Background: an optimization exercise with open tools, aiming at small area, a short achievable clock period and few clock cycles per item. Do not read the settings as production practice.
Where RTL was checked, it was by simulation tests only, not by an equivalence proof against the original.
Some runs may be left out. An edit can pass the tests and still lose a function that they never use.
Only the layout flow was run in run 7; the RTL was not checked for function there.

$ cat flow/design.v
`timescale 1ns / 1ps
module md5(
      input clk,
      input reset_n,
      input start,
      input [63:0] password,
      output reg done,
      output reg [127:0] passwd_hash
      );
reg [31:0] w [0:15];
reg [6:0] i;
reg [31:0] h0;
reg [31:0] h1;
reg [31:0] h2;
reg [31:0] h3;
reg [31:0] a,b,c,d,f,g;
function [31:0] r_rom;
  input [5:0] idx;
  case (idx)
    6'd0: r_rom = 32'd7;
    6'd1: r_rom = 32'd12;
    6'd2: r_rom = 32'd17;
    6'd3: r_rom = 32'd22;
    6'd4: r_rom = 32'd7;
    6'd5: r_rom = 32'd12;
    6'd6: r_rom = 32'd17;
    6'd7: r_rom = 32'd22;
    6'd8: r_rom = 32'd7;
    6'd9: r_rom = 32'd12;
    6'd10: r_rom = 32'd17;
    6'd11: r_rom = 32'd22;
    6'd12: r_rom = 32'd7;
    6'd13: r_rom = 32'd12;
    6'd14: r_rom = 32'd17;
    6'd15: r_rom = 32'd22;
    6'd16: r_rom = 32'd5;
    6'd17: r_rom = 32'd9;
    6'd18: r_rom = 32'd14;
    6'd19: r_rom = 32'd20;
    6'd20: r_rom = 32'd5;
    6'd21: r_rom = 32'd9;
    6'd22: r_rom = 32'd14;
    6'd23: r_rom = 32'd20;
    6'd24: r_rom = 32'd5;
    6'd25: r_rom = 32'd9;
    6'd26: r_rom = 32'd14;
    6'd27: r_rom = 32'd20;
    6'd28: r_rom = 32'd5;
    6'd29: r_rom = 32'd9;
    6'd30: r_rom = 32'd14;
    6'd31: r_rom = 32'd20;
    6'd32: r_rom = 32'd4;
    6'd33: r_rom = 32'd11;
    6'd34: r_rom = 32'd16;
    6'd35: r_rom = 32'd23;
    6'd36: r_rom = 32'd4;
    6'd37: r_rom = 32'd11;
    6'd38: r_rom = 32'd16;
    6'd39: r_rom = 32'd23;
    6'd40: r_rom = 32'd4;
    6'd41: r_rom = 32'd11;
    6'd42: r_rom = 32'd16;
    6'd43: r_rom = 32'd23;
    6'd44: r_rom = 32'd4;
    6'd45: r_rom = 32'd11;
    6'd46: r_rom = 32'd16;
    6'd47: r_rom = 32'd23;
    6'd48: r_rom = 32'd6;
    6'd49: r_rom = 32'd10;
    6'd50: r_rom = 32'd15;
    6'd51: r_rom = 32'd21;
    6'd52: r_rom = 32'd6;
    6'd53: r_rom = 32'd10;
    6'd54: r_rom = 32'd15;
    6'd55: r_rom = 32'd21;
    6'd56: r_rom = 32'd6;
    6'd57: r_rom = 32'd10;
    6'd58: r_rom = 32'd15;
    6'd59: r_rom = 32'd21;
    6'd60: r_rom = 32'd6;
    6'd61: r_rom = 32'd10;
    6'd62: r_rom = 32'd15;
    6'd63: r_rom = 32'd21;
    default: r_rom = 32'd0;
  endcase
endfunction
function [31:0] k_rom;
  input [5:0] idx;
  case (idx)
    6'd0: k_rom = 32'hd76aa478;
    6'd1: k_rom = 32'he8c7b756;
    6'd2: k_rom = 32'h242070db;
    6'd3: k_rom = 32'hc1bdceee;
    6'd4: k_rom = 32'hf57c0faf;
    6'd5: k_rom = 32'h4787c62a;
    6'd6: k_rom = 32'ha8304613;
    6'd7: k_rom = 32'hfd469501;
    6'd8: k_rom = 32'h698098d8;
    6'd9: k_rom = 32'h8b44f7af;
    6'd10: k_rom = 32'hffff5bb1;
    6'd11: k_rom = 32'h895cd7be;
    6'd12: k_rom = 32'h6b901122;
    6'd13: k_rom = 32'hfd987193;
    6'd14: k_rom = 32'ha679438e;
    6'd15: k_rom = 32'h49b40821;
    6'd16: k_rom = 32'hf61e2562;
    6'd17: k_rom = 32'hc040b340;
    6'd18: k_rom = 32'h265e5a51;
    6'd19: k_rom = 32'he9b6c7aa;
    6'd20: k_rom = 32'hd62f105d;
    6'd21: k_rom = 32'h02441453;
    6'd22: k_rom = 32'hd8a1e681;
    6'd23: k_rom = 32'he7d3fbc8;
    6'd24: k_rom = 32'h21e1cde6;
    6'd25: k_rom = 32'hc33707d6;
    6'd26: k_rom = 32'hf4d50d87;
    6'd27: k_rom = 32'h455a14ed;
    6'd28: k_rom = 32'ha9e3e905;
    6'd29: k_rom = 32'hfcefa3f8;
    6'd30: k_rom = 32'h676f02d9;
    6'd31: k_rom = 32'h8d2a4c8a;
    6'd32: k_rom = 32'hfffa3942;
    6'd33: k_rom = 32'h8771f681;
    6'd34: k_rom = 32'h6d9d6122;
    6'd35: k_rom = 32'hfde5380c;
    6'd36: k_rom = 32'ha4beea44;
    6'd37: k_rom = 32'h4bdecfa9;
    6'd38: k_rom = 32'hf6bb4b60;
    6'd39: k_rom = 32'hbebfbc70;
    6'd40: k_rom = 32'h289b7ec6;
    6'd41: k_rom = 32'heaa127fa;
    6'd42: k_rom = 32'hd4ef3085;
    6'd43: k_rom = 32'h04881d05;
    6'd44: k_rom = 32'hd9d4d039;
    6'd45: k_rom = 32'he6db99e5;
    6'd46: k_rom = 32'h1fa27cf8;
    6'd47: k_rom = 32'hc4ac5665;
    6'd48: k_rom = 32'hf4292244;
    6'd49: k_rom = 32'h432aff97;
    6'd50: k_rom = 32'hab9423a7;
    6'd51: k_rom = 32'hfc93a039;
    6'd52: k_rom = 32'h655b59c3;
    6'd53: k_rom = 32'h8f0ccc92;
    6'd54: k_rom = 32'hffeff47d;
    6'd55: k_rom = 32'h85845dd1;
    6'd56: k_rom = 32'h6fa87e4f;
    6'd57: k_rom = 32'hfe2ce6e0;
    6'd58: k_rom = 32'ha3014314;
    6'd59: k_rom = 32'h4e0811a1;
    6'd60: k_rom = 32'hf7537e82;
    6'd61: k_rom = 32'hbd3af235;
    6'd62: k_rom = 32'h2ad7d2bb;
    6'd63: k_rom = 32'heb86d391;
    default: k_rom = 32'd0;
  endcase
endfunction
wire [31:0] r_i = r_rom(i[5:0]);
wire [31:0] k_i = k_rom(i[5:0]);
localparam [2:0] S_MAIN_INIT = 0, S_MAIN_DIVIDE = 1,
                 S_MAIN_LOOP1 = 2, S_MAIN_LOOP2 = 3,S_MAIN_HASH=4,S_MAIN_ANS=5;
reg [2:0] P, P_next;
always @(posedge clk) begin
  if (~reset_n) P <= S_MAIN_INIT;
  else P <= P_next;
end
always @(*) begin  
  case (P)
    S_MAIN_INIT:
      if (start) P_next = S_MAIN_DIVIDE;
      else P_next = S_MAIN_INIT;
    S_MAIN_DIVIDE:
       P_next = S_MAIN_LOOP1;
    S_MAIN_LOOP1:
      P_next = S_MAIN_LOOP2;
    S_MAIN_LOOP2:
      if(i==7'd63) P_next = S_MAIN_HASH;
      else P_next = S_MAIN_LOOP1;
    S_MAIN_HASH:
      P_next = S_MAIN_ANS;
    S_MAIN_ANS:
      P_next = S_MAIN_INIT;
    default:
      P_next = S_MAIN_INIT;
  endcase
end
always @(posedge clk) begin
  if (~reset_n) begin
    {w[0],w[1],w[2],w[3],w[4],w[5],w[6],w[7],
     w[8],w[9],w[10],w[11],w[12],w[13],w[14],w[15] }
    <= {32'd0,32'd0,32'h00000080,32'd0,32'd0,32'd0,32'd0,32'd0,
        32'd0,32'd0,32'd0,32'd0,32'd0,32'd0,32'h00000040,32'd0};
  end
  else if(P==S_MAIN_DIVIDE) begin
   w[0][31:24]<=password[39:32];
   w[0][23:16]<=password[47:40];
   w[0][15:8]<=password[55:48];
   w[0][7:0]<=password[63:56];
   w[1][31:24]<=password[7:0];
   w[1][23:16]<=password[15:8];
   w[1][15:8]<=password[23:16];
   w[1][7:0]<=password[31:24];
  end
  else begin
    w[0]<=w[0];
  end
end
always @(posedge clk) begin
  if (~reset_n) begin
    i<=7'd0;
  end
  else begin
    if(P==S_MAIN_INIT) i<=7'd0;
    else if(P==S_MAIN_LOOP2) i<=i+1;
    else i<=i;
  end
end
always @(posedge clk) begin
  if (~reset_n) begin
    f<=32'd0;
    g<=32'd0;
  end
  else if(P==S_MAIN_LOOP1) begin
    if(i<16) begin
      f <= (b & c) | ((~b) & d);
      g <= i;
    end
    else if(i<32) begin
      f <= (d & b) | ((~d) & c);
      g <= (5*i + 1) %16;
    end
    else if(i<48) begin
      f <= b ^ c ^ d;
      g <= (3*i + 5) %16;
    end
    else begin
      f <= c ^ (b | (~d));
      g <= (7*i) %16;
    end
  end
  else begin
    f<=f;
    g<=g;
  end
end
always @(posedge clk) begin
  if (~reset_n || P==S_MAIN_INIT) begin
    a<=32'h67452301;
    b<=32'hefcdab89;
    c<=32'h98badcfe;
    d<=32'h10325476;
  end
  else if(P==S_MAIN_LOOP2) begin
    d <= c;
    c <= b;
    b <= b +(((a + f + k_i + w[g])<<(r_i)) | ((a + f + k_i + w[g])>>(32-r_i))) ;
    a <= d;
  end
  else begin
    a<=a;
    b<=b;
    c<=c;
    d<=d;
  end
end
always @(posedge clk) begin
  if (~reset_n || P==S_MAIN_INIT) begin
    h0 <= 32'h67452301;
    h1 <= 32'hefcdab89;
    h2 <= 32'h98badcfe;
    h3 <= 32'h10325476;
  end
  else if(P==S_MAIN_HASH) begin
    h0 <= h0+a;
    h1 <= h1+b;
    h2 <= h2+c;
    h3 <= h3+d;
  end
  else begin
    h0 <= h0;
    h1 <= h1;
    h2 <= h2;
    h3 <= h3;
  end
end
always @(posedge clk) begin
  if (~reset_n) begin
    done<=1'b0;
  end
  else begin
    done<=(P==S_MAIN_ANS);
  end
end
always @(posedge clk) begin
  if (~reset_n) begin
    passwd_hash<={128{1'b0}};
  end
  else if (P==S_MAIN_ANS) begin
    passwd_hash[127:120]<=h0[7:0];
    passwd_hash[119:112]<=h0[15:8];
    passwd_hash[111:104]<=h0[23:16];
    passwd_hash[103:96]<=h0[31:24];
    passwd_hash[95:88]<=h1[7:0];
    passwd_hash[87:80]<=h1[15:8];
    passwd_hash[79:72]<=h1[23:16];
    passwd_hash[71:64]<=h1[31:24];
    passwd_hash[63:56]<=h2[7:0];
    passwd_hash[55:48]<=h2[15:8];
    passwd_hash[47:40]<=h2[23:16];
    passwd_hash[39:32]<=h2[31:24];
    passwd_hash[31:24]<=h3[7:0];
    passwd_hash[23:16]<=h3[15:8];
    passwd_hash[15:8]<=h3[23:16];
    passwd_hash[7:0]<=h3[31:24];
  end
  else begin
    passwd_hash<=passwd_hash;
  end
end
endmodule
$ cat flow/run.sh
#!/bin/bash
# synth_recipe.tcl (not shown) runs the flow's synth.tcl, then flattens the netlist and writes it again
# the make line also repeats each setting of config.mk as NAME=value (left out here)
make -C /OpenROAD-flow-scripts/flow DESIGN_CONFIG=/design/flow/config.mk WORK_HOME=/design/flow/orfs CLKGATE_MAP_FILE= SYNTH_SCRIPT=/design/flow/synth_recipe.tcl finish
$ cat flow/config.mk
export PLATFORM = sky130hd
export DESIGN_NAME = md5
export DESIGN_NICKNAME = md5
export VERILOG_FILES = /design/flow/design.v
export SDC_FILE = /design/flow/constraint.sdc
export NUM_CORES = 4
export LEC_CHECK = 0
export CAP_MARGIN = 20
export CORE_MARGIN = 2
export CORE_UTILIZATION = 40
export SLEW_MARGIN = 20
$ cat flow/constraint.sdc
create_clock -name core_clock -period 11.0 [get_ports {clk}]
set_input_delay 2.2000 -clock core_clock [delete_from_list [all_inputs] [get_ports {clk}]]
set_output_delay 2.2000 -clock core_clock [all_outputs]
set_load 0.01 [all_outputs]
Run 1, floorplan with the power grid:
Pins as bars on the die edge. Tap cells in grey.
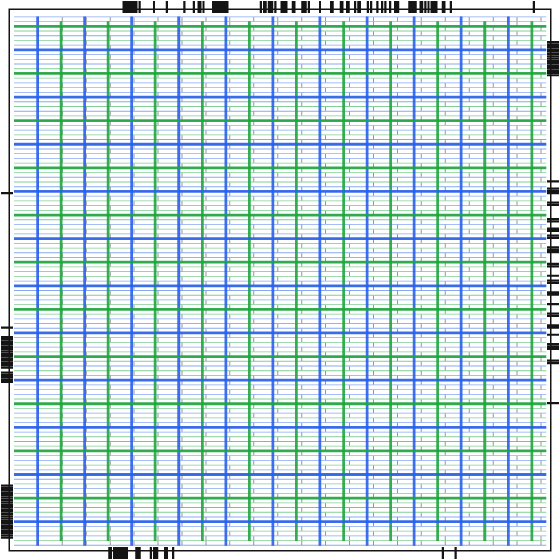
Green stands for VDD. Blue stands for VSS.
1254 tap cells. 196 signal pins sit on the boundary. 113 met1 rails follow the rows. 22 straps on met5.

Run 1, placement by cell class:
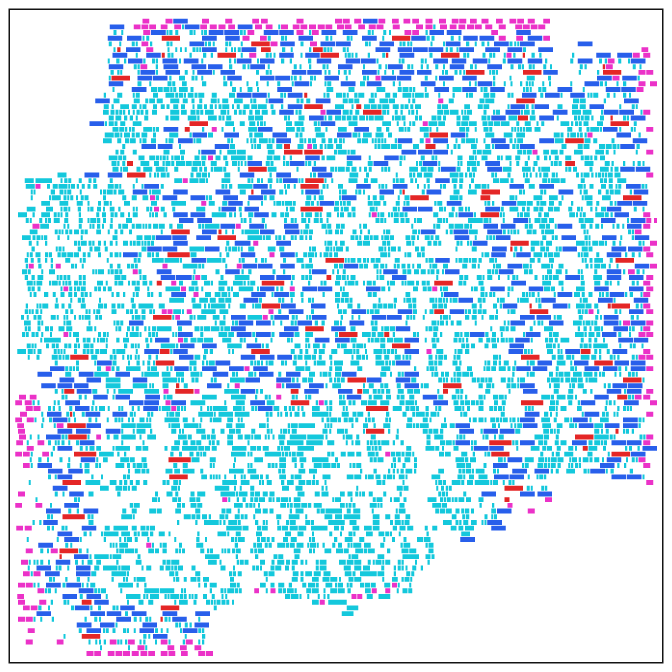
Blue stands for flip-flops, cells 532. Red stands for clock drivers and dummy loads, cells 113. Cyan stands for all other logic, cells 4202. Magenta stands for other buffers and delay cells, cells 261.

==> impl_results.rst, run 1 <==
.. list-table::
   :header-rows: 1

   * - Metric
     - Value
   * - Run status
     - no timing/DRC/antenna violations
   * - Non-Clock Inverter Count
     - 229
   * - Register name with the most flops
     - passwd_hash
   * - Floorplan die width
     - 311 um
   * - Crit path max-delay cell type
     - and2_1
   * - Number of sequential cells in the layout
     - 532
   * - Main combinational cell family by area after synthesis
     - compound AO/OA/AOI/OAI gates
   * - Number of design-rule violations left by the first detailed-router iteration
     - 4105
   * - Htree depth
     - 2
   * - Source-to-sink clock delay at the later pin of the worst-skew pair
     - 670 ps
   * - # port buffers
     - 195
   * - Crit path kind
     - reg -> reg
   * - Worst Max-Slew Pin Slew
     - 1160 ps
   * - M1 GR Usage
     - 38.4%
   * - Hold_sp
     - passwd_hash[14]
   * - Setup repair after global routing missed its margin
     - false
   * - Beginning of the worst register-to-register path
     - g[3]
   * - Bufs and invs on worst path
     - 1
   * - Average cell area after synthesis
     - 7.41 um2
   * - Top-count cell post-synth
     - nand2_1
   * - Post-Synth Adder-Cell Area
     - 10.6%
   * - Critical path endpoint category
     - flop
   * - All-layer global routing usage
     - 28.1%
   * - Final hold violation count
     - 0
   * - Primary flip-flop cell chosen by synthesis mapping
     - dfxtp_1
   * - TritonCTS clock tree
     - done
   * - Global routing's busiest layer
     - met2
   * - Cell types occupying the most area after synthesis
     - dfxtp_1, nand2_1, a21oi_1, ha_1, fa_1
   * - Bufs on Longest Clock Path
     - 3
   * - Worst setup slack after layout
     - 1390 ps
   * - Biggest fanout along the worst timing path
     - 21
   * - Req. time, crit path
     - 11550 ps
   * - Achievable frequency
     - 104 MHz
   * - Share of cell area taken by multi-input logic gates
     - 58.6%
   * - Number of filler cells placed in the layout
     - 9498
   * - Half-perimeter wire length of the detailed placement result
     - 104000 um
   * - Initial core utilization
     - 40.4%
   * - Number of synthesized flops with an enable pin
     - 0
   * - Number of warning messages in the yosys log
     - 2
   * - CP delay by family, top
     - compound AO/OA/AOI/OAI gates
   * - Leading area contributor after synthesis
     - dfxtp_1
   * - Number of standard-cell rows in the floorplan
     - 112
   * - Count of maximum capacitance violations
     - 0
   * - Max-slew headroom
     - 22.8%
   * - Levels on crit path
     - 30
   * - Post-route worst hold slack
     - 451 ps
   * - Post-synthesis sequential area ratio
     - 28.2%
   * - Cell area after layout
     - 42700 um2
   * - GR Layer Usage met3
     - 3.63%
   * - Clock slew at reported path FFs
     - 60 ps
   * - Synthesized instance count
     - 5095
Testbench counts for the RTL of run 1, summed over its fixed seeds: cycles 25,344, hashes 192.
Run 1, clock wires, drivers and flops:
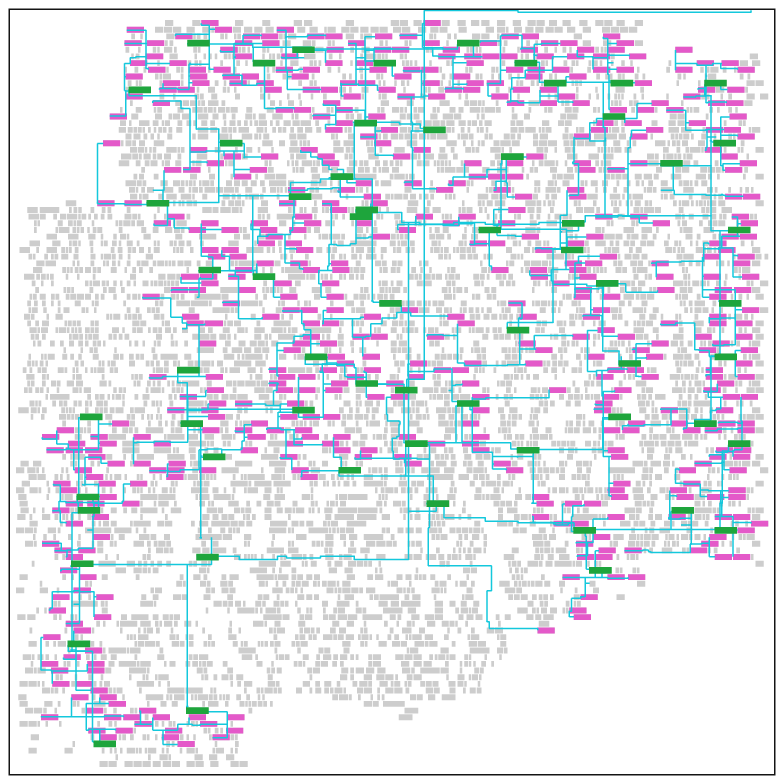
Magenta stands for flip-flops, count 532. Green stands for cells driving clock nets, count 61. Cyan stands for clock wires, length 7670 um.
Position of the flops: all over the die. There are 62 routed clock nets.

## Run 2: files that changed since run 1, shown whole
==> flow/design.v <==
module md5(
      input clk,
      input reset_n,
      input start,
      input [63:0] password,
      output reg done,
      output [127:0] passwd_hash
      );
reg [6:0] cnt;
reg [31:0] p, b, c, d;
wire idle = (cnt == 7'd67);
wire fin  = cnt[6] & ~idle;
wire [1:0] rnd = cnt[5:4];
wire [1:0] pos = cnt[1:0];
wire [31:0] m0 = {password[39:32], password[47:40], password[55:48], password[63:56]};
wire [31:0] m1 = {password[7:0], password[15:8], password[23:16], password[31:24]};
reg [31:0] tc;
always @(*) begin
  case (cnt)
    7'd0: tc = 32'he8c7b756;
    7'd1: tc = 32'h2420715b;
    7'd2: tc = 32'hc1bdceee;
    7'd3: tc = 32'hf57c0faf;
    7'd4: tc = 32'h4787c62a;
    7'd5: tc = 32'ha8304613;
    7'd6: tc = 32'hfd469501;
    7'd7: tc = 32'h698098d8;
    7'd8: tc = 32'h8b44f7af;
    7'd9: tc = 32'hffff5bb1;
    7'd10: tc = 32'h895cd7be;
    7'd11: tc = 32'h6b901122;
    7'd12: tc = 32'hfd987193;
    7'd13: tc = 32'ha67943ce;
    7'd14: tc = 32'h49b40821;
    7'd15: tc = 32'hf61e2562;
    7'd16: tc = 32'hc040b340;
    7'd17: tc = 32'h265e5a51;
    7'd18: tc = 32'he9b6c7aa;
    7'd19: tc = 32'hd62f105d;
    7'd20: tc = 32'h02441453;
    7'd21: tc = 32'hd8a1e681;
    7'd22: tc = 32'he7d3fbc8;
    7'd23: tc = 32'h21e1cde6;
    7'd24: tc = 32'hc3370816;
    7'd25: tc = 32'hf4d50d87;
    7'd26: tc = 32'h455a14ed;
    7'd27: tc = 32'ha9e3e905;
    7'd28: tc = 32'hfcefa478;
    7'd29: tc = 32'h676f02d9;
    7'd30: tc = 32'h8d2a4c8a;
    7'd31: tc = 32'hfffa3942;
    7'd32: tc = 32'h8771f681;
    7'd33: tc = 32'h6d9d6122;
    7'd34: tc = 32'hfde5384c;
    7'd35: tc = 32'ha4beea44;
    7'd36: tc = 32'h4bdecfa9;
    7'd37: tc = 32'hf6bb4b60;
    7'd38: tc = 32'hbebfbc70;
    7'd39: tc = 32'h289b7ec6;
    7'd40: tc = 32'heaa127fa;
    7'd41: tc = 32'hd4ef3085;
    7'd42: tc = 32'h04881d05;
    7'd43: tc = 32'hd9d4d039;
    7'd44: tc = 32'he6db99e5;
    7'd45: tc = 32'h1fa27cf8;
    7'd46: tc = 32'hc4ac56e5;
    7'd47: tc = 32'hf4292244;
    7'd48: tc = 32'h432aff97;
    7'd49: tc = 32'hab9423e7;
    7'd50: tc = 32'hfc93a039;
    7'd51: tc = 32'h655b59c3;
    7'd52: tc = 32'h8f0ccc92;
    7'd53: tc = 32'hffeff47d;
    7'd54: tc = 32'h85845dd1;
    7'd55: tc = 32'h6fa87e4f;
    7'd56: tc = 32'hfe2ce6e0;
    7'd57: tc = 32'ha3014314;
    7'd58: tc = 32'h4e0811a1;
    7'd59: tc = 32'hf7537e82;
    7'd60: tc = 32'hbd3af235;
    7'd61: tc = 32'h2ad7d33b;
    7'd62: tc = 32'heb86d391;
    7'd63: tc = 32'h67452301;
    7'd64: tc = 32'h10325476;
    7'd65: tc = 32'h98badcfe;
    7'd66: tc = 32'hefcdab89;
    7'd67: tc = 32'h3eafc779;
    default: tc = 32'h00000000;
  endcase
end
wire s0 = (cnt == 7'd18) | (cnt == 7'd40) | (cnt == 7'd47) | (cnt == 7'd67);
wire s1 = (cnt == 7'd0) | (cnt == 7'd15) | (cnt == 7'd35) | (cnt == 7'd54);
wire [31:0] msg = ({32{s0}} & m0) | ({32{s1}} & m1);
wire [31:0] dop = idle ? 32'd0 : d;
wire [31:0] p_next = dop + tc + msg;
reg [31:0] x1, x0;
always @(*) begin
  if (fin) begin x1 = 32'd0; x0 = 32'd0; end
  else case (rnd)
    2'd0: begin x1 = c;         x0 = d;          end
    2'd1: begin x1 = c | d;     x0 = c & ~d;     end
    2'd2: begin x1 = ~(c ^ d);  x0 = c ^ d;      end
    default: begin x1 = ~c;     x0 = ~(c ^ d);   end
  endcase
end
wire [31:0] f = (b & x1) | (~b & x0);
wire [31:0] t = p + f;
reg [1:0] xr;
always @(*) begin
  case ({pos, rnd})
    4'd0: xr = 2'd3;
    4'd1: xr = 2'd1;
    4'd2: xr = 2'd0;
    4'd3: xr = 2'd2;
    4'd4: xr = 2'd3;
    4'd5: xr = 2'd0;
    4'd6: xr = 2'd2;
    4'd7: xr = 2'd1;
    4'd8: xr = 2'd3;
    4'd9: xr = 2'd0;
    4'd10: xr = 2'd2;
    4'd11: xr = 2'd1;
    4'd12: xr = 2'd2;
    4'd13: xr = 2'd0;
    4'd14: xr = 2'd3;
    4'd15: xr = 2'd1;
  endcase
end
reg [31:0] t1, rot;
always @(*) begin
  case (xr)
    2'd0: t1 = t;
    2'd1: t1 = {t[30:0], t[31]};
    2'd2: t1 = {t[29:0], t[31:30]};
    default: t1 = {t[28:0], t[31:29]};
  endcase
  case (pos)
    2'd0: rot = {t1[27:0], t1[31:28]};
    2'd1: rot = {t1[22:0], t1[31:23]};
    2'd2: rot = {t1[17:0], t1[31:18]};
    default: rot = {t1[11:0], t1[31:12]};
  endcase
end
wire [31:0] bop = fin ? 32'd0 : b;
wire [31:0] sum = bop + rot;
always @(posedge clk) begin
  if (~reset_n) cnt <= 7'd67;
  else if (idle) cnt <= start ? 7'd0 : 7'd67;
  else cnt <= cnt + 7'd1;
end
always @(posedge clk) begin
  if (~reset_n) done <= 1'b0;
  else done <= (cnt == 7'd66);
end
always @(posedge clk) begin
  p <= p_next;
  if (idle) begin
    b <= 32'hefcdab89;
    c <= 32'h98badcfe;
    d <= 32'h10325476;
  end else begin
    b <= sum;
    c <= b;
    d <= c;
  end
end
wire [31:0] ha = {d[6:0], d[31:7]};
wire [31:0] hb = p;
wire [31:0] hc = {b[16:0], b[31:17]};
wire [31:0] hd = {c[11:0], c[31:12]};
function [31:0] bswap;
  input [31:0] x;
  bswap = {x[7:0], x[15:8], x[23:16], x[31:24]};
endfunction
assign passwd_hash = {bswap(ha), bswap(hb), bswap(hc), bswap(hd)};
endmodule
Run 2, floorplan with the power grid:
Pins as bars on the die edge. Tap cells in grey.
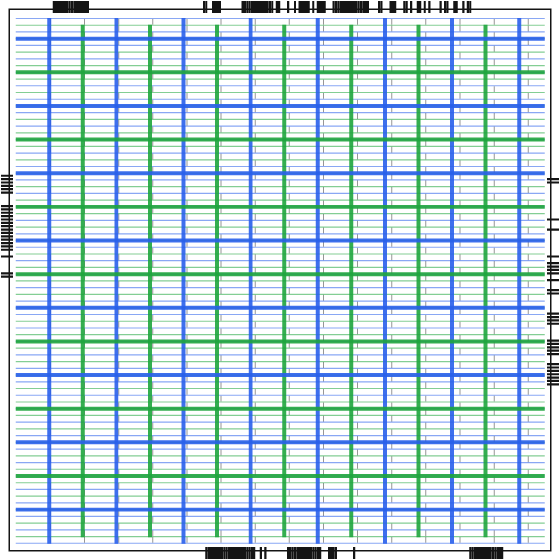
Green stands for VDD. Blue stands for VSS.
The core has 78 rows. 15 straps on met5. 79 met1 rails follow the rows. 15 straps on met4.

Run 2, clock wires, drivers and flops:
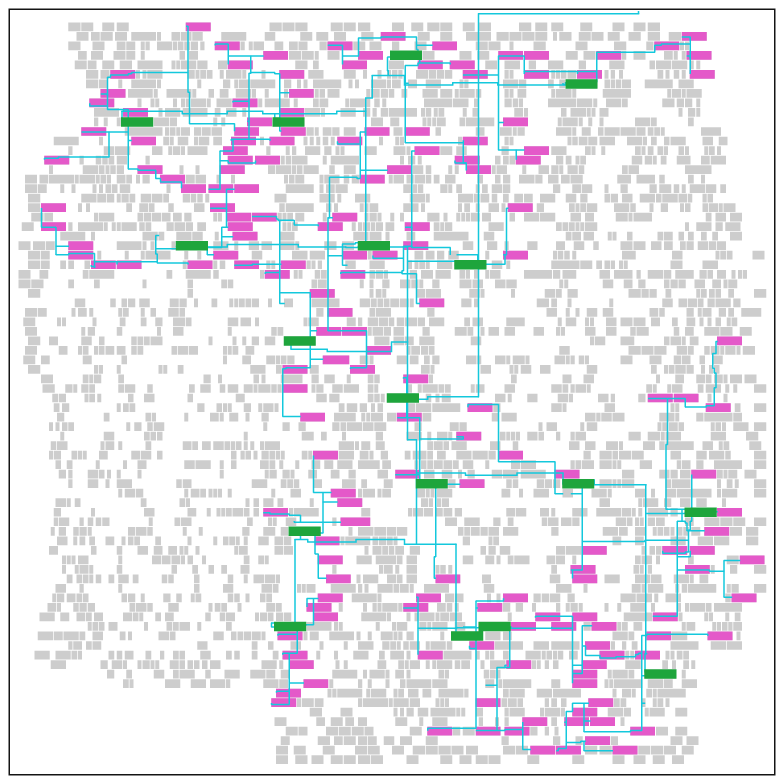
Green stands for cells driving clock nets, count 17. Cyan stands for clock wires, length 2860 um. Magenta stands for flip-flops, count 170.
Position of the flops: all over the die.

==> impl_results.rst, run 2 <==
.. list-table::
   :header-rows: 1

   * - Metric
     - Value
   * - Worst setup slack after layout
     - 2240 ps
   * - Run status
     - no timing/DRC/antenna violations
   * - Post-synthesis sequential area ratio
     - 18.5%
   * - Biggest fanout along the worst timing path
     - 107
   * - All-layer global routing usage
     - 31.1%
   * - Beginning of the worst register-to-register path
     - cnt[5]
   * - Number of synthesized flops with an enable pin
     - 0
   * - Share of cell area taken by multi-input logic gates
     - 63.9%
   * - Bufs on Longest Clock Path
     - 2
   * - Average cell area after synthesis
     - 7.46 um2
   * - Number of filler cells placed in the layout
     - 4603
   * - Count of maximum capacitance violations
     - 0
   * - GR Layer Usage met3
     - 5.50%
   * - TritonCTS clock tree
     - done
   * - Bufs and invs on worst path
     - 1
   * - Final hold violation count
     - 0
   * - Top-count cell post-synth
     - nand2_1
   * - Max-slew headroom
     - 31.1%
   * - Primary flip-flop cell chosen by synthesis mapping
     - dfxtp_1
   * - Levels on crit path
     - 29
   * - M1 GR Usage
     - 41.1%
   * - Critical path endpoint category
     - flop
   * - Crit path max-delay cell type
     - dfxtp_4
   * - Clock slew at reported path FFs
     - 70 ps
   * - Global routing's busiest layer
     - met2
   * - Cell area after layout
     - 21200 um2
   * - Number of standard-cell rows in the floorplan
     - 78
   * - Source-to-sink clock delay at the later pin of the worst-skew pair
     - 490 ps
   * - Synthesized instance count
     - 2463
   * - Floorplan die width
     - 218 um
   * - Number of design-rule violations left by the first detailed-router iteration
     - 2022
   * - Worst Max-Slew Pin Slew
     - 1030 ps
   * - Non-Clock Inverter Count
     - 205
   * - Req. time, crit path
     - 11340 ps
   * - Number of warning messages in the yosys log
     - 1
   * - # port buffers
     - 195
   * - Achievable frequency
     - 114 MHz
   * - Post-route worst hold slack
     - 526 ps
   * - Half-perimeter wire length of the detailed placement result
     - 57100 um
   * - Hold_sp
     - b[18]
   * - Cell types occupying the most area after synthesis
     - dfxtp_1, ha_1, nand2_1, a21oi_1, o21ai_0
   * - Setup repair after global routing missed its margin
     - false
   * - Htree depth
     - 4
   * - Number of sequential cells in the layout
     - 170
Testbench counts for the RTL of run 2, summed over its fixed seeds: cycles 13,056, hashes 192.
Run 2, clock wiring as the flow saved it:
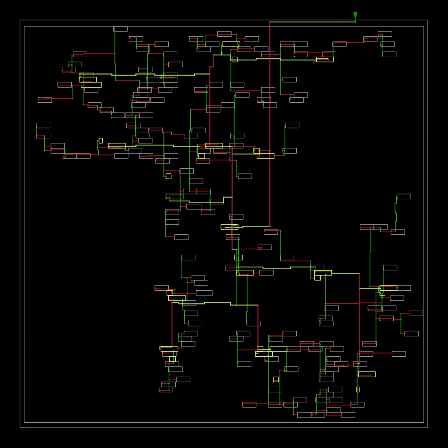

--- run 3 (changed files replaced; the others as in run 2) ---
==> flow/design.v <==
module md5(
      input clk,
      input reset_n,
      input start,
      input [63:0] password,
      output reg done,
      output [127:0] passwd_hash
      );
reg [6:0] cnt;
reg [31:0] p, b, c, d;
reg idle;            
reg fin;             
reg [3:0] rsel;      
reg [3:0] xsel;      
reg [3:0] psel;      
wire [6:0] cnt_n = ~reset_n ? 7'd67 : idle ? (start ? 7'd0 : 7'd67) : cnt + 7'd1;
reg [3:0] xsel_n;
always @(*) begin
  case ({cnt_n[1:0], cnt_n[5:4]})
    4'd0: xsel_n = 4'b1000;
    4'd1: xsel_n = 4'b0010;
    4'd2: xsel_n = 4'b0001;
    4'd3: xsel_n = 4'b0100;
    4'd4: xsel_n = 4'b1000;
    4'd5: xsel_n = 4'b0001;
    4'd6: xsel_n = 4'b0100;
    4'd7: xsel_n = 4'b0010;
    4'd8: xsel_n = 4'b1000;
    4'd9: xsel_n = 4'b0001;
    4'd10: xsel_n = 4'b0100;
    4'd11: xsel_n = 4'b0010;
    4'd12: xsel_n = 4'b0100;
    4'd13: xsel_n = 4'b0001;
    4'd14: xsel_n = 4'b1000;
    4'd15: xsel_n = 4'b0010;
  endcase
end
always @(posedge clk) begin
  cnt <= cnt_n;
  idle <= (cnt_n == 7'd67);
  fin <= cnt_n[6] & (cnt_n != 7'd67);
  rsel <= cnt_n[6] ? 4'b0000 : (4'b0001 << cnt_n[5:4]);
  xsel <= xsel_n;
  psel <= 4'b0001 << cnt_n[1:0];
end
always @(posedge clk) begin
  if (~reset_n) done <= 1'b0;
  else done <= (cnt == 7'd66);
end
wire [31:0] m0 = {password[39:32], password[47:40], password[55:48], password[63:56]};
wire [31:0] m1 = {password[7:0], password[15:8], password[23:16], password[31:24]};
wire [31:0] tc;
assign tc[0] = (cnt == 7'd1) | (cnt == 7'd3) | (cnt == 7'd5) | (cnt == 7'd6) | (cnt == 7'd8) | (cnt == 7'd9) | (cnt == 7'd12) | (cnt == 7'd14) | (cnt == 7'd17) | (cnt == 7'd19) | (cnt == 7'd20) | (cnt == 7'd21) | (cnt == 7'd25) | (cnt == 7'd26) | (cnt == 7'd27) | (cnt == 7'd29) | (cnt == 7'd32) | (cnt == 7'd36) | (cnt == 7'd41) | (cnt == 7'd42) | (cnt == 7'd43) | (cnt == 7'd44) | (cnt == 7'd46) | (cnt == 7'd48) | (cnt == 7'd49) | (cnt == 7'd50) | (cnt == 7'd51) | (cnt == 7'd53) | (cnt == 7'd54) | (cnt == 7'd55) | (cnt == 7'd58) | (cnt == 7'd60) | (cnt == 7'd61) | (cnt == 7'd62) | (cnt == 7'd63) | (cnt == 7'd66) | (cnt == 7'd67);
assign tc[1] = (cnt == 7'd0) | (cnt == 7'd1) | (cnt == 7'd2) | (cnt == 7'd3) | (cnt == 7'd4) | (cnt == 7'd5) | (cnt == 7'd8) | (cnt == 7'd10) | (cnt == 7'd11) | (cnt == 7'd12) | (cnt == 7'd13) | (cnt == 7'd15) | (cnt == 7'd18) | (cnt == 7'd20) | (cnt == 7'd23) | (cnt == 7'd24) | (cnt == 7'd25) | (cnt == 7'd30) | (cnt == 7'd31) | (cnt == 7'd33) | (cnt == 7'd39) | (cnt == 7'd40) | (cnt == 7'd48) | (cnt == 7'd49) | (cnt == 7'd51) | (cnt == 7'd52) | (cnt == 7'd55) | (cnt == 7'd59) | (cnt == 7'd61) | (cnt == 7'd64) | (cnt == 7'd65);
assign tc[2] = (cnt == 7'd0) | (cnt == 7'd2) | (cnt == 7'd3) | (cnt == 7'd8) | (cnt == 7'd10) | (cnt == 7'd13) | (cnt == 7'd19) | (cnt == 7'd23) | (cnt == 7'd24) | (cnt == 7'd25) | (cnt == 7'd26) | (cnt == 7'd27) | (cnt == 7'd34) | (cnt == 7'd35) | (cnt == 7'd39) | (cnt == 7'd41) | (cnt == 7'd42) | (cnt == 7'd44) | (cnt == 7'd46) | (cnt == 7'd47) | (cnt == 7'd48) | (cnt == 7'd49) | (cnt == 7'd53) | (cnt == 7'd55) | (cnt == 7'd57) | (cnt == 7'd60) | (cnt == 7'd64) | (cnt == 7'd65);
assign tc[3] = (cnt == 7'd1) | (cnt == 7'd2) | (cnt == 7'd3) | (cnt == 7'd4) | (cnt == 7'd7) | (cnt == 7'd8) | (cnt == 7'd10) | (cnt == 7'd13) | (cnt == 7'd18) | (cnt == 7'd19) | (cnt == 7'd22) | (cnt == 7'd26) | (cnt == 7'd28) | (cnt == 7'd29) | (cnt == 7'd30) | (cnt == 7'd34) | (cnt == 7'd36) | (cnt == 7'd40) | (cnt == 7'd43) | (cnt == 7'd45) | (cnt == 7'd50) | (cnt == 7'd53) | (cnt == 7'd55) | (cnt == 7'd61) | (cnt == 7'd65) | (cnt == 7'd66) | (cnt == 7'd67);
assign tc[4] = (cnt == 7'd0) | (cnt == 7'd1) | (cnt == 7'd5) | (cnt == 7'd7) | (cnt == 7'd9) | (cnt == 7'd10) | (cnt == 7'd12) | (cnt == 7'd17) | (cnt == 7'd19) | (cnt == 7'd20) | (cnt == 7'd24) | (cnt == 7'd28) | (cnt == 7'd29) | (cnt == 7'd38) | (cnt == 7'd40) | (cnt == 7'd43) | (cnt == 7'd45) | (cnt == 7'd48) | (cnt == 7'd50) | (cnt == 7'd52) | (cnt == 7'd53) | (cnt == 7'd54) | (cnt == 7'd57) | (cnt == 7'd60) | (cnt == 7'd61) | (cnt == 7'd62) | (cnt == 7'd64) | (cnt == 7'd65) | (cnt == 7'd67);
assign tc[5] = (cnt == 7'd2) | (cnt == 7'd3) | (cnt == 7'd4) | (cnt == 7'd8) | (cnt == 7'd9) | (cnt == 7'd10) | (cnt == 7'd11) | (cnt == 7'd14) | (cnt == 7'd15) | (cnt == 7'd18) | (cnt == 7'd23) | (cnt == 7'd26) | (cnt == 7'd28) | (cnt == 7'd33) | (cnt == 7'd36) | (cnt == 7'd37) | (cnt == 7'd38) | (cnt == 7'd40) | (cnt == 7'd43) | (cnt == 7'd44) | (cnt == 7'd45) | (cnt == 7'd46) | (cnt == 7'd49) | (cnt == 7'd50) | (cnt == 7'd53) | (cnt == 7'd56) | (cnt == 7'd58) | (cnt == 7'd60) | (cnt == 7'd61) | (cnt == 7'd64) | (cnt == 7'd65) | (cnt == 7'd67);
assign tc[6] = (cnt == 7'd0) | (cnt == 7'd1) | (cnt == 7'd2) | (cnt == 7'd7) | (cnt == 7'd13) | (cnt == 7'd15) | (cnt == 7'd16) | (cnt == 7'd17) | (cnt == 7'd19) | (cnt == 7'd20) | (cnt == 7'd22) | (cnt == 7'd23) | (cnt == 7'd26) | (cnt == 7'd28) | (cnt == 7'd29) | (cnt == 7'd31) | (cnt == 7'd34) | (cnt == 7'd35) | (cnt == 7'd37) | (cnt == 7'd38) | (cnt == 7'd39) | (cnt == 7'd40) | (cnt == 7'd44) | (cnt == 7'd45) | (cnt == 7'd46) | (cnt == 7'd47) | (cnt == 7'd49) | (cnt == 7'd51) | (cnt == 7'd53) | (cnt == 7'd54) | (cnt == 7'd55) | (cnt == 7'd56) | (cnt == 7'd64) | (cnt == 7'd65) | (cnt == 7'd67);
assign tc[7] = (cnt == 7'd2) | (cnt == 7'd3) | (cnt == 7'd7) | (cnt == 7'd8) | (cnt == 7'd9) | (cnt == 7'd10) | (cnt == 7'd12) | (cnt == 7'd13) | (cnt == 7'd18) | (cnt == 7'd21) | (cnt == 7'd22) | (cnt == 7'd23) | (cnt == 7'd25) | (cnt == 7'd26) | (cnt == 7'd29) | (cnt == 7'd30) | (cnt == 7'd32) | (cnt == 7'd36) | (cnt == 7'd39) | (cnt == 7'd40) | (cnt == 7'd41) | (cnt == 7'd44) | (cnt == 7'd45) | (cnt == 7'd46) | (cnt == 7'd48) | (cnt == 7'd49) | (cnt == 7'd51) | (cnt == 7'd52) | (cnt == 7'd54) | (cnt == 7'd56) | (cnt == 7'd58) | (cnt == 7'd59) | (cnt == 7'd62) | (cnt == 7'd65) | (cnt == 7'd66);
assign tc[8] = (cnt == 7'd0) | (cnt == 7'd1) | (cnt == 7'd3) | (cnt == 7'd6) | (cnt == 7'd8) | (cnt == 7'd9) | (cnt == 7'd10) | (cnt == 7'd11) | (cnt == 7'd12) | (cnt == 7'd13) | (cnt == 7'd15) | (cnt == 7'd16) | (cnt == 7'd18) | (cnt == 7'd22) | (cnt == 7'd23) | (cnt == 7'd25) | (cnt == 7'd27) | (cnt == 7'd31) | (cnt == 7'd33) | (cnt == 7'd36) | (cnt == 7'd37) | (cnt == 7'd40) | (cnt == 7'd42) | (cnt == 7'd44) | (cnt == 7'd48) | (cnt == 7'd49) | (cnt == 7'd51) | (cnt == 7'd54) | (cnt == 7'd57) | (cnt == 7'd58) | (cnt == 7'd61) | (cnt == 7'd62) | (cnt == 7'd63) | (cnt == 7'd66) | (cnt == 7'd67);
assign tc[9] = (cnt == 7'd0) | (cnt == 7'd2) | (cnt == 7'd3) | (cnt == 7'd4) | (cnt == 7'd5) | (cnt == 7'd8) | (cnt == 7'd9) | (cnt == 7'd10) | (cnt == 7'd13) | (cnt == 7'd16) | (cnt == 7'd17) | (cnt == 7'd18) | (cnt == 7'd21) | (cnt == 7'd22) | (cnt == 7'd29) | (cnt == 7'd32) | (cnt == 7'd35) | (cnt == 7'd36) | (cnt == 7'd37) | (cnt == 7'd39) | (cnt == 7'd40) | (cnt == 7'd46) | (cnt == 7'd47) | (cnt == 7'd48) | (cnt == 7'd49) | (cnt == 7'd55) | (cnt == 7'd56) | (cnt == 7'd57) | (cnt == 7'd59) | (cnt == 7'd60) | (cnt == 7'd61) | (cnt == 7'd62) | (cnt == 7'd63) | (cnt == 7'd66) | (cnt == 7'd67);
assign tc[10] = (cnt == 7'd0) | (cnt == 7'd2) | (cnt == 7'd3) | (cnt == 7'd4) | (cnt == 7'd5) | (cnt == 7'd6) | (cnt == 7'd8) | (cnt == 7'd10) | (cnt == 7'd15) | (cnt == 7'd18) | (cnt == 7'd20) | (cnt == 7'd21) | (cnt == 7'd23) | (cnt == 7'd25) | (cnt == 7'd26) | (cnt == 7'd28) | (cnt == 7'd30) | (cnt == 7'd32) | (cnt == 7'd36) | (cnt == 7'd38) | (cnt == 7'd39) | (cnt == 7'd40) | (cnt == 7'd42) | (cnt == 7'd45) | (cnt == 7'd46) | (cnt == 7'd48) | (cnt == 7'd52) | (cnt == 7'd53) | (cnt == 7'd54) | (cnt == 7'd55) | (cnt == 7'd56) | (cnt == 7'd59) | (cnt == 7'd64) | (cnt == 7'd65) | (cnt == 7'd67);
assign tc[11] = (cnt == 7'd2) | (cnt == 7'd3) | (cnt == 7'd7) | (cnt == 7'd9) | (cnt == 7'd14) | (cnt == 7'd17) | (cnt == 7'd22) | (cnt == 7'd23) | (cnt == 7'd24) | (cnt == 7'd25) | (cnt == 7'd27) | (cnt == 7'd30) | (cnt == 7'd31) | (cnt == 7'd34) | (cnt == 7'd35) | (cnt == 7'd36) | (cnt == 7'd37) | (cnt == 7'd38) | (cnt == 7'd39) | (cnt == 7'd42) | (cnt == 7'd44) | (cnt == 7'd45) | (cnt == 7'd48) | (cnt == 7'd51) | (cnt == 7'd52) | (cnt == 7'd54) | (cnt == 7'd55) | (cnt == 7'd59) | (cnt == 7'd65) | (cnt == 7'd66);
assign tc[12] = (cnt == 7'd0) | (cnt == 7'd1) | (cnt == 7'd6) | (cnt == 7'd7) | (cnt == 7'd8) | (cnt == 7'd9) | (cnt == 7'd10) | (cnt == 7'd11) | (cnt == 7'd12) | (cnt == 7'd16) | (cnt == 7'd17) | (cnt == 7'd19) | (cnt == 7'd20) | (cnt == 7'd22) | (cnt == 7'd26) | (cnt == 7'd31) | (cnt == 7'd32) | (cnt == 7'd34) | (cnt == 7'd38) | (cnt == 7'd39) | (cnt == 7'd41) | (cnt == 7'd42) | (cnt == 7'd43) | (cnt == 7'd44) | (cnt == 7'd45) | (cnt == 7'd46) | (cnt == 7'd48) | (cnt == 7'd51) | (cnt == 7'd53) | (cnt == 7'd54) | (cnt == 7'd55) | (cnt == 7'd58) | (cnt == 7'd59) | (cnt == 7'd60) | (cnt == 7'd61) | (cnt == 7'd62) | (cnt == 7'd64) | (cnt == 7'd65);
assign tc[13] = (cnt == 7'd0) | (cnt == 7'd1) | (cnt == 7'd8) | (cnt == 7'd12) | (cnt == 7'd15) | (cnt == 7'd16) | (cnt == 7'd21) | (cnt == 7'd22) | (cnt == 7'd27) | (cnt == 7'd28) | (cnt == 7'd31) | (cnt == 7'd32) | (cnt == 7'd33) | (cnt == 7'd34) | (cnt == 7'd35) | (cnt == 7'd38) | (cnt == 7'd39) | (cnt == 7'd40) | (cnt == 7'd41) | (cnt == 7'd45) | (cnt == 7'd47) | (cnt == 7'd48) | (cnt == 7'd49) | (cnt == 7'd50) | (cnt == 7'd53) | (cnt == 7'd55) | (cnt == 7'd56) | (cnt == 7'd59) | (cnt == 7'd60) | (cnt == 7'd63) | (cnt == 7'd66);
assign tc[14] = (cnt == 7'd1) | (cnt == 7'd2) | (cnt == 7'd4) | (cnt == 7'd5) | (cnt == 7'd8) | (cnt == 7'd9) | (cnt == 7'd10) | (cnt == 7'd12) | (cnt == 7'd13) | (cnt == 7'd17) | (cnt == 7'd18) | (cnt == 7'd21) | (cnt == 7'd22) | (cnt == 7'd23) | (cnt == 7'd27) | (cnt == 7'd30) | (cnt == 7'd32) | (cnt == 7'd33) | (cnt == 7'd35) | (cnt == 7'd36) | (cnt == 7'd37) | (cnt == 7'd39) | (cnt == 7'd43) | (cnt == 7'd45) | (cnt == 7'd46) | (cnt == 7'd48) | (cnt == 7'd51) | (cnt == 7'd52) | (cnt == 7'd53) | (cnt == 7'd54) | (cnt == 7'd55) | (cnt == 7'd56) | (cnt == 7'd57) | (cnt == 7'd59) | (cnt == 7'd60) | (cnt == 7'd61) | (cnt == 7'd62) | (cnt == 7'd64) | (cnt == 7'd65) | (cnt == 7'd67);
assign tc[15] = (cnt == 7'd0) | (cnt == 7'd2) | (cnt == 7'd4) | (cnt == 7'd6) | (cnt == 7'd7) | (cnt == 7'd8) | (cnt == 7'd10) | (cnt == 7'd16) | (cnt == 7'd18) | (cnt == 7'd21) | (cnt == 7'd22) | (cnt == 7'd23) | (cnt == 7'd27) | (cnt == 7'd28) | (cnt == 7'd32) | (cnt == 7'd35) | (cnt == 7'd36) | (cnt == 7'd38) | (cnt == 7'd43) | (cnt == 7'd44) | (cnt == 7'd48) | (cnt == 7'd50) | (cnt == 7'd52) | (cnt == 7'd53) | (cnt == 7'd56) | (cnt == 7'd60) | (cnt == 7'd61) | (cnt == 7'd62) | (cnt == 7'd65) | (cnt == 7'd66) | (cnt == 7'd67);
assign tc[16] = (cnt == 7'd0) | (cnt == 7'd2) | (cnt == 7'd4) | (cnt == 7'd9) | (cnt == 7'd13) | (cnt == 7'd19) | (cnt == 7'd21) | (cnt == 7'd22) | (cnt == 7'd23) | (cnt == 7'd24) | (cnt == 7'd25) | (cnt == 7'd27) | (cnt == 7'd28) | (cnt == 7'd29) | (cnt == 7'd32) | (cnt == 7'd33) | (cnt == 7'd34) | (cnt == 7'd37) | (cnt == 7'd38) | (cnt == 7'd39) | (cnt == 7'd40) | (cnt == 7'd41) | (cnt == 7'd44) | (cnt == 7'd47) | (cnt == 7'd50) | (cnt == 7'd51) | (cnt == 7'd53) | (cnt == 7'd57) | (cnt == 7'd59) | (cnt == 7'd61) | (cnt == 7'd63) | (cnt == 7'd66) | (cnt == 7'd67);
assign tc[17] = (cnt == 7'd0) | (cnt == 7'd4) | (cnt == 7'd6) | (cnt == 7'd9) | (cnt == 7'd15) | (cnt == 7'd17) | (cnt == 7'd18) | (cnt == 7'd19) | (cnt == 7'd22) | (cnt == 7'd24) | (cnt == 7'd26) | (cnt == 7'd27) | (cnt == 7'd28) | (cnt == 7'd29) | (cnt == 7'd30) | (cnt == 7'd31) | (cnt == 7'd35) | (cnt == 7'd36) | (cnt == 7'd37) | (cnt == 7'd38) | (cnt == 7'd39) | (cnt == 7'd41) | (cnt == 7'd44) | (cnt == 7'd45) | (cnt == 7'd48) | (cnt == 7'd50) | (cnt == 7'd51) | (cnt == 7'd53) | (cnt == 7'd59) | (cnt == 7'd60) | (cnt == 7'd61) | (cnt == 7'd62) | (cnt == 7'd64) | (cnt == 7'd65) | (cnt == 7'd67);
assign tc[18] = (cnt == 7'd0) | (cnt == 7'd2) | (cnt == 7'd3) | (cnt == 7'd4) | (cnt == 7'd6) | (cnt == 7'd8) | (cnt == 7'd9) | (cnt == 7'd10) | (cnt == 7'd14) | (cnt == 7'd15) | (cnt == 7'd17) | (cnt == 7'd18) | (cnt == 7'd19) | (cnt == 7'd20) | (cnt == 7'd24) | (cnt == 7'd25) | (cnt == 7'd28) | (cnt == 7'd29) | (cnt == 7'd33) | (cnt == 7'd34) | (cnt == 7'd35) | (cnt == 7'd36) | (cnt == 7'd38) | (cnt == 7'd41) | (cnt == 7'd43) | (cnt == 7'd46) | (cnt == 7'd49) | (cnt == 7'd52) | (cnt == 7'd53) | (cnt == 7'd54) | (cnt == 7'd56) | (cnt == 7'd61) | (cnt == 7'd62) | (cnt == 7'd63) | (cnt == 7'd66) | (cnt == 7'd67);
assign tc[19] = (cnt == 7'd2) | (cnt == 7'd3) | (cnt == 7'd9) | (cnt == 7'd10) | (cnt == 7'd12) | (cnt == 7'd13) | (cnt == 7'd15) | (cnt == 7'd17) | (cnt == 7'd19) | (cnt == 7'd26) | (cnt == 7'd28) | (cnt == 7'd29) | (cnt == 7'd30) | (cnt == 7'd31) | (cnt == 7'd33) | (cnt == 7'd35) | (cnt == 7'd36) | (cnt == 7'd37) | (cnt == 7'd38) | (cnt == 7'd39) | (cnt == 7'd41) | (cnt == 7'd42) | (cnt == 7'd44) | (cnt == 7'd46) | (cnt == 7'd47) | (cnt == 7'd48) | (cnt == 7'd51) | (cnt == 7'd52) | (cnt == 7'd53) | (cnt == 7'd55) | (cnt == 7'd56) | (cnt == 7'd58) | (cnt == 7'd60) | (cnt == 7'd65) | (cnt == 7'd66) | (cnt == 7'd67);
assign tc[20] = (cnt == 7'd2) | (cnt == 7'd3) | (cnt == 7'd5) | (cnt == 7'd9) | (cnt == 7'd10) | (cnt == 7'd11) | (cnt == 7'd12) | (cnt == 7'd13) | (cnt == 7'd14) | (cnt == 7'd15) | (cnt == 7'd17) | (cnt == 7'd18) | (cnt == 7'd22) | (cnt == 7'd24) | (cnt == 7'd25) | (cnt == 7'd26) | (cnt == 7'd31) | (cnt == 7'd32) | (cnt == 7'd33) | (cnt == 7'd35) | (cnt == 7'd36) | (cnt == 7'd37) | (cnt == 7'd38) | (cnt == 7'd39) | (cnt == 7'd43) | (cnt == 7'd44) | (cnt == 7'd49) | (cnt == 7'd50) | (cnt == 7'd51) | (cnt == 7'd59) | (cnt == 7'd60) | (cnt == 7'd61) | (cnt == 7'd64) | (cnt == 7'd65);
assign tc[21] = (cnt == 7'd1) | (cnt == 7'd2) | (cnt == 7'd3) | (cnt == 7'd5) | (cnt == 7'd9) | (cnt == 7'd13) | (cnt == 7'd14) | (cnt == 7'd18) | (cnt == 7'd19) | (cnt == 7'd21) | (cnt == 7'd23) | (cnt == 7'd24) | (cnt == 7'd27) | (cnt == 7'd28) | (cnt == 7'd29) | (cnt == 7'd30) | (cnt == 7'd31) | (cnt == 7'd32) | (cnt == 7'd34) | (cnt == 7'd35) | (cnt == 7'd37) | (cnt == 7'd38) | (cnt == 7'd40) | (cnt == 7'd41) | (cnt == 7'd45) | (cnt == 7'd46) | (cnt == 7'd47) | (cnt == 7'd48) | (cnt == 7'd53) | (cnt == 7'd55) | (cnt == 7'd56) | (cnt == 7'd60) | (cnt == 7'd64) | (cnt == 7'd65) | (cnt == 7'd67);
assign tc[22] = (cnt == 7'd0) | (cnt == 7'd3) | (cnt == 7'd6) | (cnt == 7'd8) | (cnt == 7'd9) | (cnt == 7'd10) | (cnt == 7'd13) | (cnt == 7'd16) | (cnt == 7'd17) | (cnt == 7'd20) | (cnt == 7'd22) | (cnt == 7'd23) | (cnt == 7'd25) | (cnt == 7'd26) | (cnt == 7'd27) | (cnt == 7'd28) | (cnt == 7'd29) | (cnt == 7'd31) | (cnt == 7'd32) | (cnt == 7'd34) | (cnt == 7'd36) | (cnt == 7'd41) | (cnt == 7'd43) | (cnt == 7'd44) | (cnt == 7'd51) | (cnt == 7'd53) | (cnt == 7'd59) | (cnt == 7'd61) | (cnt == 7'd63) | (cnt == 7'd66);
assign tc[23] = (cnt == 7'd0) | (cnt == 7'd2) | (cnt == 7'd4) | (cnt == 7'd7) | (cnt == 7'd9) | (cnt == 7'd11) | (cnt == 7'd12) | (cnt == 7'd14) | (cnt == 7'd18) | (cnt == 7'd21) | (cnt == 7'd22) | (cnt == 7'd23) | (cnt == 7'd25) | (cnt == 7'd27) | (cnt == 7'd28) | (cnt == 7'd31) | (cnt == 7'd33) | (cnt == 7'd34) | (cnt == 7'd35) | (cnt == 7'd36) | (cnt == 7'd37) | (cnt == 7'd38) | (cnt == 7'd39) | (cnt == 7'd40) | (cnt == 7'd41) | (cnt == 7'd42) | (cnt == 7'd43) | (cnt == 7'd44) | (cnt == 7'd45) | (cnt == 7'd46) | (cnt == 7'd49) | (cnt == 7'd50) | (cnt == 7'd53) | (cnt == 7'd54) | (cnt == 7'd55) | (cnt == 7'd61) | (cnt == 7'd62) | (cnt == 7'd65) | (cnt == 7'd66) | (cnt == 7'd67);
assign tc[24] = (cnt == 7'd2) | (cnt == 7'd3) | (cnt == 7'd4) | (cnt == 7'd6) | (cnt == 7'd7) | (cnt == 7'd8) | (cnt == 7'd9) | (cnt == 7'd10) | (cnt == 7'd11) | (cnt == 7'd12) | (cnt == 7'd14) | (cnt == 7'd18) | (cnt == 7'd22) | (cnt == 7'd23) | (cnt == 7'd24) | (cnt == 7'd26) | (cnt == 7'd27) | (cnt == 7'd29) | (cnt == 7'd30) | (cnt == 7'd31) | (cnt == 7'd32) | (cnt == 7'd33) | (cnt == 7'd34) | (cnt == 7'd36) | (cnt == 7'd43) | (cnt == 7'd45) | (cnt == 7'd48) | (cnt == 7'd49) | (cnt == 7'd51) | (cnt == 7'd52) | (cnt == 7'd53) | (cnt == 7'd54) | (cnt == 7'd55) | (cnt == 7'd57) | (cnt == 7'd59) | (cnt == 7'd60) | (cnt == 7'd62) | (cnt == 7'd63) | (cnt == 7'd66);
assign tc[25] = (cnt == 7'd4) | (cnt == 7'd8) | (cnt == 7'd9) | (cnt == 7'd11) | (cnt == 7'd13) | (cnt == 7'd15) | (cnt == 7'd17) | (cnt == 7'd19) | (cnt == 7'd20) | (cnt == 7'd22) | (cnt == 7'd24) | (cnt == 7'd29) | (cnt == 7'd31) | (cnt == 7'd32) | (cnt == 7'd36) | (cnt == 7'd37) | (cnt == 7'd38) | (cnt == 7'd40) | (cnt == 7'd44) | (cnt == 7'd45) | (cnt == 7'd48) | (cnt == 7'd49) | (cnt == 7'd52) | (cnt == 7'd53) | (cnt == 7'd55) | (cnt == 7'd56) | (cnt == 7'd57) | (cnt == 7'd58) | (cnt == 7'd59) | (cnt == 7'd61) | (cnt == 7'd62) | (cnt == 7'd63) | (cnt == 7'd66) | (cnt == 7'd67);
assign tc[26] = (cnt == 7'd1) | (cnt == 7'd3) | (cnt == 7'd4) | (cnt == 7'd6) | (cnt == 7'd9) | (cnt == 7'd12) | (cnt == 7'd13) | (cnt == 7'd15) | (cnt == 7'd17) | (cnt == 7'd19) | (cnt == 7'd22) | (cnt == 7'd25) | (cnt == 7'd26) | (cnt == 7'd28) | (cnt == 7'd29) | (cnt == 7'd30) | (cnt == 7'd31) | (cnt == 7'd32) | (cnt == 7'd33) | (cnt == 7'd34) | (cnt == 7'd35) | (cnt == 7'd37) | (cnt == 7'd38) | (cnt == 7'd41) | (cnt == 7'd42) | (cnt == 7'd44) | (cnt == 7'd45) | (cnt == 7'd46) | (cnt == 7'd47) | (cnt == 7'd50) | (cnt == 7'd51) | (cnt == 7'd52) | (cnt == 7'd53) | (cnt == 7'd54) | (cnt == 7'd55) | (cnt == 7'd56) | (cnt == 7'd58) | (cnt == 7'd59) | (cnt == 7'd60) | (cnt == 7'd63) | (cnt == 7'd66) | (cnt == 7'd67);
assign tc[27] = (cnt == 7'd0) | (cnt == 7'd5) | (cnt == 7'd6) | (cnt == 7'd7) | (cnt == 7'd8) | (cnt == 7'd9) | (cnt == 7'd10) | (cnt == 7'd11) | (cnt == 7'd12) | (cnt == 7'd14) | (cnt == 7'd18) | (cnt == 7'd21) | (cnt == 7'd27) | (cnt == 7'd28) | (cnt == 7'd30) | (cnt == 7'd31) | (cnt == 7'd33) | (cnt == 7'd34) | (cnt == 7'd36) | (cnt == 7'd38) | (cnt == 7'd39) | (cnt == 7'd40) | (cnt == 7'd43) | (cnt == 7'd45) | (cnt == 7'd49) | (cnt == 7'd50) | (cnt == 7'd52) | (cnt == 7'd53) | (cnt == 7'd55) | (cnt == 7'd56) | (cnt == 7'd58) | (cnt == 7'd60) | (cnt == 7'd61) | (cnt == 7'd62) | (cnt == 7'd65) | (cnt == 7'd66) | (cnt == 7'd67);
assign tc[28] = (cnt == 7'd3) | (cnt == 7'd6) | (cnt == 7'd9) | (cnt == 7'd12) | (cnt == 7'd15) | (cnt == 7'd19) | (cnt == 7'd21) | (cnt == 7'd25) | (cnt == 7'd28) | (cnt == 7'd31) | (cnt == 7'd34) | (cnt == 7'd37) | (cnt == 7'd38) | (cnt == 7'd41) | (cnt == 7'd43) | (cnt == 7'd45) | (cnt == 7'd47) | (cnt == 7'd50) | (cnt == 7'd53) | (cnt == 7'd56) | (cnt == 7'd59) | (cnt == 7'd60) | (cnt == 7'd64) | (cnt == 7'd65) | (cnt == 7'd67);
assign tc[29] = (cnt == 7'd0) | (cnt == 7'd1) | (cnt == 7'd3) | (cnt == 7'd5) | (cnt == 7'd6) | (cnt == 7'd7) | (cnt == 7'd9) | (cnt == 7'd11) | (cnt == 7'd12) | (cnt == 7'd13) | (cnt == 7'd15) | (cnt == 7'd17) | (cnt == 7'd18) | (cnt == 7'd22) | (cnt == 7'd23) | (cnt == 7'd25) | (cnt == 7'd27) | (cnt == 7'd28) | (cnt == 7'd29) | (cnt == 7'd31) | (cnt == 7'd33) | (cnt == 7'd34) | (cnt == 7'd35) | (cnt == 7'd37) | (cnt == 7'd38) | (cnt == 7'd39) | (cnt == 7'd40) | (cnt == 7'd44) | (cnt == 7'd47) | (cnt == 7'd49) | (cnt == 7'd50) | (cnt == 7'd51) | (cnt == 7'd53) | (cnt == 7'd55) | (cnt == 7'd56) | (cnt == 7'd57) | (cnt == 7'd59) | (cnt == 7'd60) | (cnt == 7'd61) | (cnt == 7'd62) | (cnt == 7'd63) | (cnt == 7'd66) | (cnt == 7'd67);
assign tc[30] = (cnt == 7'd0) | (cnt == 7'd2) | (cnt == 7'd3) | (cnt == 7'd4) | (cnt == 7'd6) | (cnt == 7'd7) | (cnt == 7'd9) | (cnt == 7'd11) | (cnt == 7'd12) | (cnt == 7'd14) | (cnt == 7'd15) | (cnt == 7'd16) | (cnt == 7'd18) | (cnt == 7'd19) | (cnt == 7'd21) | (cnt == 7'd22) | (cnt == 7'd24) | (cnt == 7'd25) | (cnt == 7'd26) | (cnt == 7'd28) | (cnt == 7'd29) | (cnt == 7'd31) | (cnt == 7'd33) | (cnt == 7'd34) | (cnt == 7'd36) | (cnt == 7'd37) | (cnt == 7'd40) | (cnt == 7'd41) | (cnt == 7'd43) | (cnt == 7'd44) | (cnt == 7'd46) | (cnt == 7'd47) | (cnt == 7'd48) | (cnt == 7'd50) | (cnt == 7'd51) | (cnt == 7'd53) | (cnt == 7'd55) | (cnt == 7'd56) | (cnt == 7'd58) | (cnt == 7'd59) | (cnt == 7'd62) | (cnt == 7'd63) | (cnt == 7'd66);
assign tc[31] = (cnt == 7'd0) | (cnt == 7'd2) | (cnt == 7'd3) | (cnt == 7'd5) | (cnt == 7'd6) | (cnt == 7'd8) | (cnt == 7'd9) | (cnt == 7'd10) | (cnt == 7'd12) | (cnt == 7'd13) | (cnt == 7'd15) | (cnt == 7'd16) | (cnt == 7'd18) | (cnt == 7'd19) | (cnt == 7'd21) | (cnt == 7'd22) | (cnt == 7'd24) | (cnt == 7'd25) | (cnt == 7'd27) | (cnt == 7'd28) | (cnt == 7'd30) | (cnt == 7'd31) | (cnt == 7'd32) | (cnt == 7'd34) | (cnt == 7'd35) | (cnt == 7'd37) | (cnt == 7'd38) | (cnt == 7'd40) | (cnt == 7'd41) | (cnt == 7'd43) | (cnt == 7'd44) | (cnt == 7'd46) | (cnt == 7'd47) | (cnt == 7'd49) | (cnt == 7'd50) | (cnt == 7'd52) | (cnt == 7'd53) | (cnt == 7'd54) | (cnt == 7'd56) | (cnt == 7'd57) | (cnt == 7'd59) | (cnt == 7'd60) | (cnt == 7'd62) | (cnt == 7'd65) | (cnt == 7'd66);
wire s0 = (cnt == 7'd18) | (cnt == 7'd40) | (cnt == 7'd47) | (cnt == 7'd67);
wire s1 = (cnt == 7'd0) | (cnt == 7'd15) | (cnt == 7'd35) | (cnt == 7'd54);
wire [31:0] msg = ({32{s0}} & m0) | ({32{s1}} & m1);
wire [31:0] dop = {32{~idle}} & d;
wire [31:0] p_next = dop + tc + msg;
wire [31:0] x1 = ({32{rsel[0]}} & c) | ({32{rsel[1]}} & (c | d)) | ({32{rsel[2]}} & ~(c ^ d)) | ({32{rsel[3]}} & ~c);
wire [31:0] x0 = ({32{rsel[0]}} & d) | ({32{rsel[1]}} & (c & ~d)) | ({32{rsel[2]}} & (c ^ d)) | ({32{rsel[3]}} & ~(c ^ d));
wire [31:0] f = (b & x1) | (~b & x0);
wire [31:0] t = p + f;
wire [31:0] t1 = ({32{xsel[0]}} & t) | ({32{xsel[1]}} & {t[30:0], t[31]}) |
                 ({32{xsel[2]}} & {t[29:0], t[31:30]}) | ({32{xsel[3]}} & {t[28:0], t[31:29]});
wire [31:0] rot = ({32{psel[0]}} & {t1[27:0], t1[31:28]}) | ({32{psel[1]}} & {t1[22:0], t1[31:23]}) |
                  ({32{psel[2]}} & {t1[17:0], t1[31:18]}) | ({32{psel[3]}} & {t1[11:0], t1[31:12]});
wire [31:0] bop = {32{~fin}} & b;
wire [31:0] sum = bop + rot;
always @(posedge clk) begin
  p <= p_next;
  if (idle) begin
    b <= 32'hefcdab89;
    c <= 32'h98badcfe;
    d <= 32'h10325476;
  end else begin
    b <= sum;
    c <= b;
    d <= c;
  end
end
wire [31:0] ha = {d[6:0], d[31:7]};
wire [31:0] hb = p;
wire [31:0] hc = {b[16:0], b[31:17]};
wire [31:0] hd = {c[11:0], c[31:12]};
function [31:0] bswap;
  input [31:0] x;
  bswap = {x[7:0], x[15:8], x[23:16], x[31:24]};
endfunction
assign passwd_hash = {bswap(ha), bswap(hb), bswap(hc), bswap(hd)};
endmodule
==> flow/config.mk <==
export PLATFORM = sky130hd
export DESIGN_NAME = md5
export DESIGN_NICKNAME = md5
export VERILOG_FILES = /design/flow/design.v
export SDC_FILE = /design/flow/constraint.sdc
export NUM_CORES = 4
export LEC_CHECK = 0
export ABC_AREA = 1
export CAP_MARGIN = 20
export CORE_MARGIN = 2
export CORE_UTILIZATION = 40
export SLEW_MARGIN = 20
Run 3, clock wiring as the flow saved it:
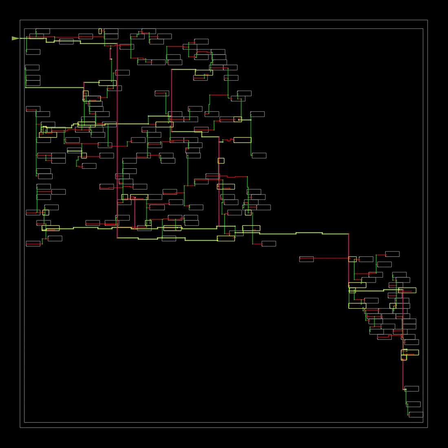
CTS Buf Count: 17
number of sequential cells in the layout: 150
clk sinks: 150

Run 3, placed standard cells:
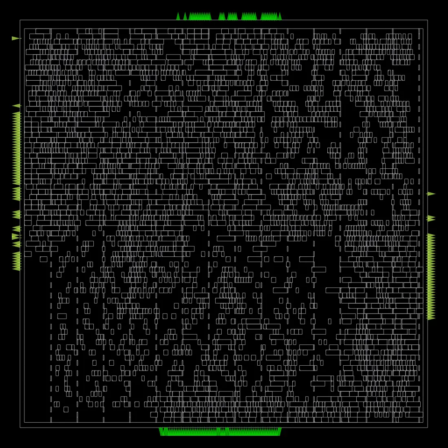
n_taps: 585
core area: 43300 um2

==> impl_results.rst, run 3 <==
.. list-table::
   :header-rows: 1

   * - Metric
     - Value
   * - Leading area contributor after synthesis
     - dfxtp_1
   * - CP delay by family, top
     - compound AO/OA/AOI/OAI gates
   * - Cell types occupying the most area after synthesis
     - dfxtp_1, nand2_1, ha_1, inv_1, nor2_1
   * - Bufs on Longest Clock Path
     - 2
   * - Beginning of the worst register-to-register path
     - rsel[2]
   * - Number of standard-cell rows in the floorplan
     - 76
   * - Max-slew headroom
     - 21.4%
   * - XOR/XNOR share of the synthesized area
     - 2.23%
   * - Main combinational cell family by area after synthesis
     - simple AND/OR/NAND/NOR gates
   * - Setup repair after global routing missed its margin
     - false
   * - Levels on crit path
     - 29
   * - Global routing's busiest layer
     - met2
   * - Post-Synth Simple-Gate Area
     - 37.3%
   * - Worst Max-Slew Pin Slew
     - 1180 ps
   * - Average cell area after synthesis
     - 6.02 um2
   * - Wire length on met1
     - 39100 um
   * - Synthesized instance count
     - 2930
   * - Run status
     - no timing/DRC/antenna violations
   * - Syn Nets
     - 3191
   * - Floorplan die width
     - 214 um
   * - Crit path kind
     - reg -> reg
   * - Number of design-rule violations left by the first detailed-router iteration
     - 3412
   * - Req. time, crit path
     - 11360 ps
   * - Number of filler cells placed in the layout
     - 4515
   * - Primary flip-flop cell chosen by synthesis mapping
     - dfxtp_1
   * - Critical path endpoint category
     - flop
   * - Cell area after layout
     - 20800 um2
   * - TritonCTS clock tree
     - done
   * - Number of synthesized flops with an enable pin
     - 0
   * - M1 GR Usage
     - 54.5%
   * - GR Layer Usage met3
     - 16.3%
   * - Achievable frequency
     - 142 MHz
   * - All-layer global routing usage
     - 42.0%
   * - Non-Clock Inverter Count
     - 448
   * - Final hold violation count
     - 0
   * - Htree depth
     - 4
   * - Crit path max-delay cell type
     - a21oi_1
   * - Hold_sp
     - b[25]
   * - Post-synthesis sequential area ratio
     - 17.0%
   * - Top-count cell post-synth
     - nand2_1
   * - Number of warning messages in the yosys log
     - 1
   * - Bufs and invs on worst path
     - 5
   * - Post-Synth Adder-Cell Area
     - 15.2%
   * - Biggest fanout along the worst timing path
     - 33
   * - Initial core utilization
     - 40.8%
Testbench counts for the RTL of run 3, summed over its fixed seeds: cycles 13,056, hashes 192.
--- run 4 (diff from run 3) ---
--- a/flow/config.mk
+++ b/flow/config.mk
@@ -10,3 +10,4 @@
 export CORE_MARGIN = 2
-export CORE_UTILIZATION = 40
+export CORE_UTILIZATION = 45
+export SETUP_SLACK_MARGIN = 5
 export SLEW_MARGIN = 20
Run 4, clock wires, drivers and flops:
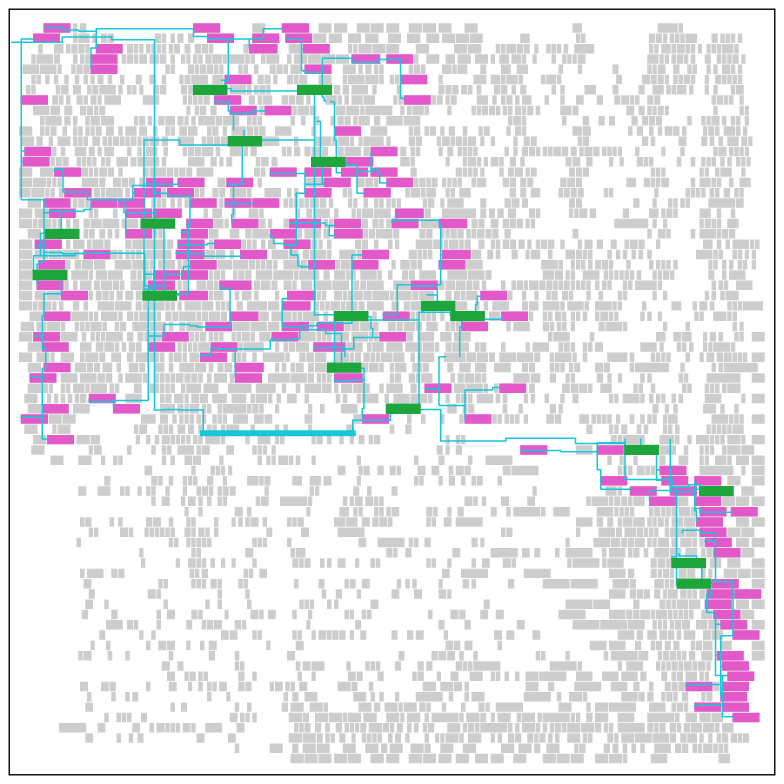
Cyan stands for clock wires, length 2080 um. Green stands for cells driving clock nets, count 17. Magenta stands for flip-flops, count 150.
Position of the flops: all over the die. There are 18 routed clock nets.

==> impl_results.rst, run 4 <==
.. list-table::
   :header-rows: 1

   * - Metric
     - Value
   * - Crit path max-delay cell type
     - dfxtp_1
   * - Detailed-router iteration count before antenna repair
     - 10
   * - Cell area after layout
     - 21200 um2
   * - Share of cell area taken by multi-input logic gates
     - 61.1%
   * - XOR/XNOR share of the synthesized area
     - 2.23%
   * - Post-route worst hold slack
     - 542 ps
   * - Biggest fanout along the worst timing path
     - 5
   * - Bufs and invs on worst path
     - 4
   * - Global routing's busiest layer
     - met2
   * - Number of sequential cells in the layout
     - 150
   * - Core area
     - 38600 um2
   * - Req. time, crit path
     - 11340 ps
   * - Non-Clock Inverter Count
     - 450
   * - Wire length on met1
     - 36600 um
   * - Worst Max-Slew Pin Slew
     - 1250 ps
   * - Main combinational cell family by area after synthesis
     - simple AND/OR/NAND/NOR gates
   * - N_taps
     - 518
   * - Hold_sp
     - b[23]
   * - Beginning of the worst register-to-register path
     - c[10]
   * - Critical path endpoint category
     - flop
   * - CTS Buf Count
     - 17
   * - GR Layer Usage met3
     - 16.5%
   * - Number of standard-cell rows in the floorplan
     - 72
   * - Top-count cell post-synth
     - nand2_1
   * - Number of design-rule violations left by the first detailed-router iteration
     - 3994
   * - Final hold violation count
     - 0
   * - M1 GR Usage
     - 59.0%
   * - Total setup violations reported at the end of the flow
     - 0
   * - All-layer global routing usage
     - 45.9%
   * - Clk sinks
     - 150
   * - Initial core utilization
     - 45.6%
   * - Htree depth
     - 4
   * - Relative area change from synthesis to final layout
     - 20.2%
   * - Cell types occupying the most area after synthesis
     - dfxtp_1, nand2_1, ha_1, inv_1, nor2_1
   * - # port buffers
     - 195
   * - Max-slew headroom
     - 16.4%
   * - Count of maximum capacitance violations
     - 0
   * - Primary flip-flop cell chosen by synthesis mapping
     - dfxtp_1
   * - Floorplan die width
     - 202 um
   * - Levels on crit path
     - 35
   * - Syn Nets
     - 3191
   * - Half-perimeter wire length of the detailed placement result
     - 78500 um
   * - End of the worst register-to-register path
     - b[30]
   * - Run status
     - no timing/DRC/antenna violations
   * - Setup repair after global routing missed its margin
     - true
   * - Post-Synth Adder-Cell Area
     - 15.2%
   * - Leading area contributor after synthesis
     - dfxtp_1
   * - Crit path kind
     - reg -> reg
   * - Post-synthesis sequential area ratio
     - 17.0%
   * - Worst setup slack after layout
     - 5180 ps
   * - Number of filler cells placed in the layout
     - 3816
   * - Bufs on Longest Clock Path
     - 2
   * - Post-Synth Simple-Gate Area
     - 37.3%
   * - TritonCTS clock tree
     - done
   * - Number of global-route vias before repair
     - 21400
Run 4, clock wiring as the flow saved it:
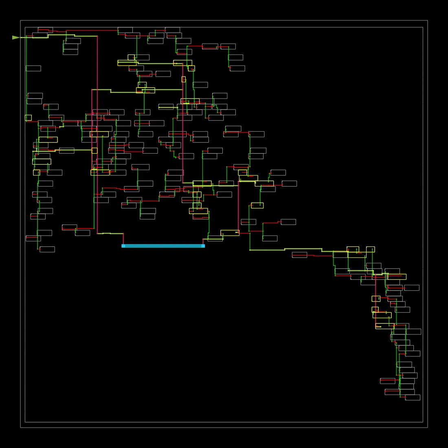
source-to-sink clock delay at the later pin of the worst-skew pair: 460 ps
count of clock buffers in the final design: 17

--- run 5 (diff from run 4) ---
==> flow/flow/run.sh (new file) <==
#!/bin/bash
set -euo pipefail
bash standard.sh \
  "BUFFER_PORTS_ARGS=-buffer_cell sky130_fd_sc_hd__buf_1" \
  SETUP_SLACK_MARGIN=5 \
  finish > make_finish.log 2>&1
==> flow/standard.sh (new file) <==
#!/bin/bash
# synth_recipe.tcl (not shown) runs the flow's synth.tcl, then flattens the netlist and writes it again
# the make line also repeats each setting of config.mk as NAME=value (left out here)
make -C /OpenROAD-flow-scripts/flow DESIGN_CONFIG=/design/flow/config.mk WORK_HOME=/design/flow/orfs CLKGATE_MAP_FILE= SYNTH_SCRIPT=/design/flow/synth_recipe.tcl "${@:-finish}"
--- a/flow/config.mk
+++ b/flow/config.mk
@@ -11,3 +11,2 @@
 export CORE_UTILIZATION = 45
-export SETUP_SLACK_MARGIN = 5
 export SLEW_MARGIN = 20
removed: flow/run.sh
==> impl_results.rst, run 5 <==
.. list-table::
   :header-rows: 1

   * - Metric
     - Value
   * - Run status
     - no timing/DRC/antenna violations
   * - Floorplan die width
     - 202 um
   * - Hold_sp
     - b[29]
   * - Final hold violation count
     - 0
   * - Synthesized instance count
     - 2930
   * - Max-slew headroom
     - 9.48%
   * - Half-perimeter wire length of the detailed placement result
     - 78100 um
   * - Clk sinks
     - 150
   * - Count of clock buffers in the final design
     - 20
   * - Beginning of the worst register-to-register path
     - rsel[2]
   * - Average cell area after synthesis
     - 6.02 um2
   * - Crit path max-delay cell type
     - ha_1
   * - Post-Synth Simple-Gate Area
     - 37.3%
   * - Worst setup slack after layout
     - 5140 ps
   * - Number of standard-cell rows in the floorplan
     - 72
   * - All-layer global routing usage
     - 45.6%
   * - Bufs and invs on worst path
     - 7
   * - CTS Buf Count
     - 17
   * - Global routing's busiest layer
     - met2
   * - Source-to-sink clock delay at the later pin of the worst-skew pair
     - 470 ps
   * - Number of sequential cells in the layout
     - 150
   * - Total setup violations reported at the end of the flow
     - 0
   * - Biggest fanout along the worst timing path
     - 17
   * - Non-Clock Inverter Count
     - 451
   * - Cell area after layout
     - 20300 um2
   * - GR Layer Usage met3
     - 17.3%
   * - Count of maximum capacitance violations
     - 0
   * - Relative area change from synthesis to final layout
     - 15.3%
   * - Primary flip-flop cell chosen by synthesis mapping
     - dfxtp_1
   * - Number of global-route vias before repair
     - 21000
   * - # port buffers
     - 195
   * - Share of cell area taken by multi-input logic gates
     - 64.1%
   * - N_taps
     - 518
   * - Bufs on Longest Clock Path
     - 2
   * - Detailed-router iteration count before antenna repair
     - 10
   * - Number of design-rule violations left by the first detailed-router iteration
     - 3821
   * - Critical path endpoint category
     - flop
   * - Req. time, crit path
     - 11310 ps
   * - Number of filler cells placed in the layout
     - 3913
   * - Htree depth
     - 4
   * - Leading area contributor after synthesis
     - dfxtp_1
   * - M1 GR Usage
     - 57.9%
   * - XOR/XNOR share of the synthesized area
     - 2.23%
   * - Number of warning messages in the yosys log
     - 1
   * - Syn Nets
     - 3191
   * - Initial core utilization
     - 45.6%
   * - Post-route worst hold slack
     - 523 ps
   * - TritonCTS clock tree
     - done
   * - Worst Max-Slew Pin Slew
     - 1350 ps
   * - Main combinational cell family by area after synthesis
     - simple AND/OR/NAND/NOR gates
Run 5, floorplan with the power grid:
Pins as bars on the die edge. Tap cells in grey.
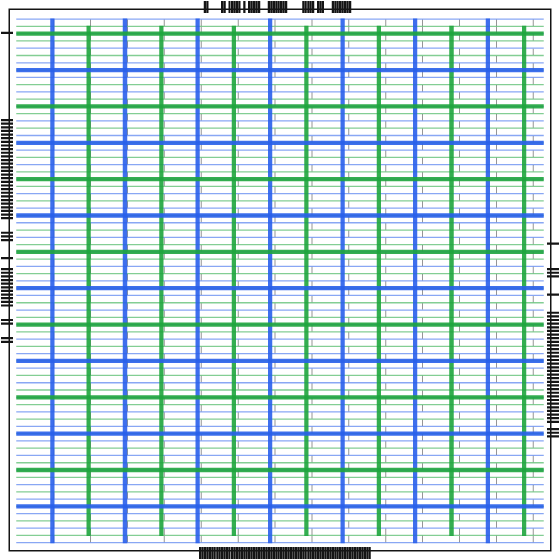
Green stands for VDD. Blue stands for VSS.
73 met1 rails follow the rows. The core has 72 rows. 14 straps on met4. 14 straps on met5. 518 tap cells.

Run 5, placement by cell class:
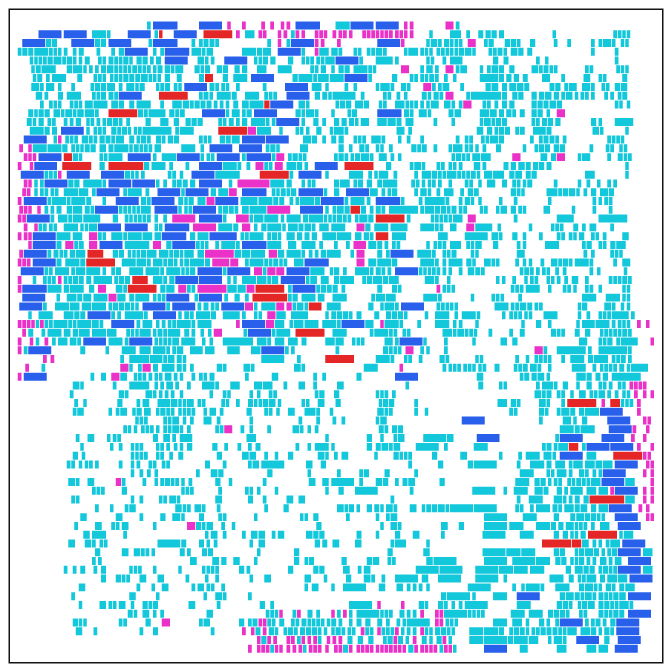
Magenta stands for other buffers and delay cells, cells 254. Red stands for clock drivers and dummy loads, cells 32. Blue stands for flip-flops, cells 150. Cyan stands for all other logic, cells 2701.

--- run 6 (diff from run 5) ---
--- a/flow/design.v
+++ b/flow/design.v
@@ -89,4 +89,10 @@
 wire [31:0] p_next = dop + tc + msg;
-wire [31:0] x1 = ({32{rsel[0]}} & c) | ({32{rsel[1]}} & (c | d)) | ({32{rsel[2]}} & ~(c ^ d)) | ({32{rsel[3]}} & ~c);
-wire [31:0] x0 = ({32{rsel[0]}} & d) | ({32{rsel[1]}} & (c & ~d)) | ({32{rsel[2]}} & (c ^ d)) | ({32{rsel[3]}} & ~(c ^ d));
+wire [31:0] cn = idle ? 32'h98badcfe : b;
+wire [31:0] dn = idle ? 32'h10325476 : c;
+wire [3:0] rn = cnt_n[6] ? 4'b0000 : (4'b0001 << cnt_n[5:4]);
+reg [31:0] x1, x0;
+always @(posedge clk) begin
+  x1 <= ({32{rn[0]}} & cn) | ({32{rn[1]}} & (cn | dn)) | ({32{rn[2]}} & ~(cn ^ dn)) | ({32{rn[3]}} & ~cn);
+  x0 <= ({32{rn[0]}} & dn) | ({32{rn[1]}} & (cn & ~dn)) | ({32{rn[2]}} & (cn ^ dn)) | ({32{rn[3]}} & ~(cn ^ dn));
+end
 wire [31:0] f = (b & x1) | (~b & x0);
==> flow/flow/run.sh (replaced) <==
#!/bin/bash
set -euo pipefail
bash standard.sh \
  "BUFFER_PORTS_ARGS=-buffer_cell sky130_fd_sc_hd__buf_1" \
  SETUP_SLACK_MARGIN=6 \
  finish > make_finish.log 2>&1
Run 6, clock wiring as the flow saved it:
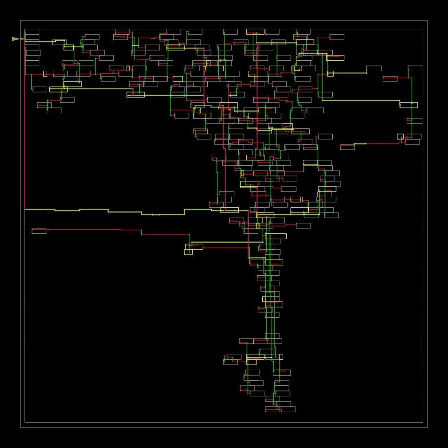
source-to-sink clock delay at the later pin of the worst-skew pair: 570 ps
CTS Buf Count: 24

==> impl_results.rst, run 6 <==
.. list-table::
   :header-rows: 1

   * - Metric
     - Value
   * - Run status
     - no timing/DRC/antenna violations
   * - Critical path endpoint category
     - flop
   * - N_taps
     - 539
   * - Post-Synth Adder-Cell Area
     - 13.9%
   * - Leading area contributor after synthesis
     - dfxtp_1
   * - GR Layer Usage met3
     - 17.2%
   * - Worst Max-Slew Pin Slew
     - 1120 ps
   * - Core area
     - 42100 um2
   * - Setup repair after global routing missed its margin
     - true
   * - Worst setup slack after layout
     - 5940 ps
   * - Clk sinks
     - 210
   * - Number of sequential cells in the layout
     - 210
   * - CP delay by family, top
     - compound AO/OA/AOI/OAI gates
   * - Levels on crit path
     - 25
   * - Number of global-route vias before repair
     - 23400
   * - Hold_sp
     - c[16]
   * - Non-Clock Inverter Count
     - 493
   * - Bufs and invs on worst path
     - 4
   * - # port buffers
     - 195
   * - All-layer global routing usage
     - 47.9%
   * - Average cell area after synthesis
     - 6.20 um2
   * - XOR/XNOR share of the synthesized area
     - 2.17%
   * - Primary flip-flop cell chosen by synthesis mapping
     - dfxtp_1
   * - Cell area after layout
     - 22900 um2
   * - Max-slew headroom
     - 24.8%
   * - End of the worst register-to-register path
     - b[10]
   * - Req. time, crit path
     - 11420 ps
   * - Top-count cell post-synth
     - nand2_1
   * - Number of filler cells placed in the layout
     - 4041
   * - Number of standard-cell rows in the floorplan
     - 75
   * - Count of clock buffers in the final design
     - 36
   * - Share of cell area taken by multi-input logic gates
     - 61.3%
   * - Main combinational cell family by area after synthesis
     - simple AND/OR/NAND/NOR gates
   * - M1 GR Usage
     - 52.7%
   * - Wire length on met1
     - 37500 um
   * - Relative area change from synthesis to final layout
     - 18.3%
   * - Bufs on Longest Clock Path
     - 3
   * - Syn Nets
     - 3381
   * - Post-route worst hold slack
     - 452 ps
   * - Final hold violation count
     - 0
   * - Synthesized instance count
     - 3120
   * - Post-Synth Simple-Gate Area
     - 37.0%
   * - Post-synthesis sequential area ratio
     - 21.7%
   * - Initial core utilization
     - 45.9%
   * - Number of design-rule violations left by the first detailed-router iteration
     - 4067
   * - Half-perimeter wire length of the detailed placement result
     - 85900 um
   * - Crit path kind
     - reg -> reg
   * - Biggest fanout along the worst timing path
     - 5
   * - Number of synthesized flops with an enable pin
     - 0
   * - Clock slew at reported path FFs
     - 70 ps
   * - Detailed-router iteration count before antenna repair
     - 10
   * - Global routing's busiest layer
     - met2
Testbench counts for the RTL of run 6, summed over its fixed seeds: cycles 13,056, hashes 192.
Run 6, floorplan with the power grid:
Pins as bars on the die edge. Tap cells in grey.
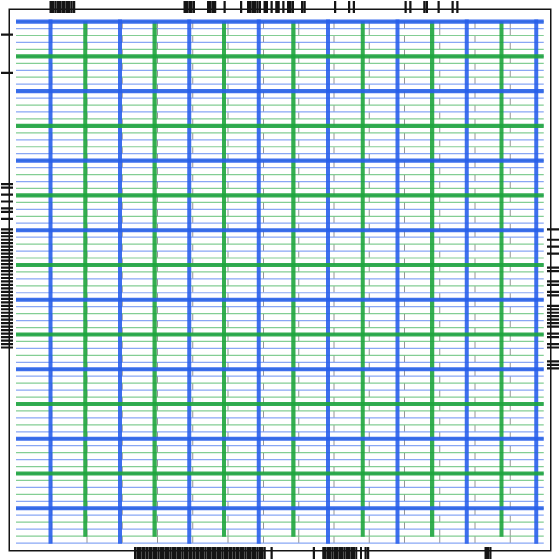
Green stands for VDD. Blue stands for VSS.
196 signal pins sit on the boundary. 15 straps on met4.

--- run 7 (diff from run 6) ---
--- a/flow/design.v
+++ b/flow/design.v
@@ -89,10 +89,15 @@
 wire [31:0] p_next = dop + tc + msg;
-wire [31:0] cn = idle ? 32'h98badcfe : b;
-wire [31:0] dn = idle ? 32'h10325476 : c;
 wire [3:0] rn = cnt_n[6] ? 4'b0000 : (4'b0001 << cnt_n[5:4]);
-reg [31:0] x1, x0;
+reg [3:0] rs1, rs2n, rs3n;
 always @(posedge clk) begin
-  x1 <= ({32{rn[0]}} & cn) | ({32{rn[1]}} & (cn | dn)) | ({32{rn[2]}} & ~(cn ^ dn)) | ({32{rn[3]}} & ~cn);
-  x0 <= ({32{rn[0]}} & dn) | ({32{rn[1]}} & (cn & ~dn)) | ({32{rn[2]}} & (cn ^ dn)) | ({32{rn[3]}} & ~(cn ^ dn));
+  if (~reset_n) rs1 <= 4'b1111; else rs1 <= rn;
+  rs2n <= ~rn;
+  if (~reset_n) rs3n <= 4'b0000; else rs3n <= ~rn;
 end
+wire [31:0] r0 = {{8{~rs3n[0]}}, {8{~rs2n[0]}}, {8{rs1[0]}}, {8{rsel[0]}}};
+wire [31:0] r1 = {{8{~rs3n[1]}}, {8{~rs2n[1]}}, {8{rs1[1]}}, {8{rsel[1]}}};
+wire [31:0] r2 = {{8{~rs3n[2]}}, {8{~rs2n[2]}}, {8{rs1[2]}}, {8{rsel[2]}}};
+wire [31:0] r3 = {{8{~rs3n[3]}}, {8{~rs2n[3]}}, {8{rs1[3]}}, {8{rsel[3]}}};
+wire [31:0] x1 = (r0 & c) | (r1 & (c | d)) | (r2 & ~(c ^ d)) | (r3 & ~c);
+wire [31:0] x0 = (r0 & d) | (r1 & (c & ~d)) | (r2 & (c ^ d)) | (r3 & ~(c ^ d));
 wire [31:0] f = (b & x1) | (~b & x0);
Run 7, placed standard cells:
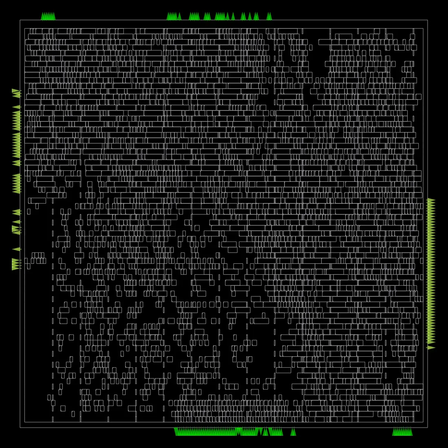
core utilization of the finished layout: 62.1%
Seq/total area: 14.1%
n_taps: 518
core area: 38800 um2
number of standard-cell rows in the floorplan: 72

Run 7, clock wiring as the flow saved it:
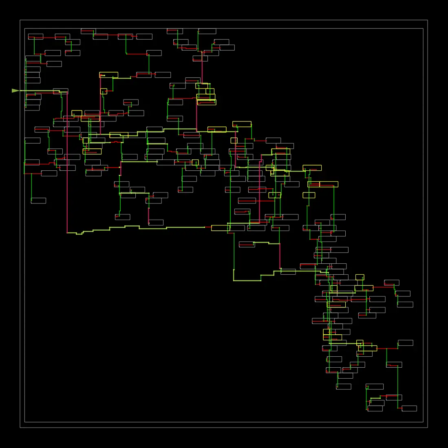
CTS Buf Count: 17
clk sinks: 162
source-to-sink clock delay at the later pin of the worst-skew pair: 470 ps
clock tree skew after final layout: 19.6 ps

==> impl_results.rst, run 7 <==
.. list-table::
   :header-rows: 1

   * - Metric
     - Value
   * - Run status
     - no timing/DRC/antenna violations
   * - Count of maximum capacitance violations
     - 0
   * - Worst Max-Slew Pin Slew
     - 1340 ps
   * - End of the worst register-to-register path
     - b[31]
   * - Floorplan die width
     - 203 um
   * - Post-synthesis sequential area ratio
     - 18.2%
   * - Number of filler cells placed in the layout
     - 3391
   * - Number of design-rule violations left by the first detailed-router iteration
     - 4303
   * - Beginning of the worst register-to-register path
     - rs2n[1]
   * - Biggest fanout along the worst timing path
     - 8
   * - Average cell area after synthesis
     - 6.06 um2
   * - Number of sequential cells in the layout
     - 162
   * - Primary flip-flop cell chosen by synthesis mapping
     - dfxtp_1
   * - Post-Synth Adder-Cell Area
     - 15.1%
   * - Crit path kind
     - reg -> reg
   * - TritonCTS clock tree
     - done
   * - Critical path endpoint category
     - flop
   * - # port buffers
     - 195
   * - Number of warning messages in the yosys log
     - 1
   * - Post-Synth Simple-Gate Area
     - 37.6%
   * - Number of global-route vias before repair
     - 22700
   * - Bufs and invs on worst path
     - 4
   * - Cell area after layout
     - 24100 um2
   * - Bufs on Longest Clock Path
     - 2
   * - M1 GR Usage
     - 56.5%
   * - Levels on crit path
     - 30
   * - Global routing's busiest layer
     - met2
   * - Worst setup slack after layout
     - 5720 ps
   * - Cell types occupying the most area after synthesis
     - dfxtp_1, nand2_1, ha_1, nor2_1, inv_1
   * - Count of clock buffers in the final design
     - 18
   * - Max-slew headroom
     - 10.1%
   * - Crit path max-delay cell type
     - dfxtp_4
   * - Final hold violation count
     - 0
   * - Total setup violations reported at the end of the flow
     - 0
Run 7, floorplan with the power grid:
Pins as bars on the die edge. Tap cells in grey.
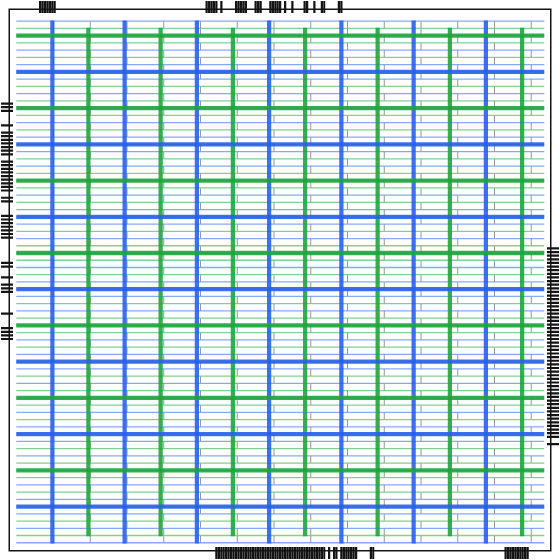

--- run 8: outline of the changes from run 7 ---
flow/design.v: 132 -> 407 lines; modules unchanged: 0
  md5: edited, 132 -> 407 lines
Run 8, floorplan with the power grid:
Pins as bars on the die edge. Tap cells in grey.
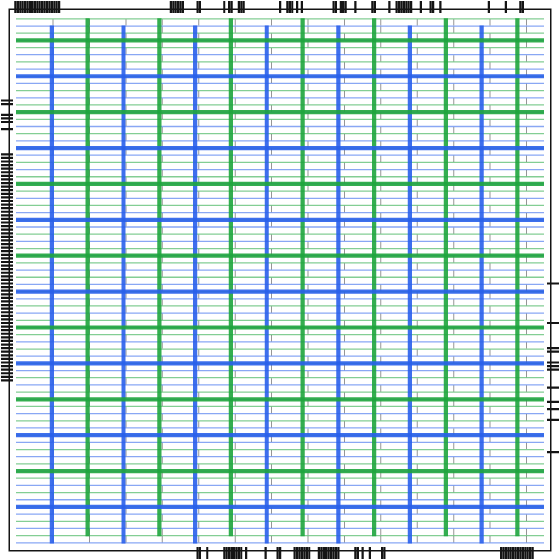
Green stands for VDD. Blue stands for VSS.
525 tap cells. 14 straps on met5.

Run 8, clock wires, drivers and flops:
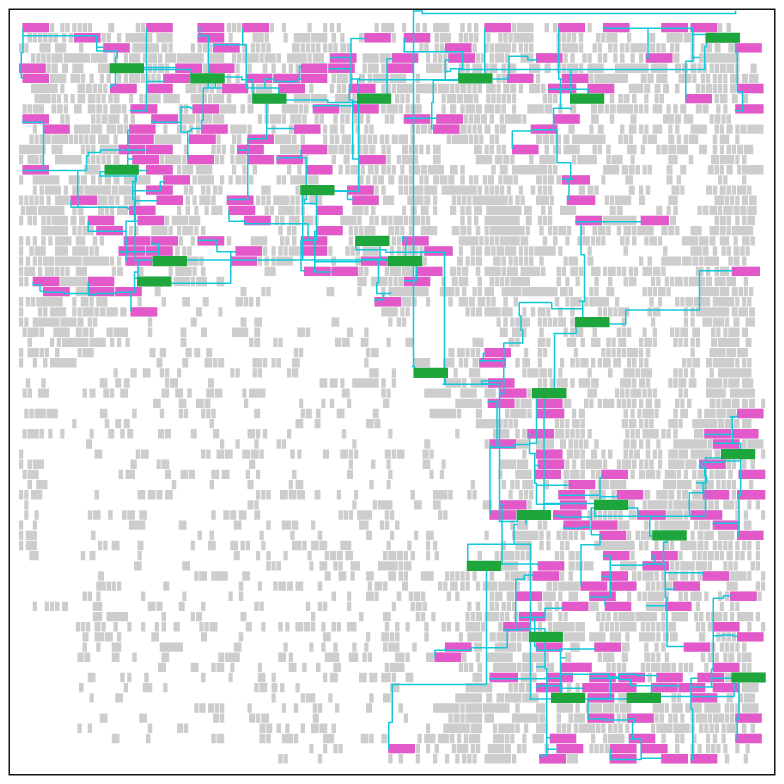
Green stands for cells driving clock nets, count 25. Cyan stands for clock wires, length 3110 um. Magenta stands for flip-flops, count 210.
There are 26 routed clock nets.

==> impl_results.rst, run 8 <==
.. list-table::
   :header-rows: 1

   * - Metric
     - Value
   * - Levels on crit path
     - 19
   * - Cell types occupying the most area after synthesis
     - dfxtp_1, nand2_1, ha_1, inv_1, nor2_1
   * - Count of clock buffers in the final design
     - 31
   * - Main combinational cell family by area after synthesis
     - simple AND/OR/NAND/NOR gates
   * - Primary flip-flop cell chosen by synthesis mapping
     - dfxtp_1
   * - TritonCTS clock tree
     - done
   * - XOR/XNOR share of the synthesized area
     - 1.64%
   * - Source-to-sink clock delay at the later pin of the worst-skew pair
     - 550 ps
   * - Synthesized instance count
     - 2852
   * - Post-Synth Simple-Gate Area
     - 38.0%
   * - Htree depth
     - 1
   * - Max-slew headroom
     - 22.4%
   * - Number of standard-cell rows in the floorplan
     - 73
   * - Crit path max-delay cell type
     - nor4_1
   * - Achievable frequency
     - 202 MHz
   * - Number of design-rule violations left by the first detailed-router iteration
     - 2729
   * - Bufs on Longest Clock Path
     - 3
   * - Cell area after layout
     - 21100 um2
   * - Number of sequential cells in the layout
     - 210
   * - Average cell area after synthesis
     - 6.35 um2
   * - Crit path kind
     - reg -> reg
   * - Run status
     - no timing/DRC/antenna violations
   * - Wire length on met1
     - 36200 um
   * - Initial core utilization
     - 45.6%
   * - CTS Buf Count
     - 25
   * - Total setup violations reported at the end of the flow
     - 0
   * - Post-synthesis sequential area ratio
     - 23.2%
   * - Critical path endpoint category
     - flop
   * - Core area
     - 39700 um2
   * - # port buffers
     - 195
   * - Global routing's busiest layer
     - met2
   * - End of the worst register-to-register path
     - p[17]
   * - Number of warning messages in the yosys log
     - 1
   * - Top-count cell post-synth
     - nand2_1
   * - Worst Max-Slew Pin Slew
     - 1160 ps
   * - Relative area change from synthesis to final layout
     - 16.6%
   * - Number of filler cells placed in the layout
     - 3957
   * - Clk sinks
     - 210
   * - Detailed-router iteration count before antenna repair
     - 7
   * - Syn Nets
     - 3100
   * - Hold_sp
     - c[2]
   * - Leading area contributor after synthesis
     - dfxtp_1
   * - Final hold violation count
     - 0
   * - Post-route worst hold slack
     - 501 ps
   * - Req. time, crit path
     - 11440 ps
Testbench counts for the RTL of run 8, summed over its fixed seeds: cycles 13,056, hashes 192.
Run 8, clock wiring as the flow saved it:
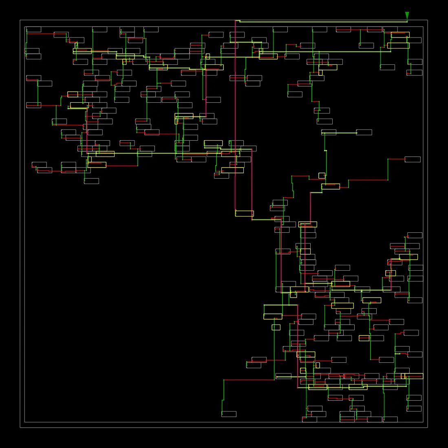

--- run 9 (diff from run 8) ---
==> flow/flow/run.sh (replaced) <==
#!/bin/bash
set -euo pipefail
bash standard.sh \
  "BUFFER_PORTS_ARGS=-buffer_cell sky130_fd_sc_hd__buf_1" \
  SETUP_SLACK_MARGIN=6.5 \
  finish > make_finish.log 2>&1
Run 9, clock wiring as the flow saved it:
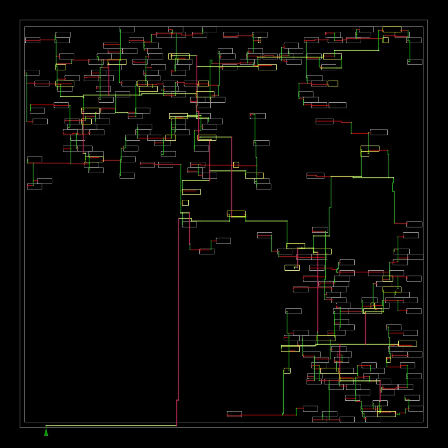
clock tree skew after final layout: 20.5 ps
source-to-sink clock delay at the later pin of the worst-skew pair: 560 ps
number of sequential cells in the layout: 210

Run 9, floorplan with the power grid:
Pins as bars on the die edge. Tap cells in grey.
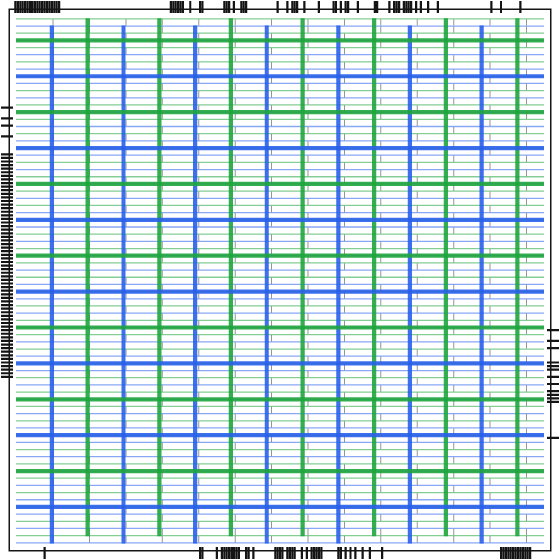
Green stands for VDD. Blue stands for VSS.
196 signal pins sit on the boundary. 14 straps on met5. 14 straps on met4. 74 met1 rails follow the rows. 525 tap cells.

==> impl_results.rst, run 9 <==
.. list-table::
   :header-rows: 1

   * - Metric
     - Value
   * - Post-Synth Adder-Cell Area
     - 14.0%
   * - TritonCTS clock tree
     - done
   * - XOR/XNOR share of the synthesized area
     - 1.64%
   * - Setup repair after global routing missed its margin
     - true
   * - Count of state elements after synthesis
     - 210
   * - Core area
     - 39700 um2
   * - Synthesized instance count
     - 2852
   * - Cell types occupying the most area after synthesis
     - dfxtp_1, nand2_1, ha_1, inv_1, nor2_1
   * - Levels on crit path
     - 33
   * - M1 GR Usage
     - 56.9%
   * - Bufs and invs on worst path
     - 23
   * - Number of global-route vias before repair
     - 20700
   * - Global routing's busiest layer
     - met2
   * - Worst setup slack after layout
     - 6300 ps
   * - End of the worst register-to-register path
     - b[23]
   * - Syn Nets
     - 3100
   * - Post-route worst hold slack
     - 507 ps
   * - Core utilization of the finished layout
     - 57.8%
   * - Number of filler cells placed in the layout
     - 3675
   * - Number of design-rule violations left by the first detailed-router iteration
     - 3123
   * - Total setup violations reported at the end of the flow
     - 0
   * - Req. time, crit path
     - 11440 ps
   * - Post-Synth Simple-Gate Area
     - 38.0%
   * - Cell area after layout
     - 23000 um2
   * - CP Data Arrival Time
     - 5130 ps
   * - Clock-cell share of area
     - 3.63%
   * - Leading area contributor after synthesis
     - dfxtp_1
   * - Share of cell area taken by multi-input logic gates
     - 60.7%
   * - Detailed-router iteration count before antenna repair
     - 7
   * - GR Layer Usage met3
     - 9.94%
   * - Clock slew at reported path FFs
     - 60 ps
   * - Achievable frequency
     - 213 MHz
   * - Primary flip-flop cell chosen by synthesis mapping
     - dfxtp_1
   * - Post-synthesis sequential area ratio
     - 23.2%
   * - CP delay by family, top
     - buffers and inverters
   * - Count of clock buffers in the final design
     - 35
   * - Hold_sp
     - c[2]
   * - All-layer global routing usage
     - 43.6%
   * - N_taps
     - 525
   * - Run status
     - no timing/DRC/antenna violations
   * - Main combinational cell family by area after synthesis
     - simple AND/OR/NAND/NOR gates
   * - Htree depth
     - 1
   * - Initial core utilization
     - 45.6%
   * - # port buffers
     - 195
   * - Max-slew headroom
     - 34.5%
   * - Beginning of the worst register-to-register path
     - b[1]
   * - Top-count cell post-synth
     - nand2_1
   * - Number of standard-cell rows in the floorplan
     - 73
   * - Crit path max-delay cell type
     - dfxtp_4
   * - Number of warning messages in the yosys log
     - 1
   * - Clk sinks
     - 210
   * - Critical path endpoint category
     - flop
   * - Average cell area after synthesis
     - 6.35 um2
   * - Count of maximum capacitance violations
     - 0
   * - Seq/total area
     - 18.6%
--- run 10 (diff from run 9) ---
==> flow/flow/run.sh (replaced) <==
#!/bin/bash
set -euo pipefail
bash standard.sh \
  "BUFFER_PORTS_ARGS=-buffer_cell sky130_fd_sc_hd__buf_1" \
  SETUP_SLACK_MARGIN=6 \
  finish > make_finish.log 2>&1
--- a/flow/config.mk
+++ b/flow/config.mk
@@ -11,2 +11,4 @@
 export CORE_UTILIZATION = 45
+export CTS_BUF_LIST = sky130_fd_sc_hd__clkbuf_8
+export CTS_CLUSTER_SIZE = 25
 export SLEW_MARGIN = 20
Run 10, placement by cell class:
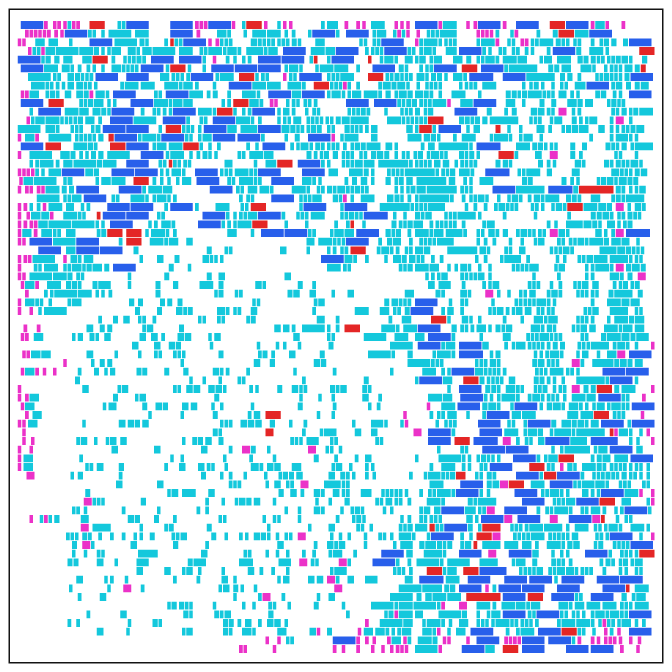
Blue stands for flip-flops, cells 210. Red stands for clock drivers and dummy loads, cells 68. Cyan stands for all other logic, cells 2570. Magenta stands for other buffers and delay cells, cells 231.

==> impl_results.rst, run 10 <==
.. list-table::
   :header-rows: 1

   * - Metric
     - Value
   * - Cell types occupying the most area after synthesis
     - dfxtp_1, nand2_1, ha_1, inv_1, nor2_1
   * - Clk sinks
     - 210
   * - Bufs on Longest Clock Path
     - 3
   * - Source-to-sink clock delay at the later pin of the worst-skew pair
     - 630 ps
   * - Post-synthesis sequential area ratio
     - 23.2%
   * - N_taps
     - 525
   * - Crit path kind
     - reg -> reg
   * - Initial core utilization
     - 45.6%
   * - Worst Max-Slew Pin Slew
     - 1150 ps
   * - Clock slew at reported path FFs
     - 60 ps
   * - Share of cell area taken by multi-input logic gates
     - 60.6%
   * - Run status
     - no timing/DRC/antenna violations
   * - Number of synthesized flops with an enable pin
     - 0
   * - Post-Synth Simple-Gate Area
     - 38.0%
   * - Detailed-router iteration count before antenna repair
     - 5
   * - Critical path endpoint category
     - flop
   * - Bufs and invs on worst path
     - 2
   * - End of the worst register-to-register path
     - p[17]
   * - Count of maximum capacitance violations
     - 0
   * - Non-Clock Inverter Count
     - 415
   * - Max-slew headroom
     - 23.1%
   * - M1 GR Usage
     - 55.0%
   * - Levels on crit path
     - 19
   * - Syn Nets
     - 3100
   * - Leading area contributor after synthesis
     - dfxtp_1
   * - Synthesized instance count
     - 2852
   * - Clock tree skew after final layout
     - 48.0 ps
   * - Top-count cell post-synth
     - nand2_1
   * - Number of sequential cells in the layout
     - 210
   * - Req. time, crit path
     - 11510 ps
   * - Floorplan die width
     - 205 um
   * - Count of clock buffers in the final design
     - 47
   * - Hold_sp
     - c[2]
   * - Primary flip-flop cell chosen by synthesis mapping
     - dfxtp_1
   * - CP Data Arrival Time
     - 5420 ps
   * - Seq/total area
     - 20.1%
   * - Cell area after layout
     - 21000 um2
   * - Achievable frequency
     - 203 MHz
   * - Core utilization of the finished layout
     - 52.9%
   * - GR Layer Usage met3
     - 7.68%
   * - Number of warning messages in the yosys log
     - 1
   * - Clock-cell share of area
     - 3.90%
   * - XOR/XNOR share of the synthesized area
     - 1.64%
   * - Setup repair after global routing missed its margin
     - true
   * - Beginning of the worst register-to-register path
     - cnt[0]
   * - Core area
     - 39700 um2
   * - All-layer global routing usage
     - 41.3%
   * - Count of state elements after synthesis
     - 210
   * - TritonCTS clock tree
     - done
   * - Biggest fanout along the worst timing path
     - 11
   * - Number of standard-cell rows in the floorplan
     - 73
   * - CP delay by family, top
     - simple AND/OR/NAND/NOR gates
   * - Average cell area after synthesis
     - 6.35 um2
   * - Wire length on met1
     - 36600 um
   * - Final hold violation count
     - 0
Run 10, clock wires, drivers and flops:
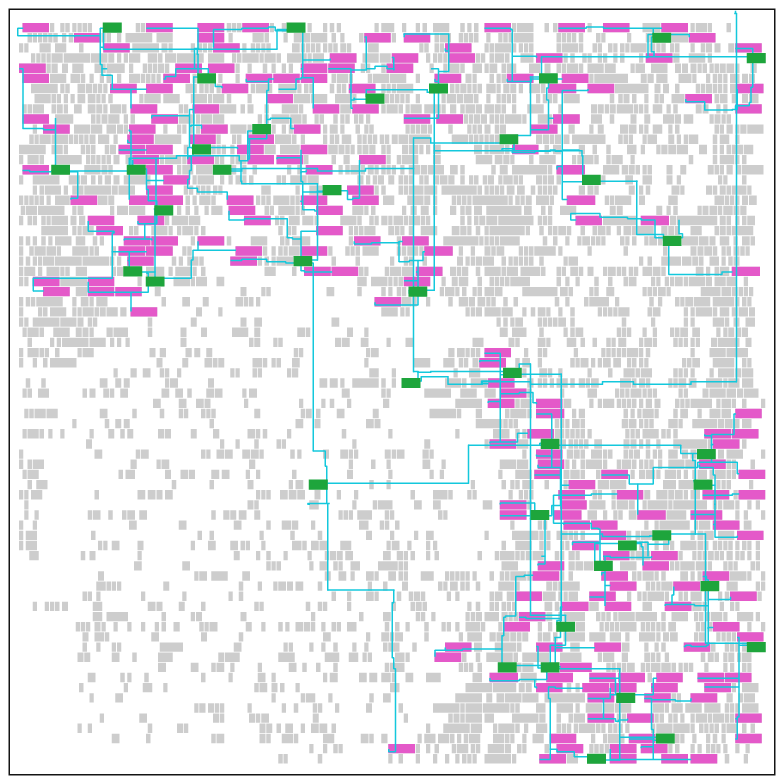
Green stands for cells driving clock nets, count 40. Magenta stands for flip-flops, count 210. Cyan stands for clock wires, length 3580 um.
Position of the flops: all over the die. There are 41 routed clock nets.

--- run 11 (diff from run 10) ---
--- a/flow/config.mk
+++ b/flow/config.mk
@@ -10,3 +10,3 @@
 export CORE_MARGIN = 2
-export CORE_UTILIZATION = 45
+export CORE_UTILIZATION = 55
 export CTS_BUF_LIST = sky130_fd_sc_hd__clkbuf_8
Run 11, metal layers overlaid:
Two of the layers only.
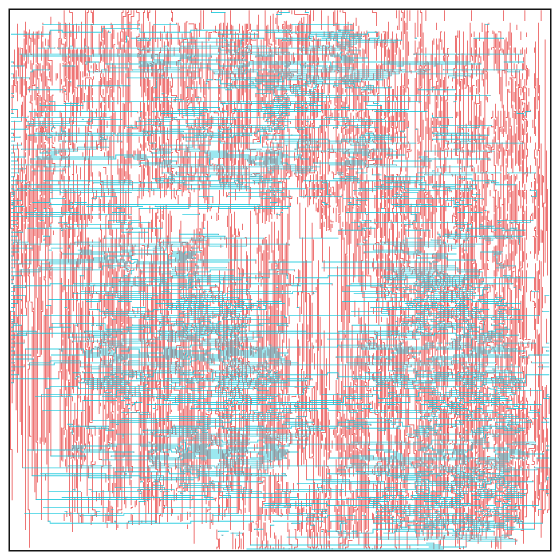
Red stands for met2, wire length 38.8 mm. Cyan stands for met3, wire length 17000 um.

Run 11, placement by cell class:
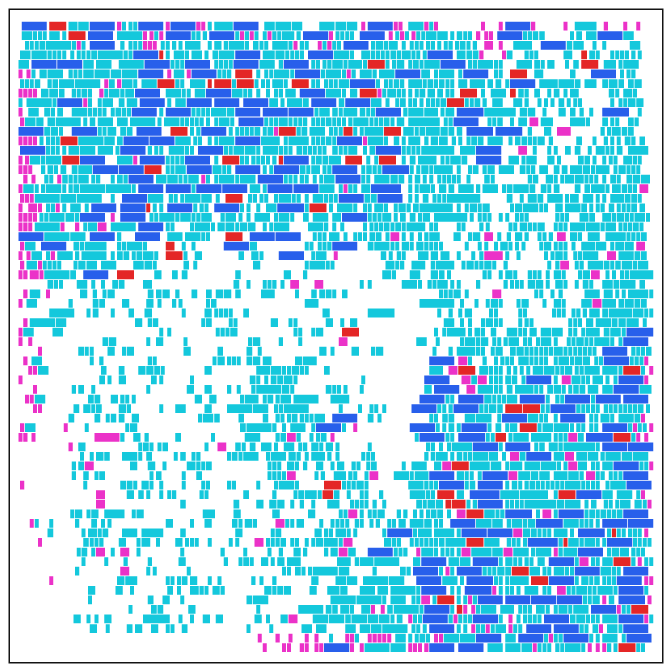
Cyan stands for all other logic, cells 2570. Red stands for clock drivers and dummy loads, cells 61. Magenta stands for other buffers and delay cells, cells 254. Blue stands for flip-flops, cells 210.

==> impl_results.rst, run 11 <==
.. list-table::
   :header-rows: 1

   * - Metric
     - Value
   * - Worst Max-Slew Pin Slew
     - 1150 ps
   * - Top-count cell post-synth
     - nand2_1
   * - Seq/total area
     - 20.0%
   * - M1 GR Usage
     - 61.2%
   * - Post-Synth Simple-Gate Area
     - 38.0%
   * - Non-Clock Inverter Count
     - 415
   * - Achievable frequency
     - 177 MHz
   * - Core area
     - 32500 um2
   * - Synthesized instance count
     - 2852
   * - Max-slew headroom
     - 23.2%
   * - Levels on crit path
     - 27
   * - Number of design-rule violations left by the first detailed-router iteration
     - 5002
   * - Global routing's busiest layer
     - met2
   * - CP Data Arrival Time
     - 6090 ps
   * - Leading area contributor after synthesis
     - dfxtp_1
   * - Count of clock buffers in the final design
     - 46
   * - Number of sequential cells in the layout
     - 210
   * - Share of cell area taken by multi-input logic gates
     - 60.9%
   * - Post-synthesis sequential area ratio
     - 23.2%
   * - Clock slew at reported path FFs
     - 80 ps
   * - Average cell area after synthesis
     - 6.35 um2
   * - Run status
     - no timing/DRC/antenna violations
   * - Cell area after layout
     - 21200 um2
   * - Number of filler cells placed in the layout
     - 2658
   * - Total setup violations reported at the end of the flow
     - 0
   * - Main combinational cell family by area after synthesis
     - simple AND/OR/NAND/NOR gates
   * - All-layer global routing usage
     - 52.7%
   * - Worst setup slack after layout
     - 5340 ps
   * - Biggest fanout along the worst timing path
     - 5
   * - Wire length on met1
     - 32300 um
   * - Count of state elements after synthesis
     - 210
   * - Htree depth
     - 2
   * - CTS Buf Count
     - 36
   * - Beginning of the worst register-to-register path
     - b[2]
   * - Source-to-sink clock delay at the later pin of the worst-skew pair
     - 580 ps
   * - CP delay by family, top
     - compound AO/OA/AOI/OAI gates
   * - Crit path max-delay cell type
     - a21oi_1
   * - Primary flip-flop cell chosen by synthesis mapping
     - dfxtp_1
   * - Number of global-route vias before repair
     - 22000
   * - Bufs and invs on worst path
     - 2
   * - Clk sinks
     - 210
--- run 12 (diff from run 11) ---
--- a/flow/config.mk
+++ b/flow/config.mk
@@ -10,5 +10,3 @@
 export CORE_MARGIN = 2
-export CORE_UTILIZATION = 55
-export CTS_BUF_LIST = sky130_fd_sc_hd__clkbuf_8
-export CTS_CLUSTER_SIZE = 25
+export CORE_UTILIZATION = 50
 export SLEW_MARGIN = 20
Run 12, metal layers overlaid:
Two of the layers only.
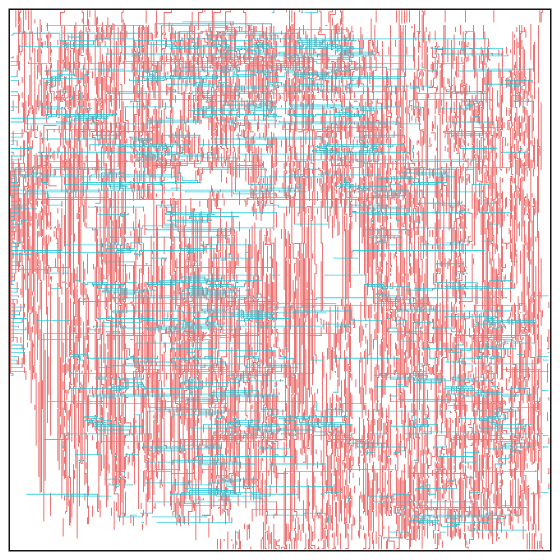
Cyan stands for met3, wire length 11500 um. Red stands for met2, wire length 38.8 mm.

Run 12, floorplan with the power grid:
Pins as bars on the die edge. Tap cells in grey.
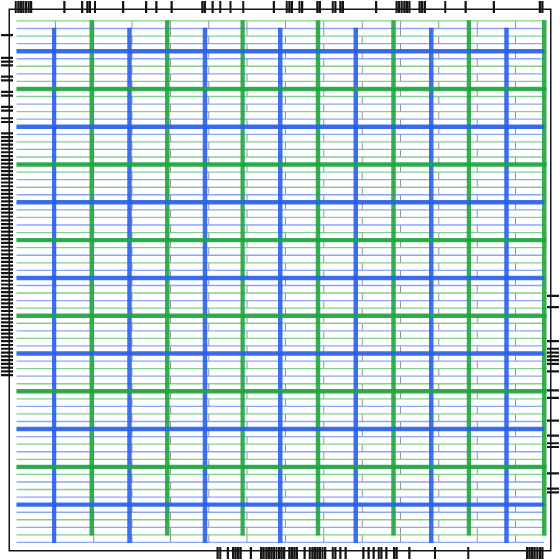
Blue stands for VSS. Green stands for VDD.
70 met1 rails follow the rows. 196 signal pins sit on the boundary. 14 straps on met4. The core has 69 rows. 461 tap cells.

==> impl_results.rst, run 12 <==
.. list-table::
   :header-rows: 1

   * - Metric
     - Value
   * - Run status
     - no timing/DRC/antenna violations
   * - Post-Synth Adder-Cell Area
     - 14.0%
   * - Cell types occupying the most area after synthesis
     - dfxtp_1, nand2_1, ha_1, inv_1, nor2_1
   * - Primary flip-flop cell chosen by synthesis mapping
     - dfxtp_1
   * - Number of filler cells placed in the layout
     - 3180
   * - TritonCTS clock tree
     - done
   * - Clk sinks
     - 210
   * - Final hold violation count
     - 0
   * - Initial core utilization
     - 50.8%
   * - Core area
     - 35700 um2
   * - Number of warning messages in the yosys log
     - 1
   * - Wire length on met1
     - 33400 um
   * - N_taps
     - 461
   * - GR Layer Usage met3
     - 12.7%
   * - Half-perimeter wire length of the detailed placement result
     - 70200 um
   * - Bufs and invs on worst path
     - 5
   * - Number of standard-cell rows in the floorplan
     - 69
   * - Clock-cell share of area
     - 3.88%
   * - Main combinational cell family by area after synthesis
     - simple AND/OR/NAND/NOR gates
   * - # port buffers
     - 195
   * - Cell area after layout
     - 21300 um2
   * - Worst setup slack after layout
     - 6090 ps
   * - Total setup violations reported at the end of the flow
     - 0
   * - Average cell area after synthesis
     - 6.35 um2
   * - Post-synthesis sequential area ratio
     - 23.2%
   * - Crit path kind
     - reg -> reg
   * - Top-count cell post-synth
     - nand2_1
   * - Post-route worst hold slack
     - 525 ps
   * - Share of cell area taken by multi-input logic gates
     - 61.5%
   * - Leading area contributor after synthesis
     - dfxtp_1
Run 12, clock wires, drivers and flops:
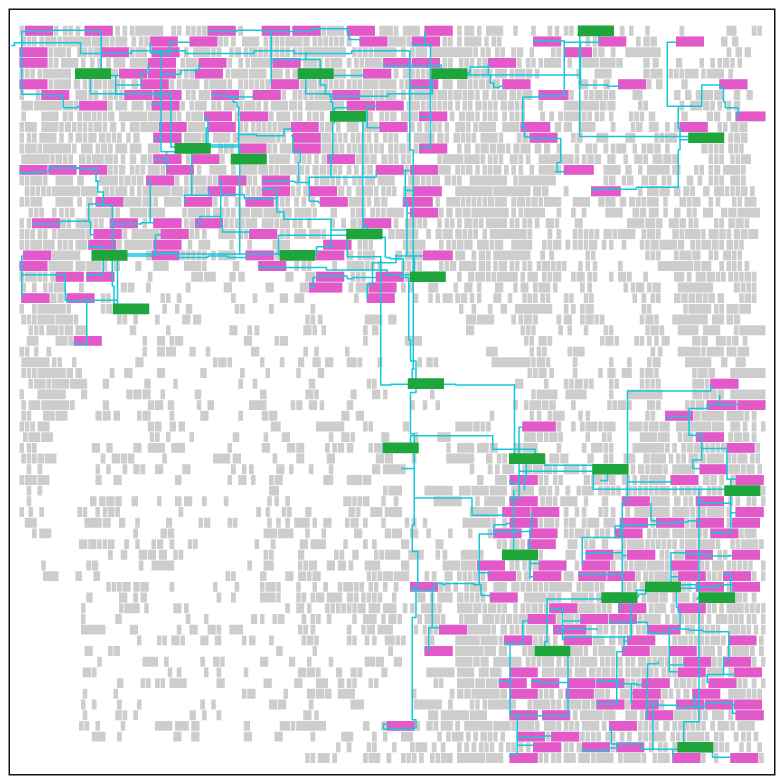

--- run 13: outline of the changes from run 12 ---
flow/design.v: 407 -> 523 lines; modules unchanged: 0
  md5: edited, 407 -> 523 lines
--- a/flow/config.mk
+++ b/flow/config.mk
@@ -9,4 +9,6 @@
 export CAP_MARGIN = 20
 export CORE_MARGIN = 2
-export CORE_UTILIZATION = 50
+export CORE_UTILIZATION = 45
+export CTS_BUF_LIST = sky130_fd_sc_hd__clkbuf_8
+export CTS_CLUSTER_SIZE = 25
 export SLEW_MARGIN = 20
Run 13, clock wires, drivers and flops:
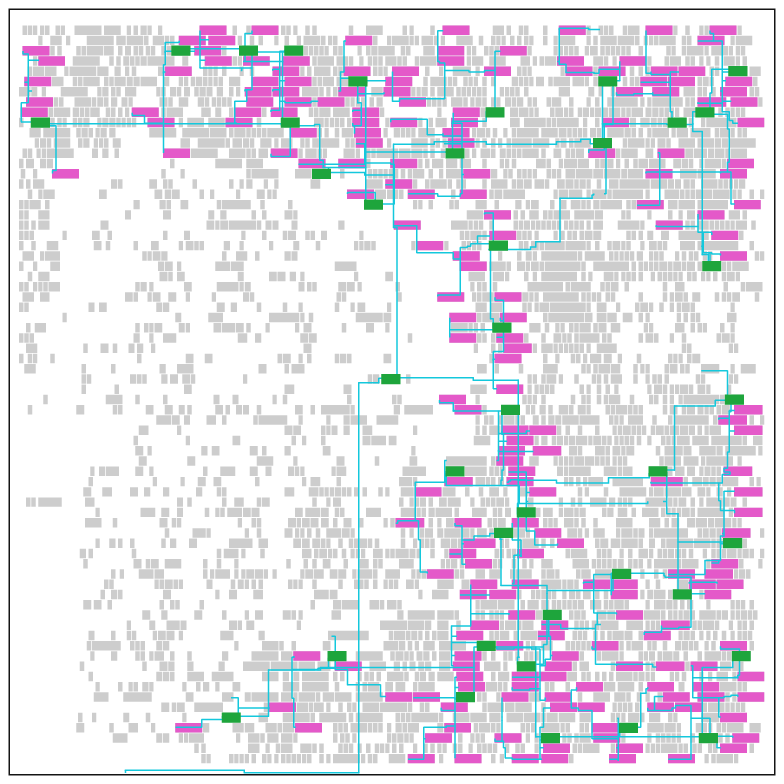
Cyan stands for clock wires, length 3280 um. Magenta stands for flip-flops, count 210. Green stands for cells driving clock nets, count 38.
There are 39 routed clock nets.

==> impl_results.rst, run 13 <==
.. list-table::
   :header-rows: 1

   * - Metric
     - Value
   * - Floorplan die width
     - 203 um
   * - Post-route worst hold slack
     - 513 ps
   * - Number of global-route vias before repair
     - 20400
   * - Cell types occupying the most area after synthesis
     - dfxtp_1, nand2_1, ha_1, inv_1, nor2_1
   * - End of the worst register-to-register path
     - b[23]
   * - Main combinational cell family by area after synthesis
     - simple AND/OR/NAND/NOR gates
   * - Number of standard-cell rows in the floorplan
     - 72
   * - Post-Synth Simple-Gate Area
     - 37.7%
   * - Max-slew headroom
     - 22.8%
   * - Cell area after layout
     - 21200 um2
   * - Final hold violation count
     - 0
   * - All-layer global routing usage
     - 42.4%
   * - Core utilization of the finished layout
     - 54.8%
   * - Worst setup slack after layout
     - 5720 ps
   * - Setup repair after global routing missed its margin
     - true
   * - N_taps
     - 518
   * - Share of cell area taken by multi-input logic gates
     - 59.7%
   * - Levels on crit path
     - 40
   * - Run status
     - no timing/DRC/antenna violations
   * - Worst Max-Slew Pin Slew
     - 1150 ps
   * - Number of synthesized flops with an enable pin
     - 0
   * - Post-Synth Adder-Cell Area
     - 15.8%
   * - TritonCTS clock tree
     - done
   * - Detailed-router iteration count before antenna repair
     - 9
   * - Bufs and invs on worst path
     - 6
   * - Number of warning messages in the yosys log
     - 1
   * - CP delay by family, top
     - simple AND/OR/NAND/NOR gates
Testbench counts for the RTL of run 13, summed over its fixed seeds: cycles 13,056, hashes 192.
Run 13, clock wiring as the flow saved it:
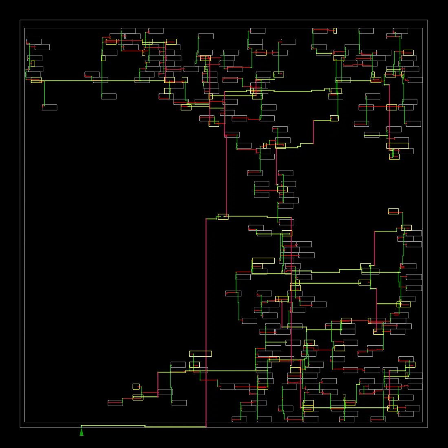
clk sinks: 210
CTS Buf Count: 38
source-to-sink clock delay at the later pin of the worst-skew pair: 620 ps
count of clock buffers in the final design: 44
clock tree skew after final layout: 52.4 ps


==> layout pictures side by side <==
Placed standard cells.
shot_01.png
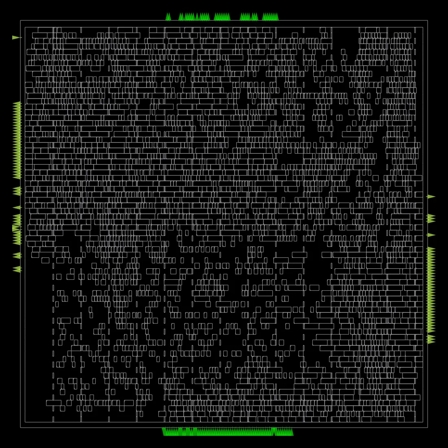
shot_02.png
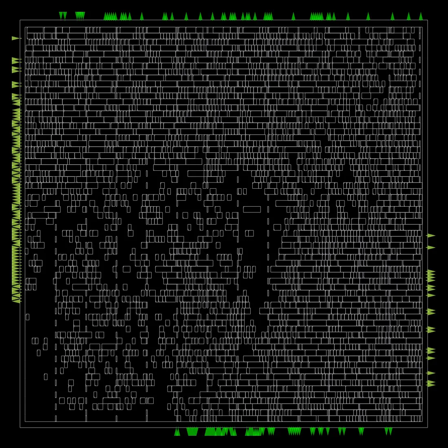
shot_03.png
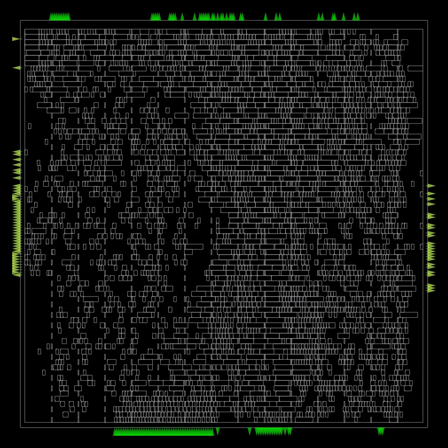
shot_04.png
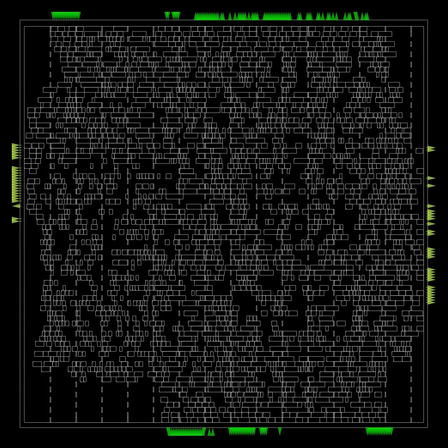
shot_05.png
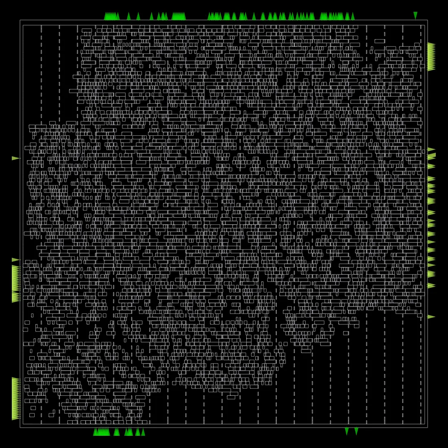
For run 6, see shot_03.png.
For run 1, see shot_05.png.
For run 2, see shot_04.png.
For run 4, see shot_01.png.
For run 11, see shot_02.png.
The one with the most cells is shot_05.png.
The one with the highest utilization is shot_02.png.


==> layout pictures side by side <==
Placement by cell class.
image #1
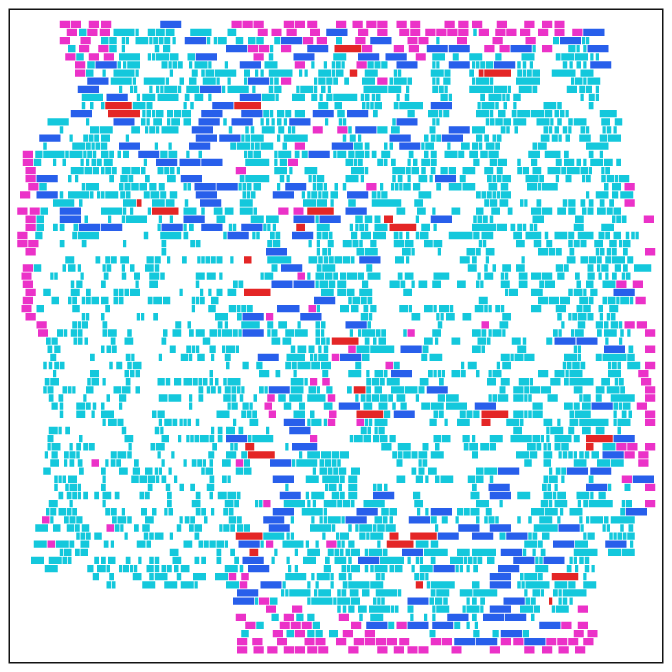
image #2
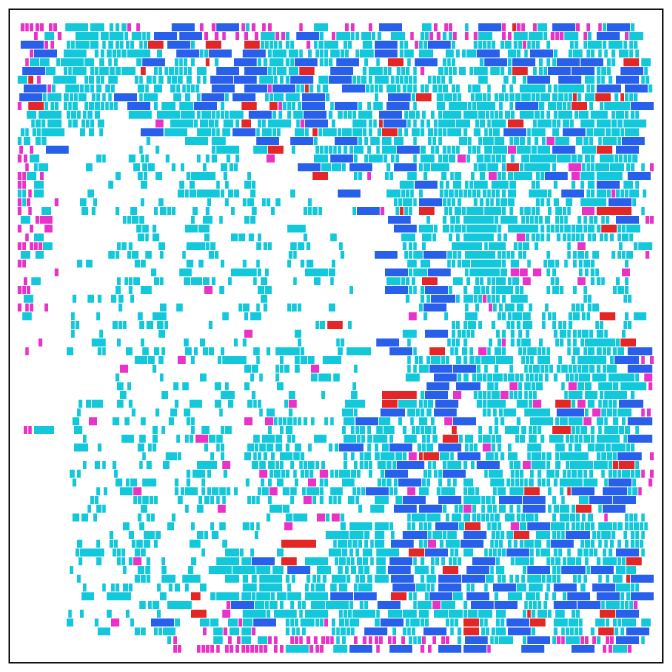
image #3
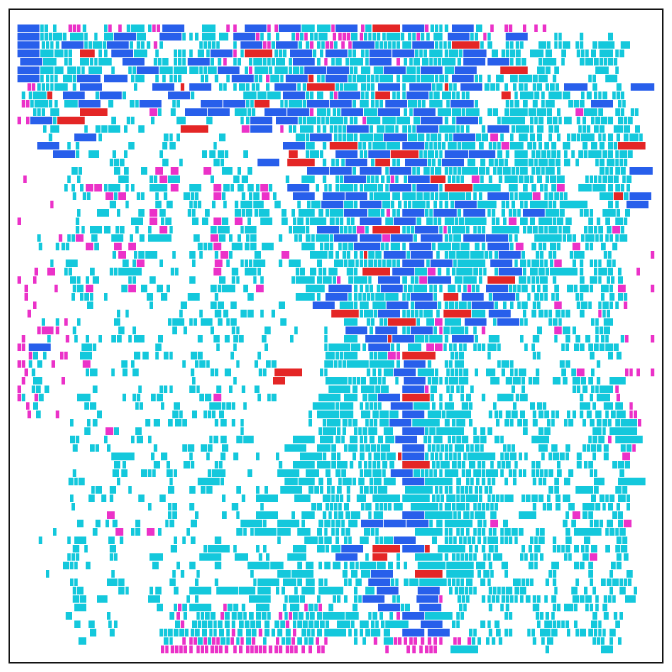
image #4
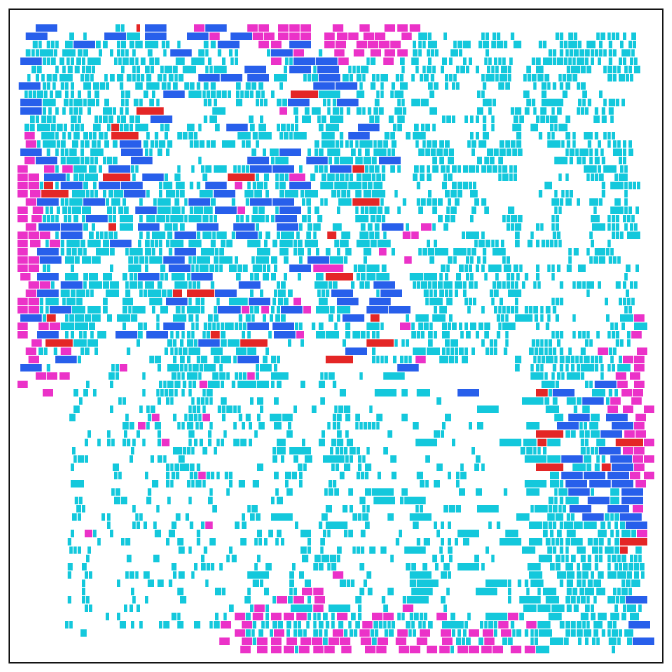
image #5
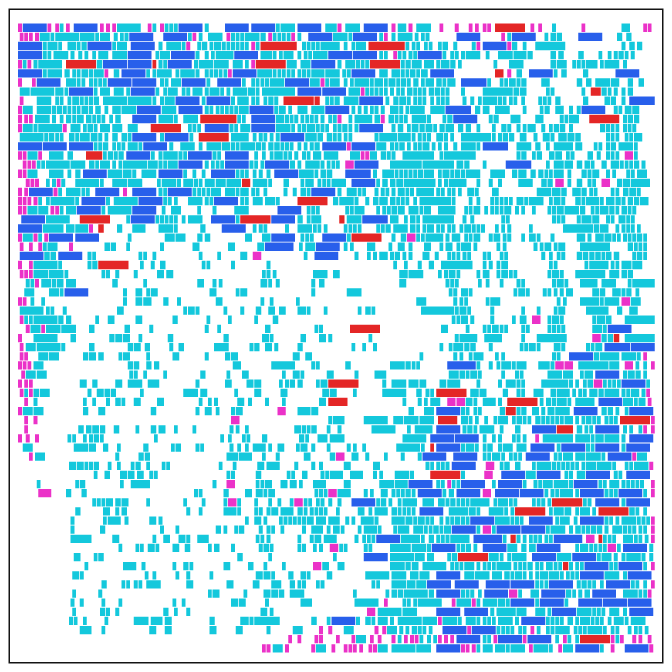
image #6
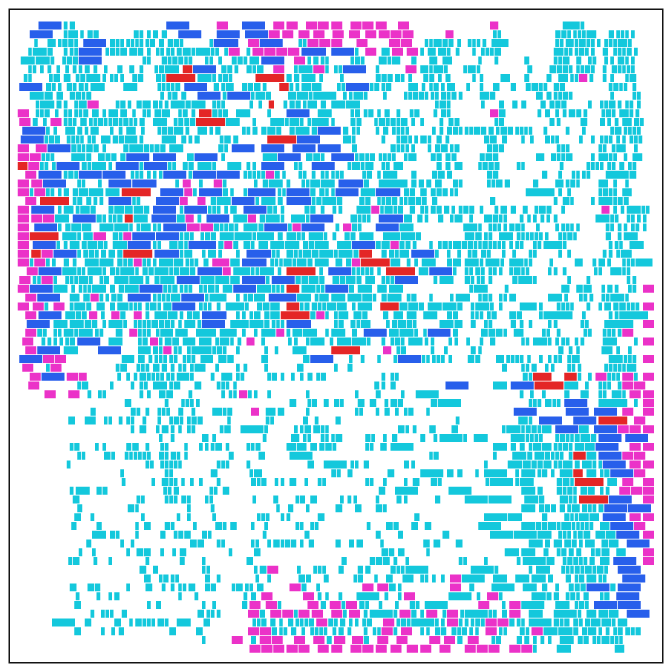
| from | picture |
|---|---|
| run 2 | image #1 |
| run 13 | image #2 |
| run 4 | image #6 |
| run 3 | image #4 |
| run 12 | image #5 |
| run 6 | image #3 |

Key to image #6:
Cyan stands for all other logic, cells 2700. Blue stands for flip-flops, cells 150. Red stands for clock drivers and dummy loads, cells 32. Magenta stands for other buffers and delay cells, cells 235.

-- separate check: timing with driven ports --
Ports are ideal in the flow. The routed layouts listed here were re-timed in OpenROAD.
Step 1 (the two cells are an assumption about what drives the block):
set clk [get_ports {clk}]
set_driving_cell -lib_cell sky130_fd_sc_hd__clkbuf_16 $clk
set_driving_cell -lib_cell sky130_fd_sc_hd__buf_2 [delete_from_list [all_inputs] $clk]
Step 2 times the ports against the registers' clock, not the clock port: input delays grow and output delays shrink by t, the midpoint of the rising clock arrivals with the driver on.
Slacks: ideal ports / drivers / drivers and shift; pairs: ideal ports / drivers.
run	t (ns)	setup WS [ns]	cell pins on the clock port's net
run 1	0.724	1.393 / 1.393 / 1.393	1
run 2	0.536	2.242 / 2.242 / 2.242	1
run 3	0.526	3.943 / 3.943 / 3.943	1
run 4	0.515	5.178 / 5.178 / 5.108	1
run 5	0.518	5.137 / 5.137 / 5.137	1
run 6	0.611	5.942 / 5.942 / 5.804	1
run 7	0.520	5.721 / 5.721 / 5.721	1
run 8	0.594	6.056 / 6.056 / 5.954	1
run 9	0.606	6.305 / 6.305 / 6.018	1
run 10	0.670	6.084 / 6.084 / 5.901	1
run 11	0.622	5.342 / 5.342 / 5.342	1
run 12	0.602	6.088 / 6.088 / 5.893	1
run 13	0.645	5.718 / 5.718 / 5.718	1
After both steps every run listed still meets setup and hold. For run 9, which loses most, drivers alone change the setup slack by 0.000 ns; drivers and shift together by -0.287 ns.
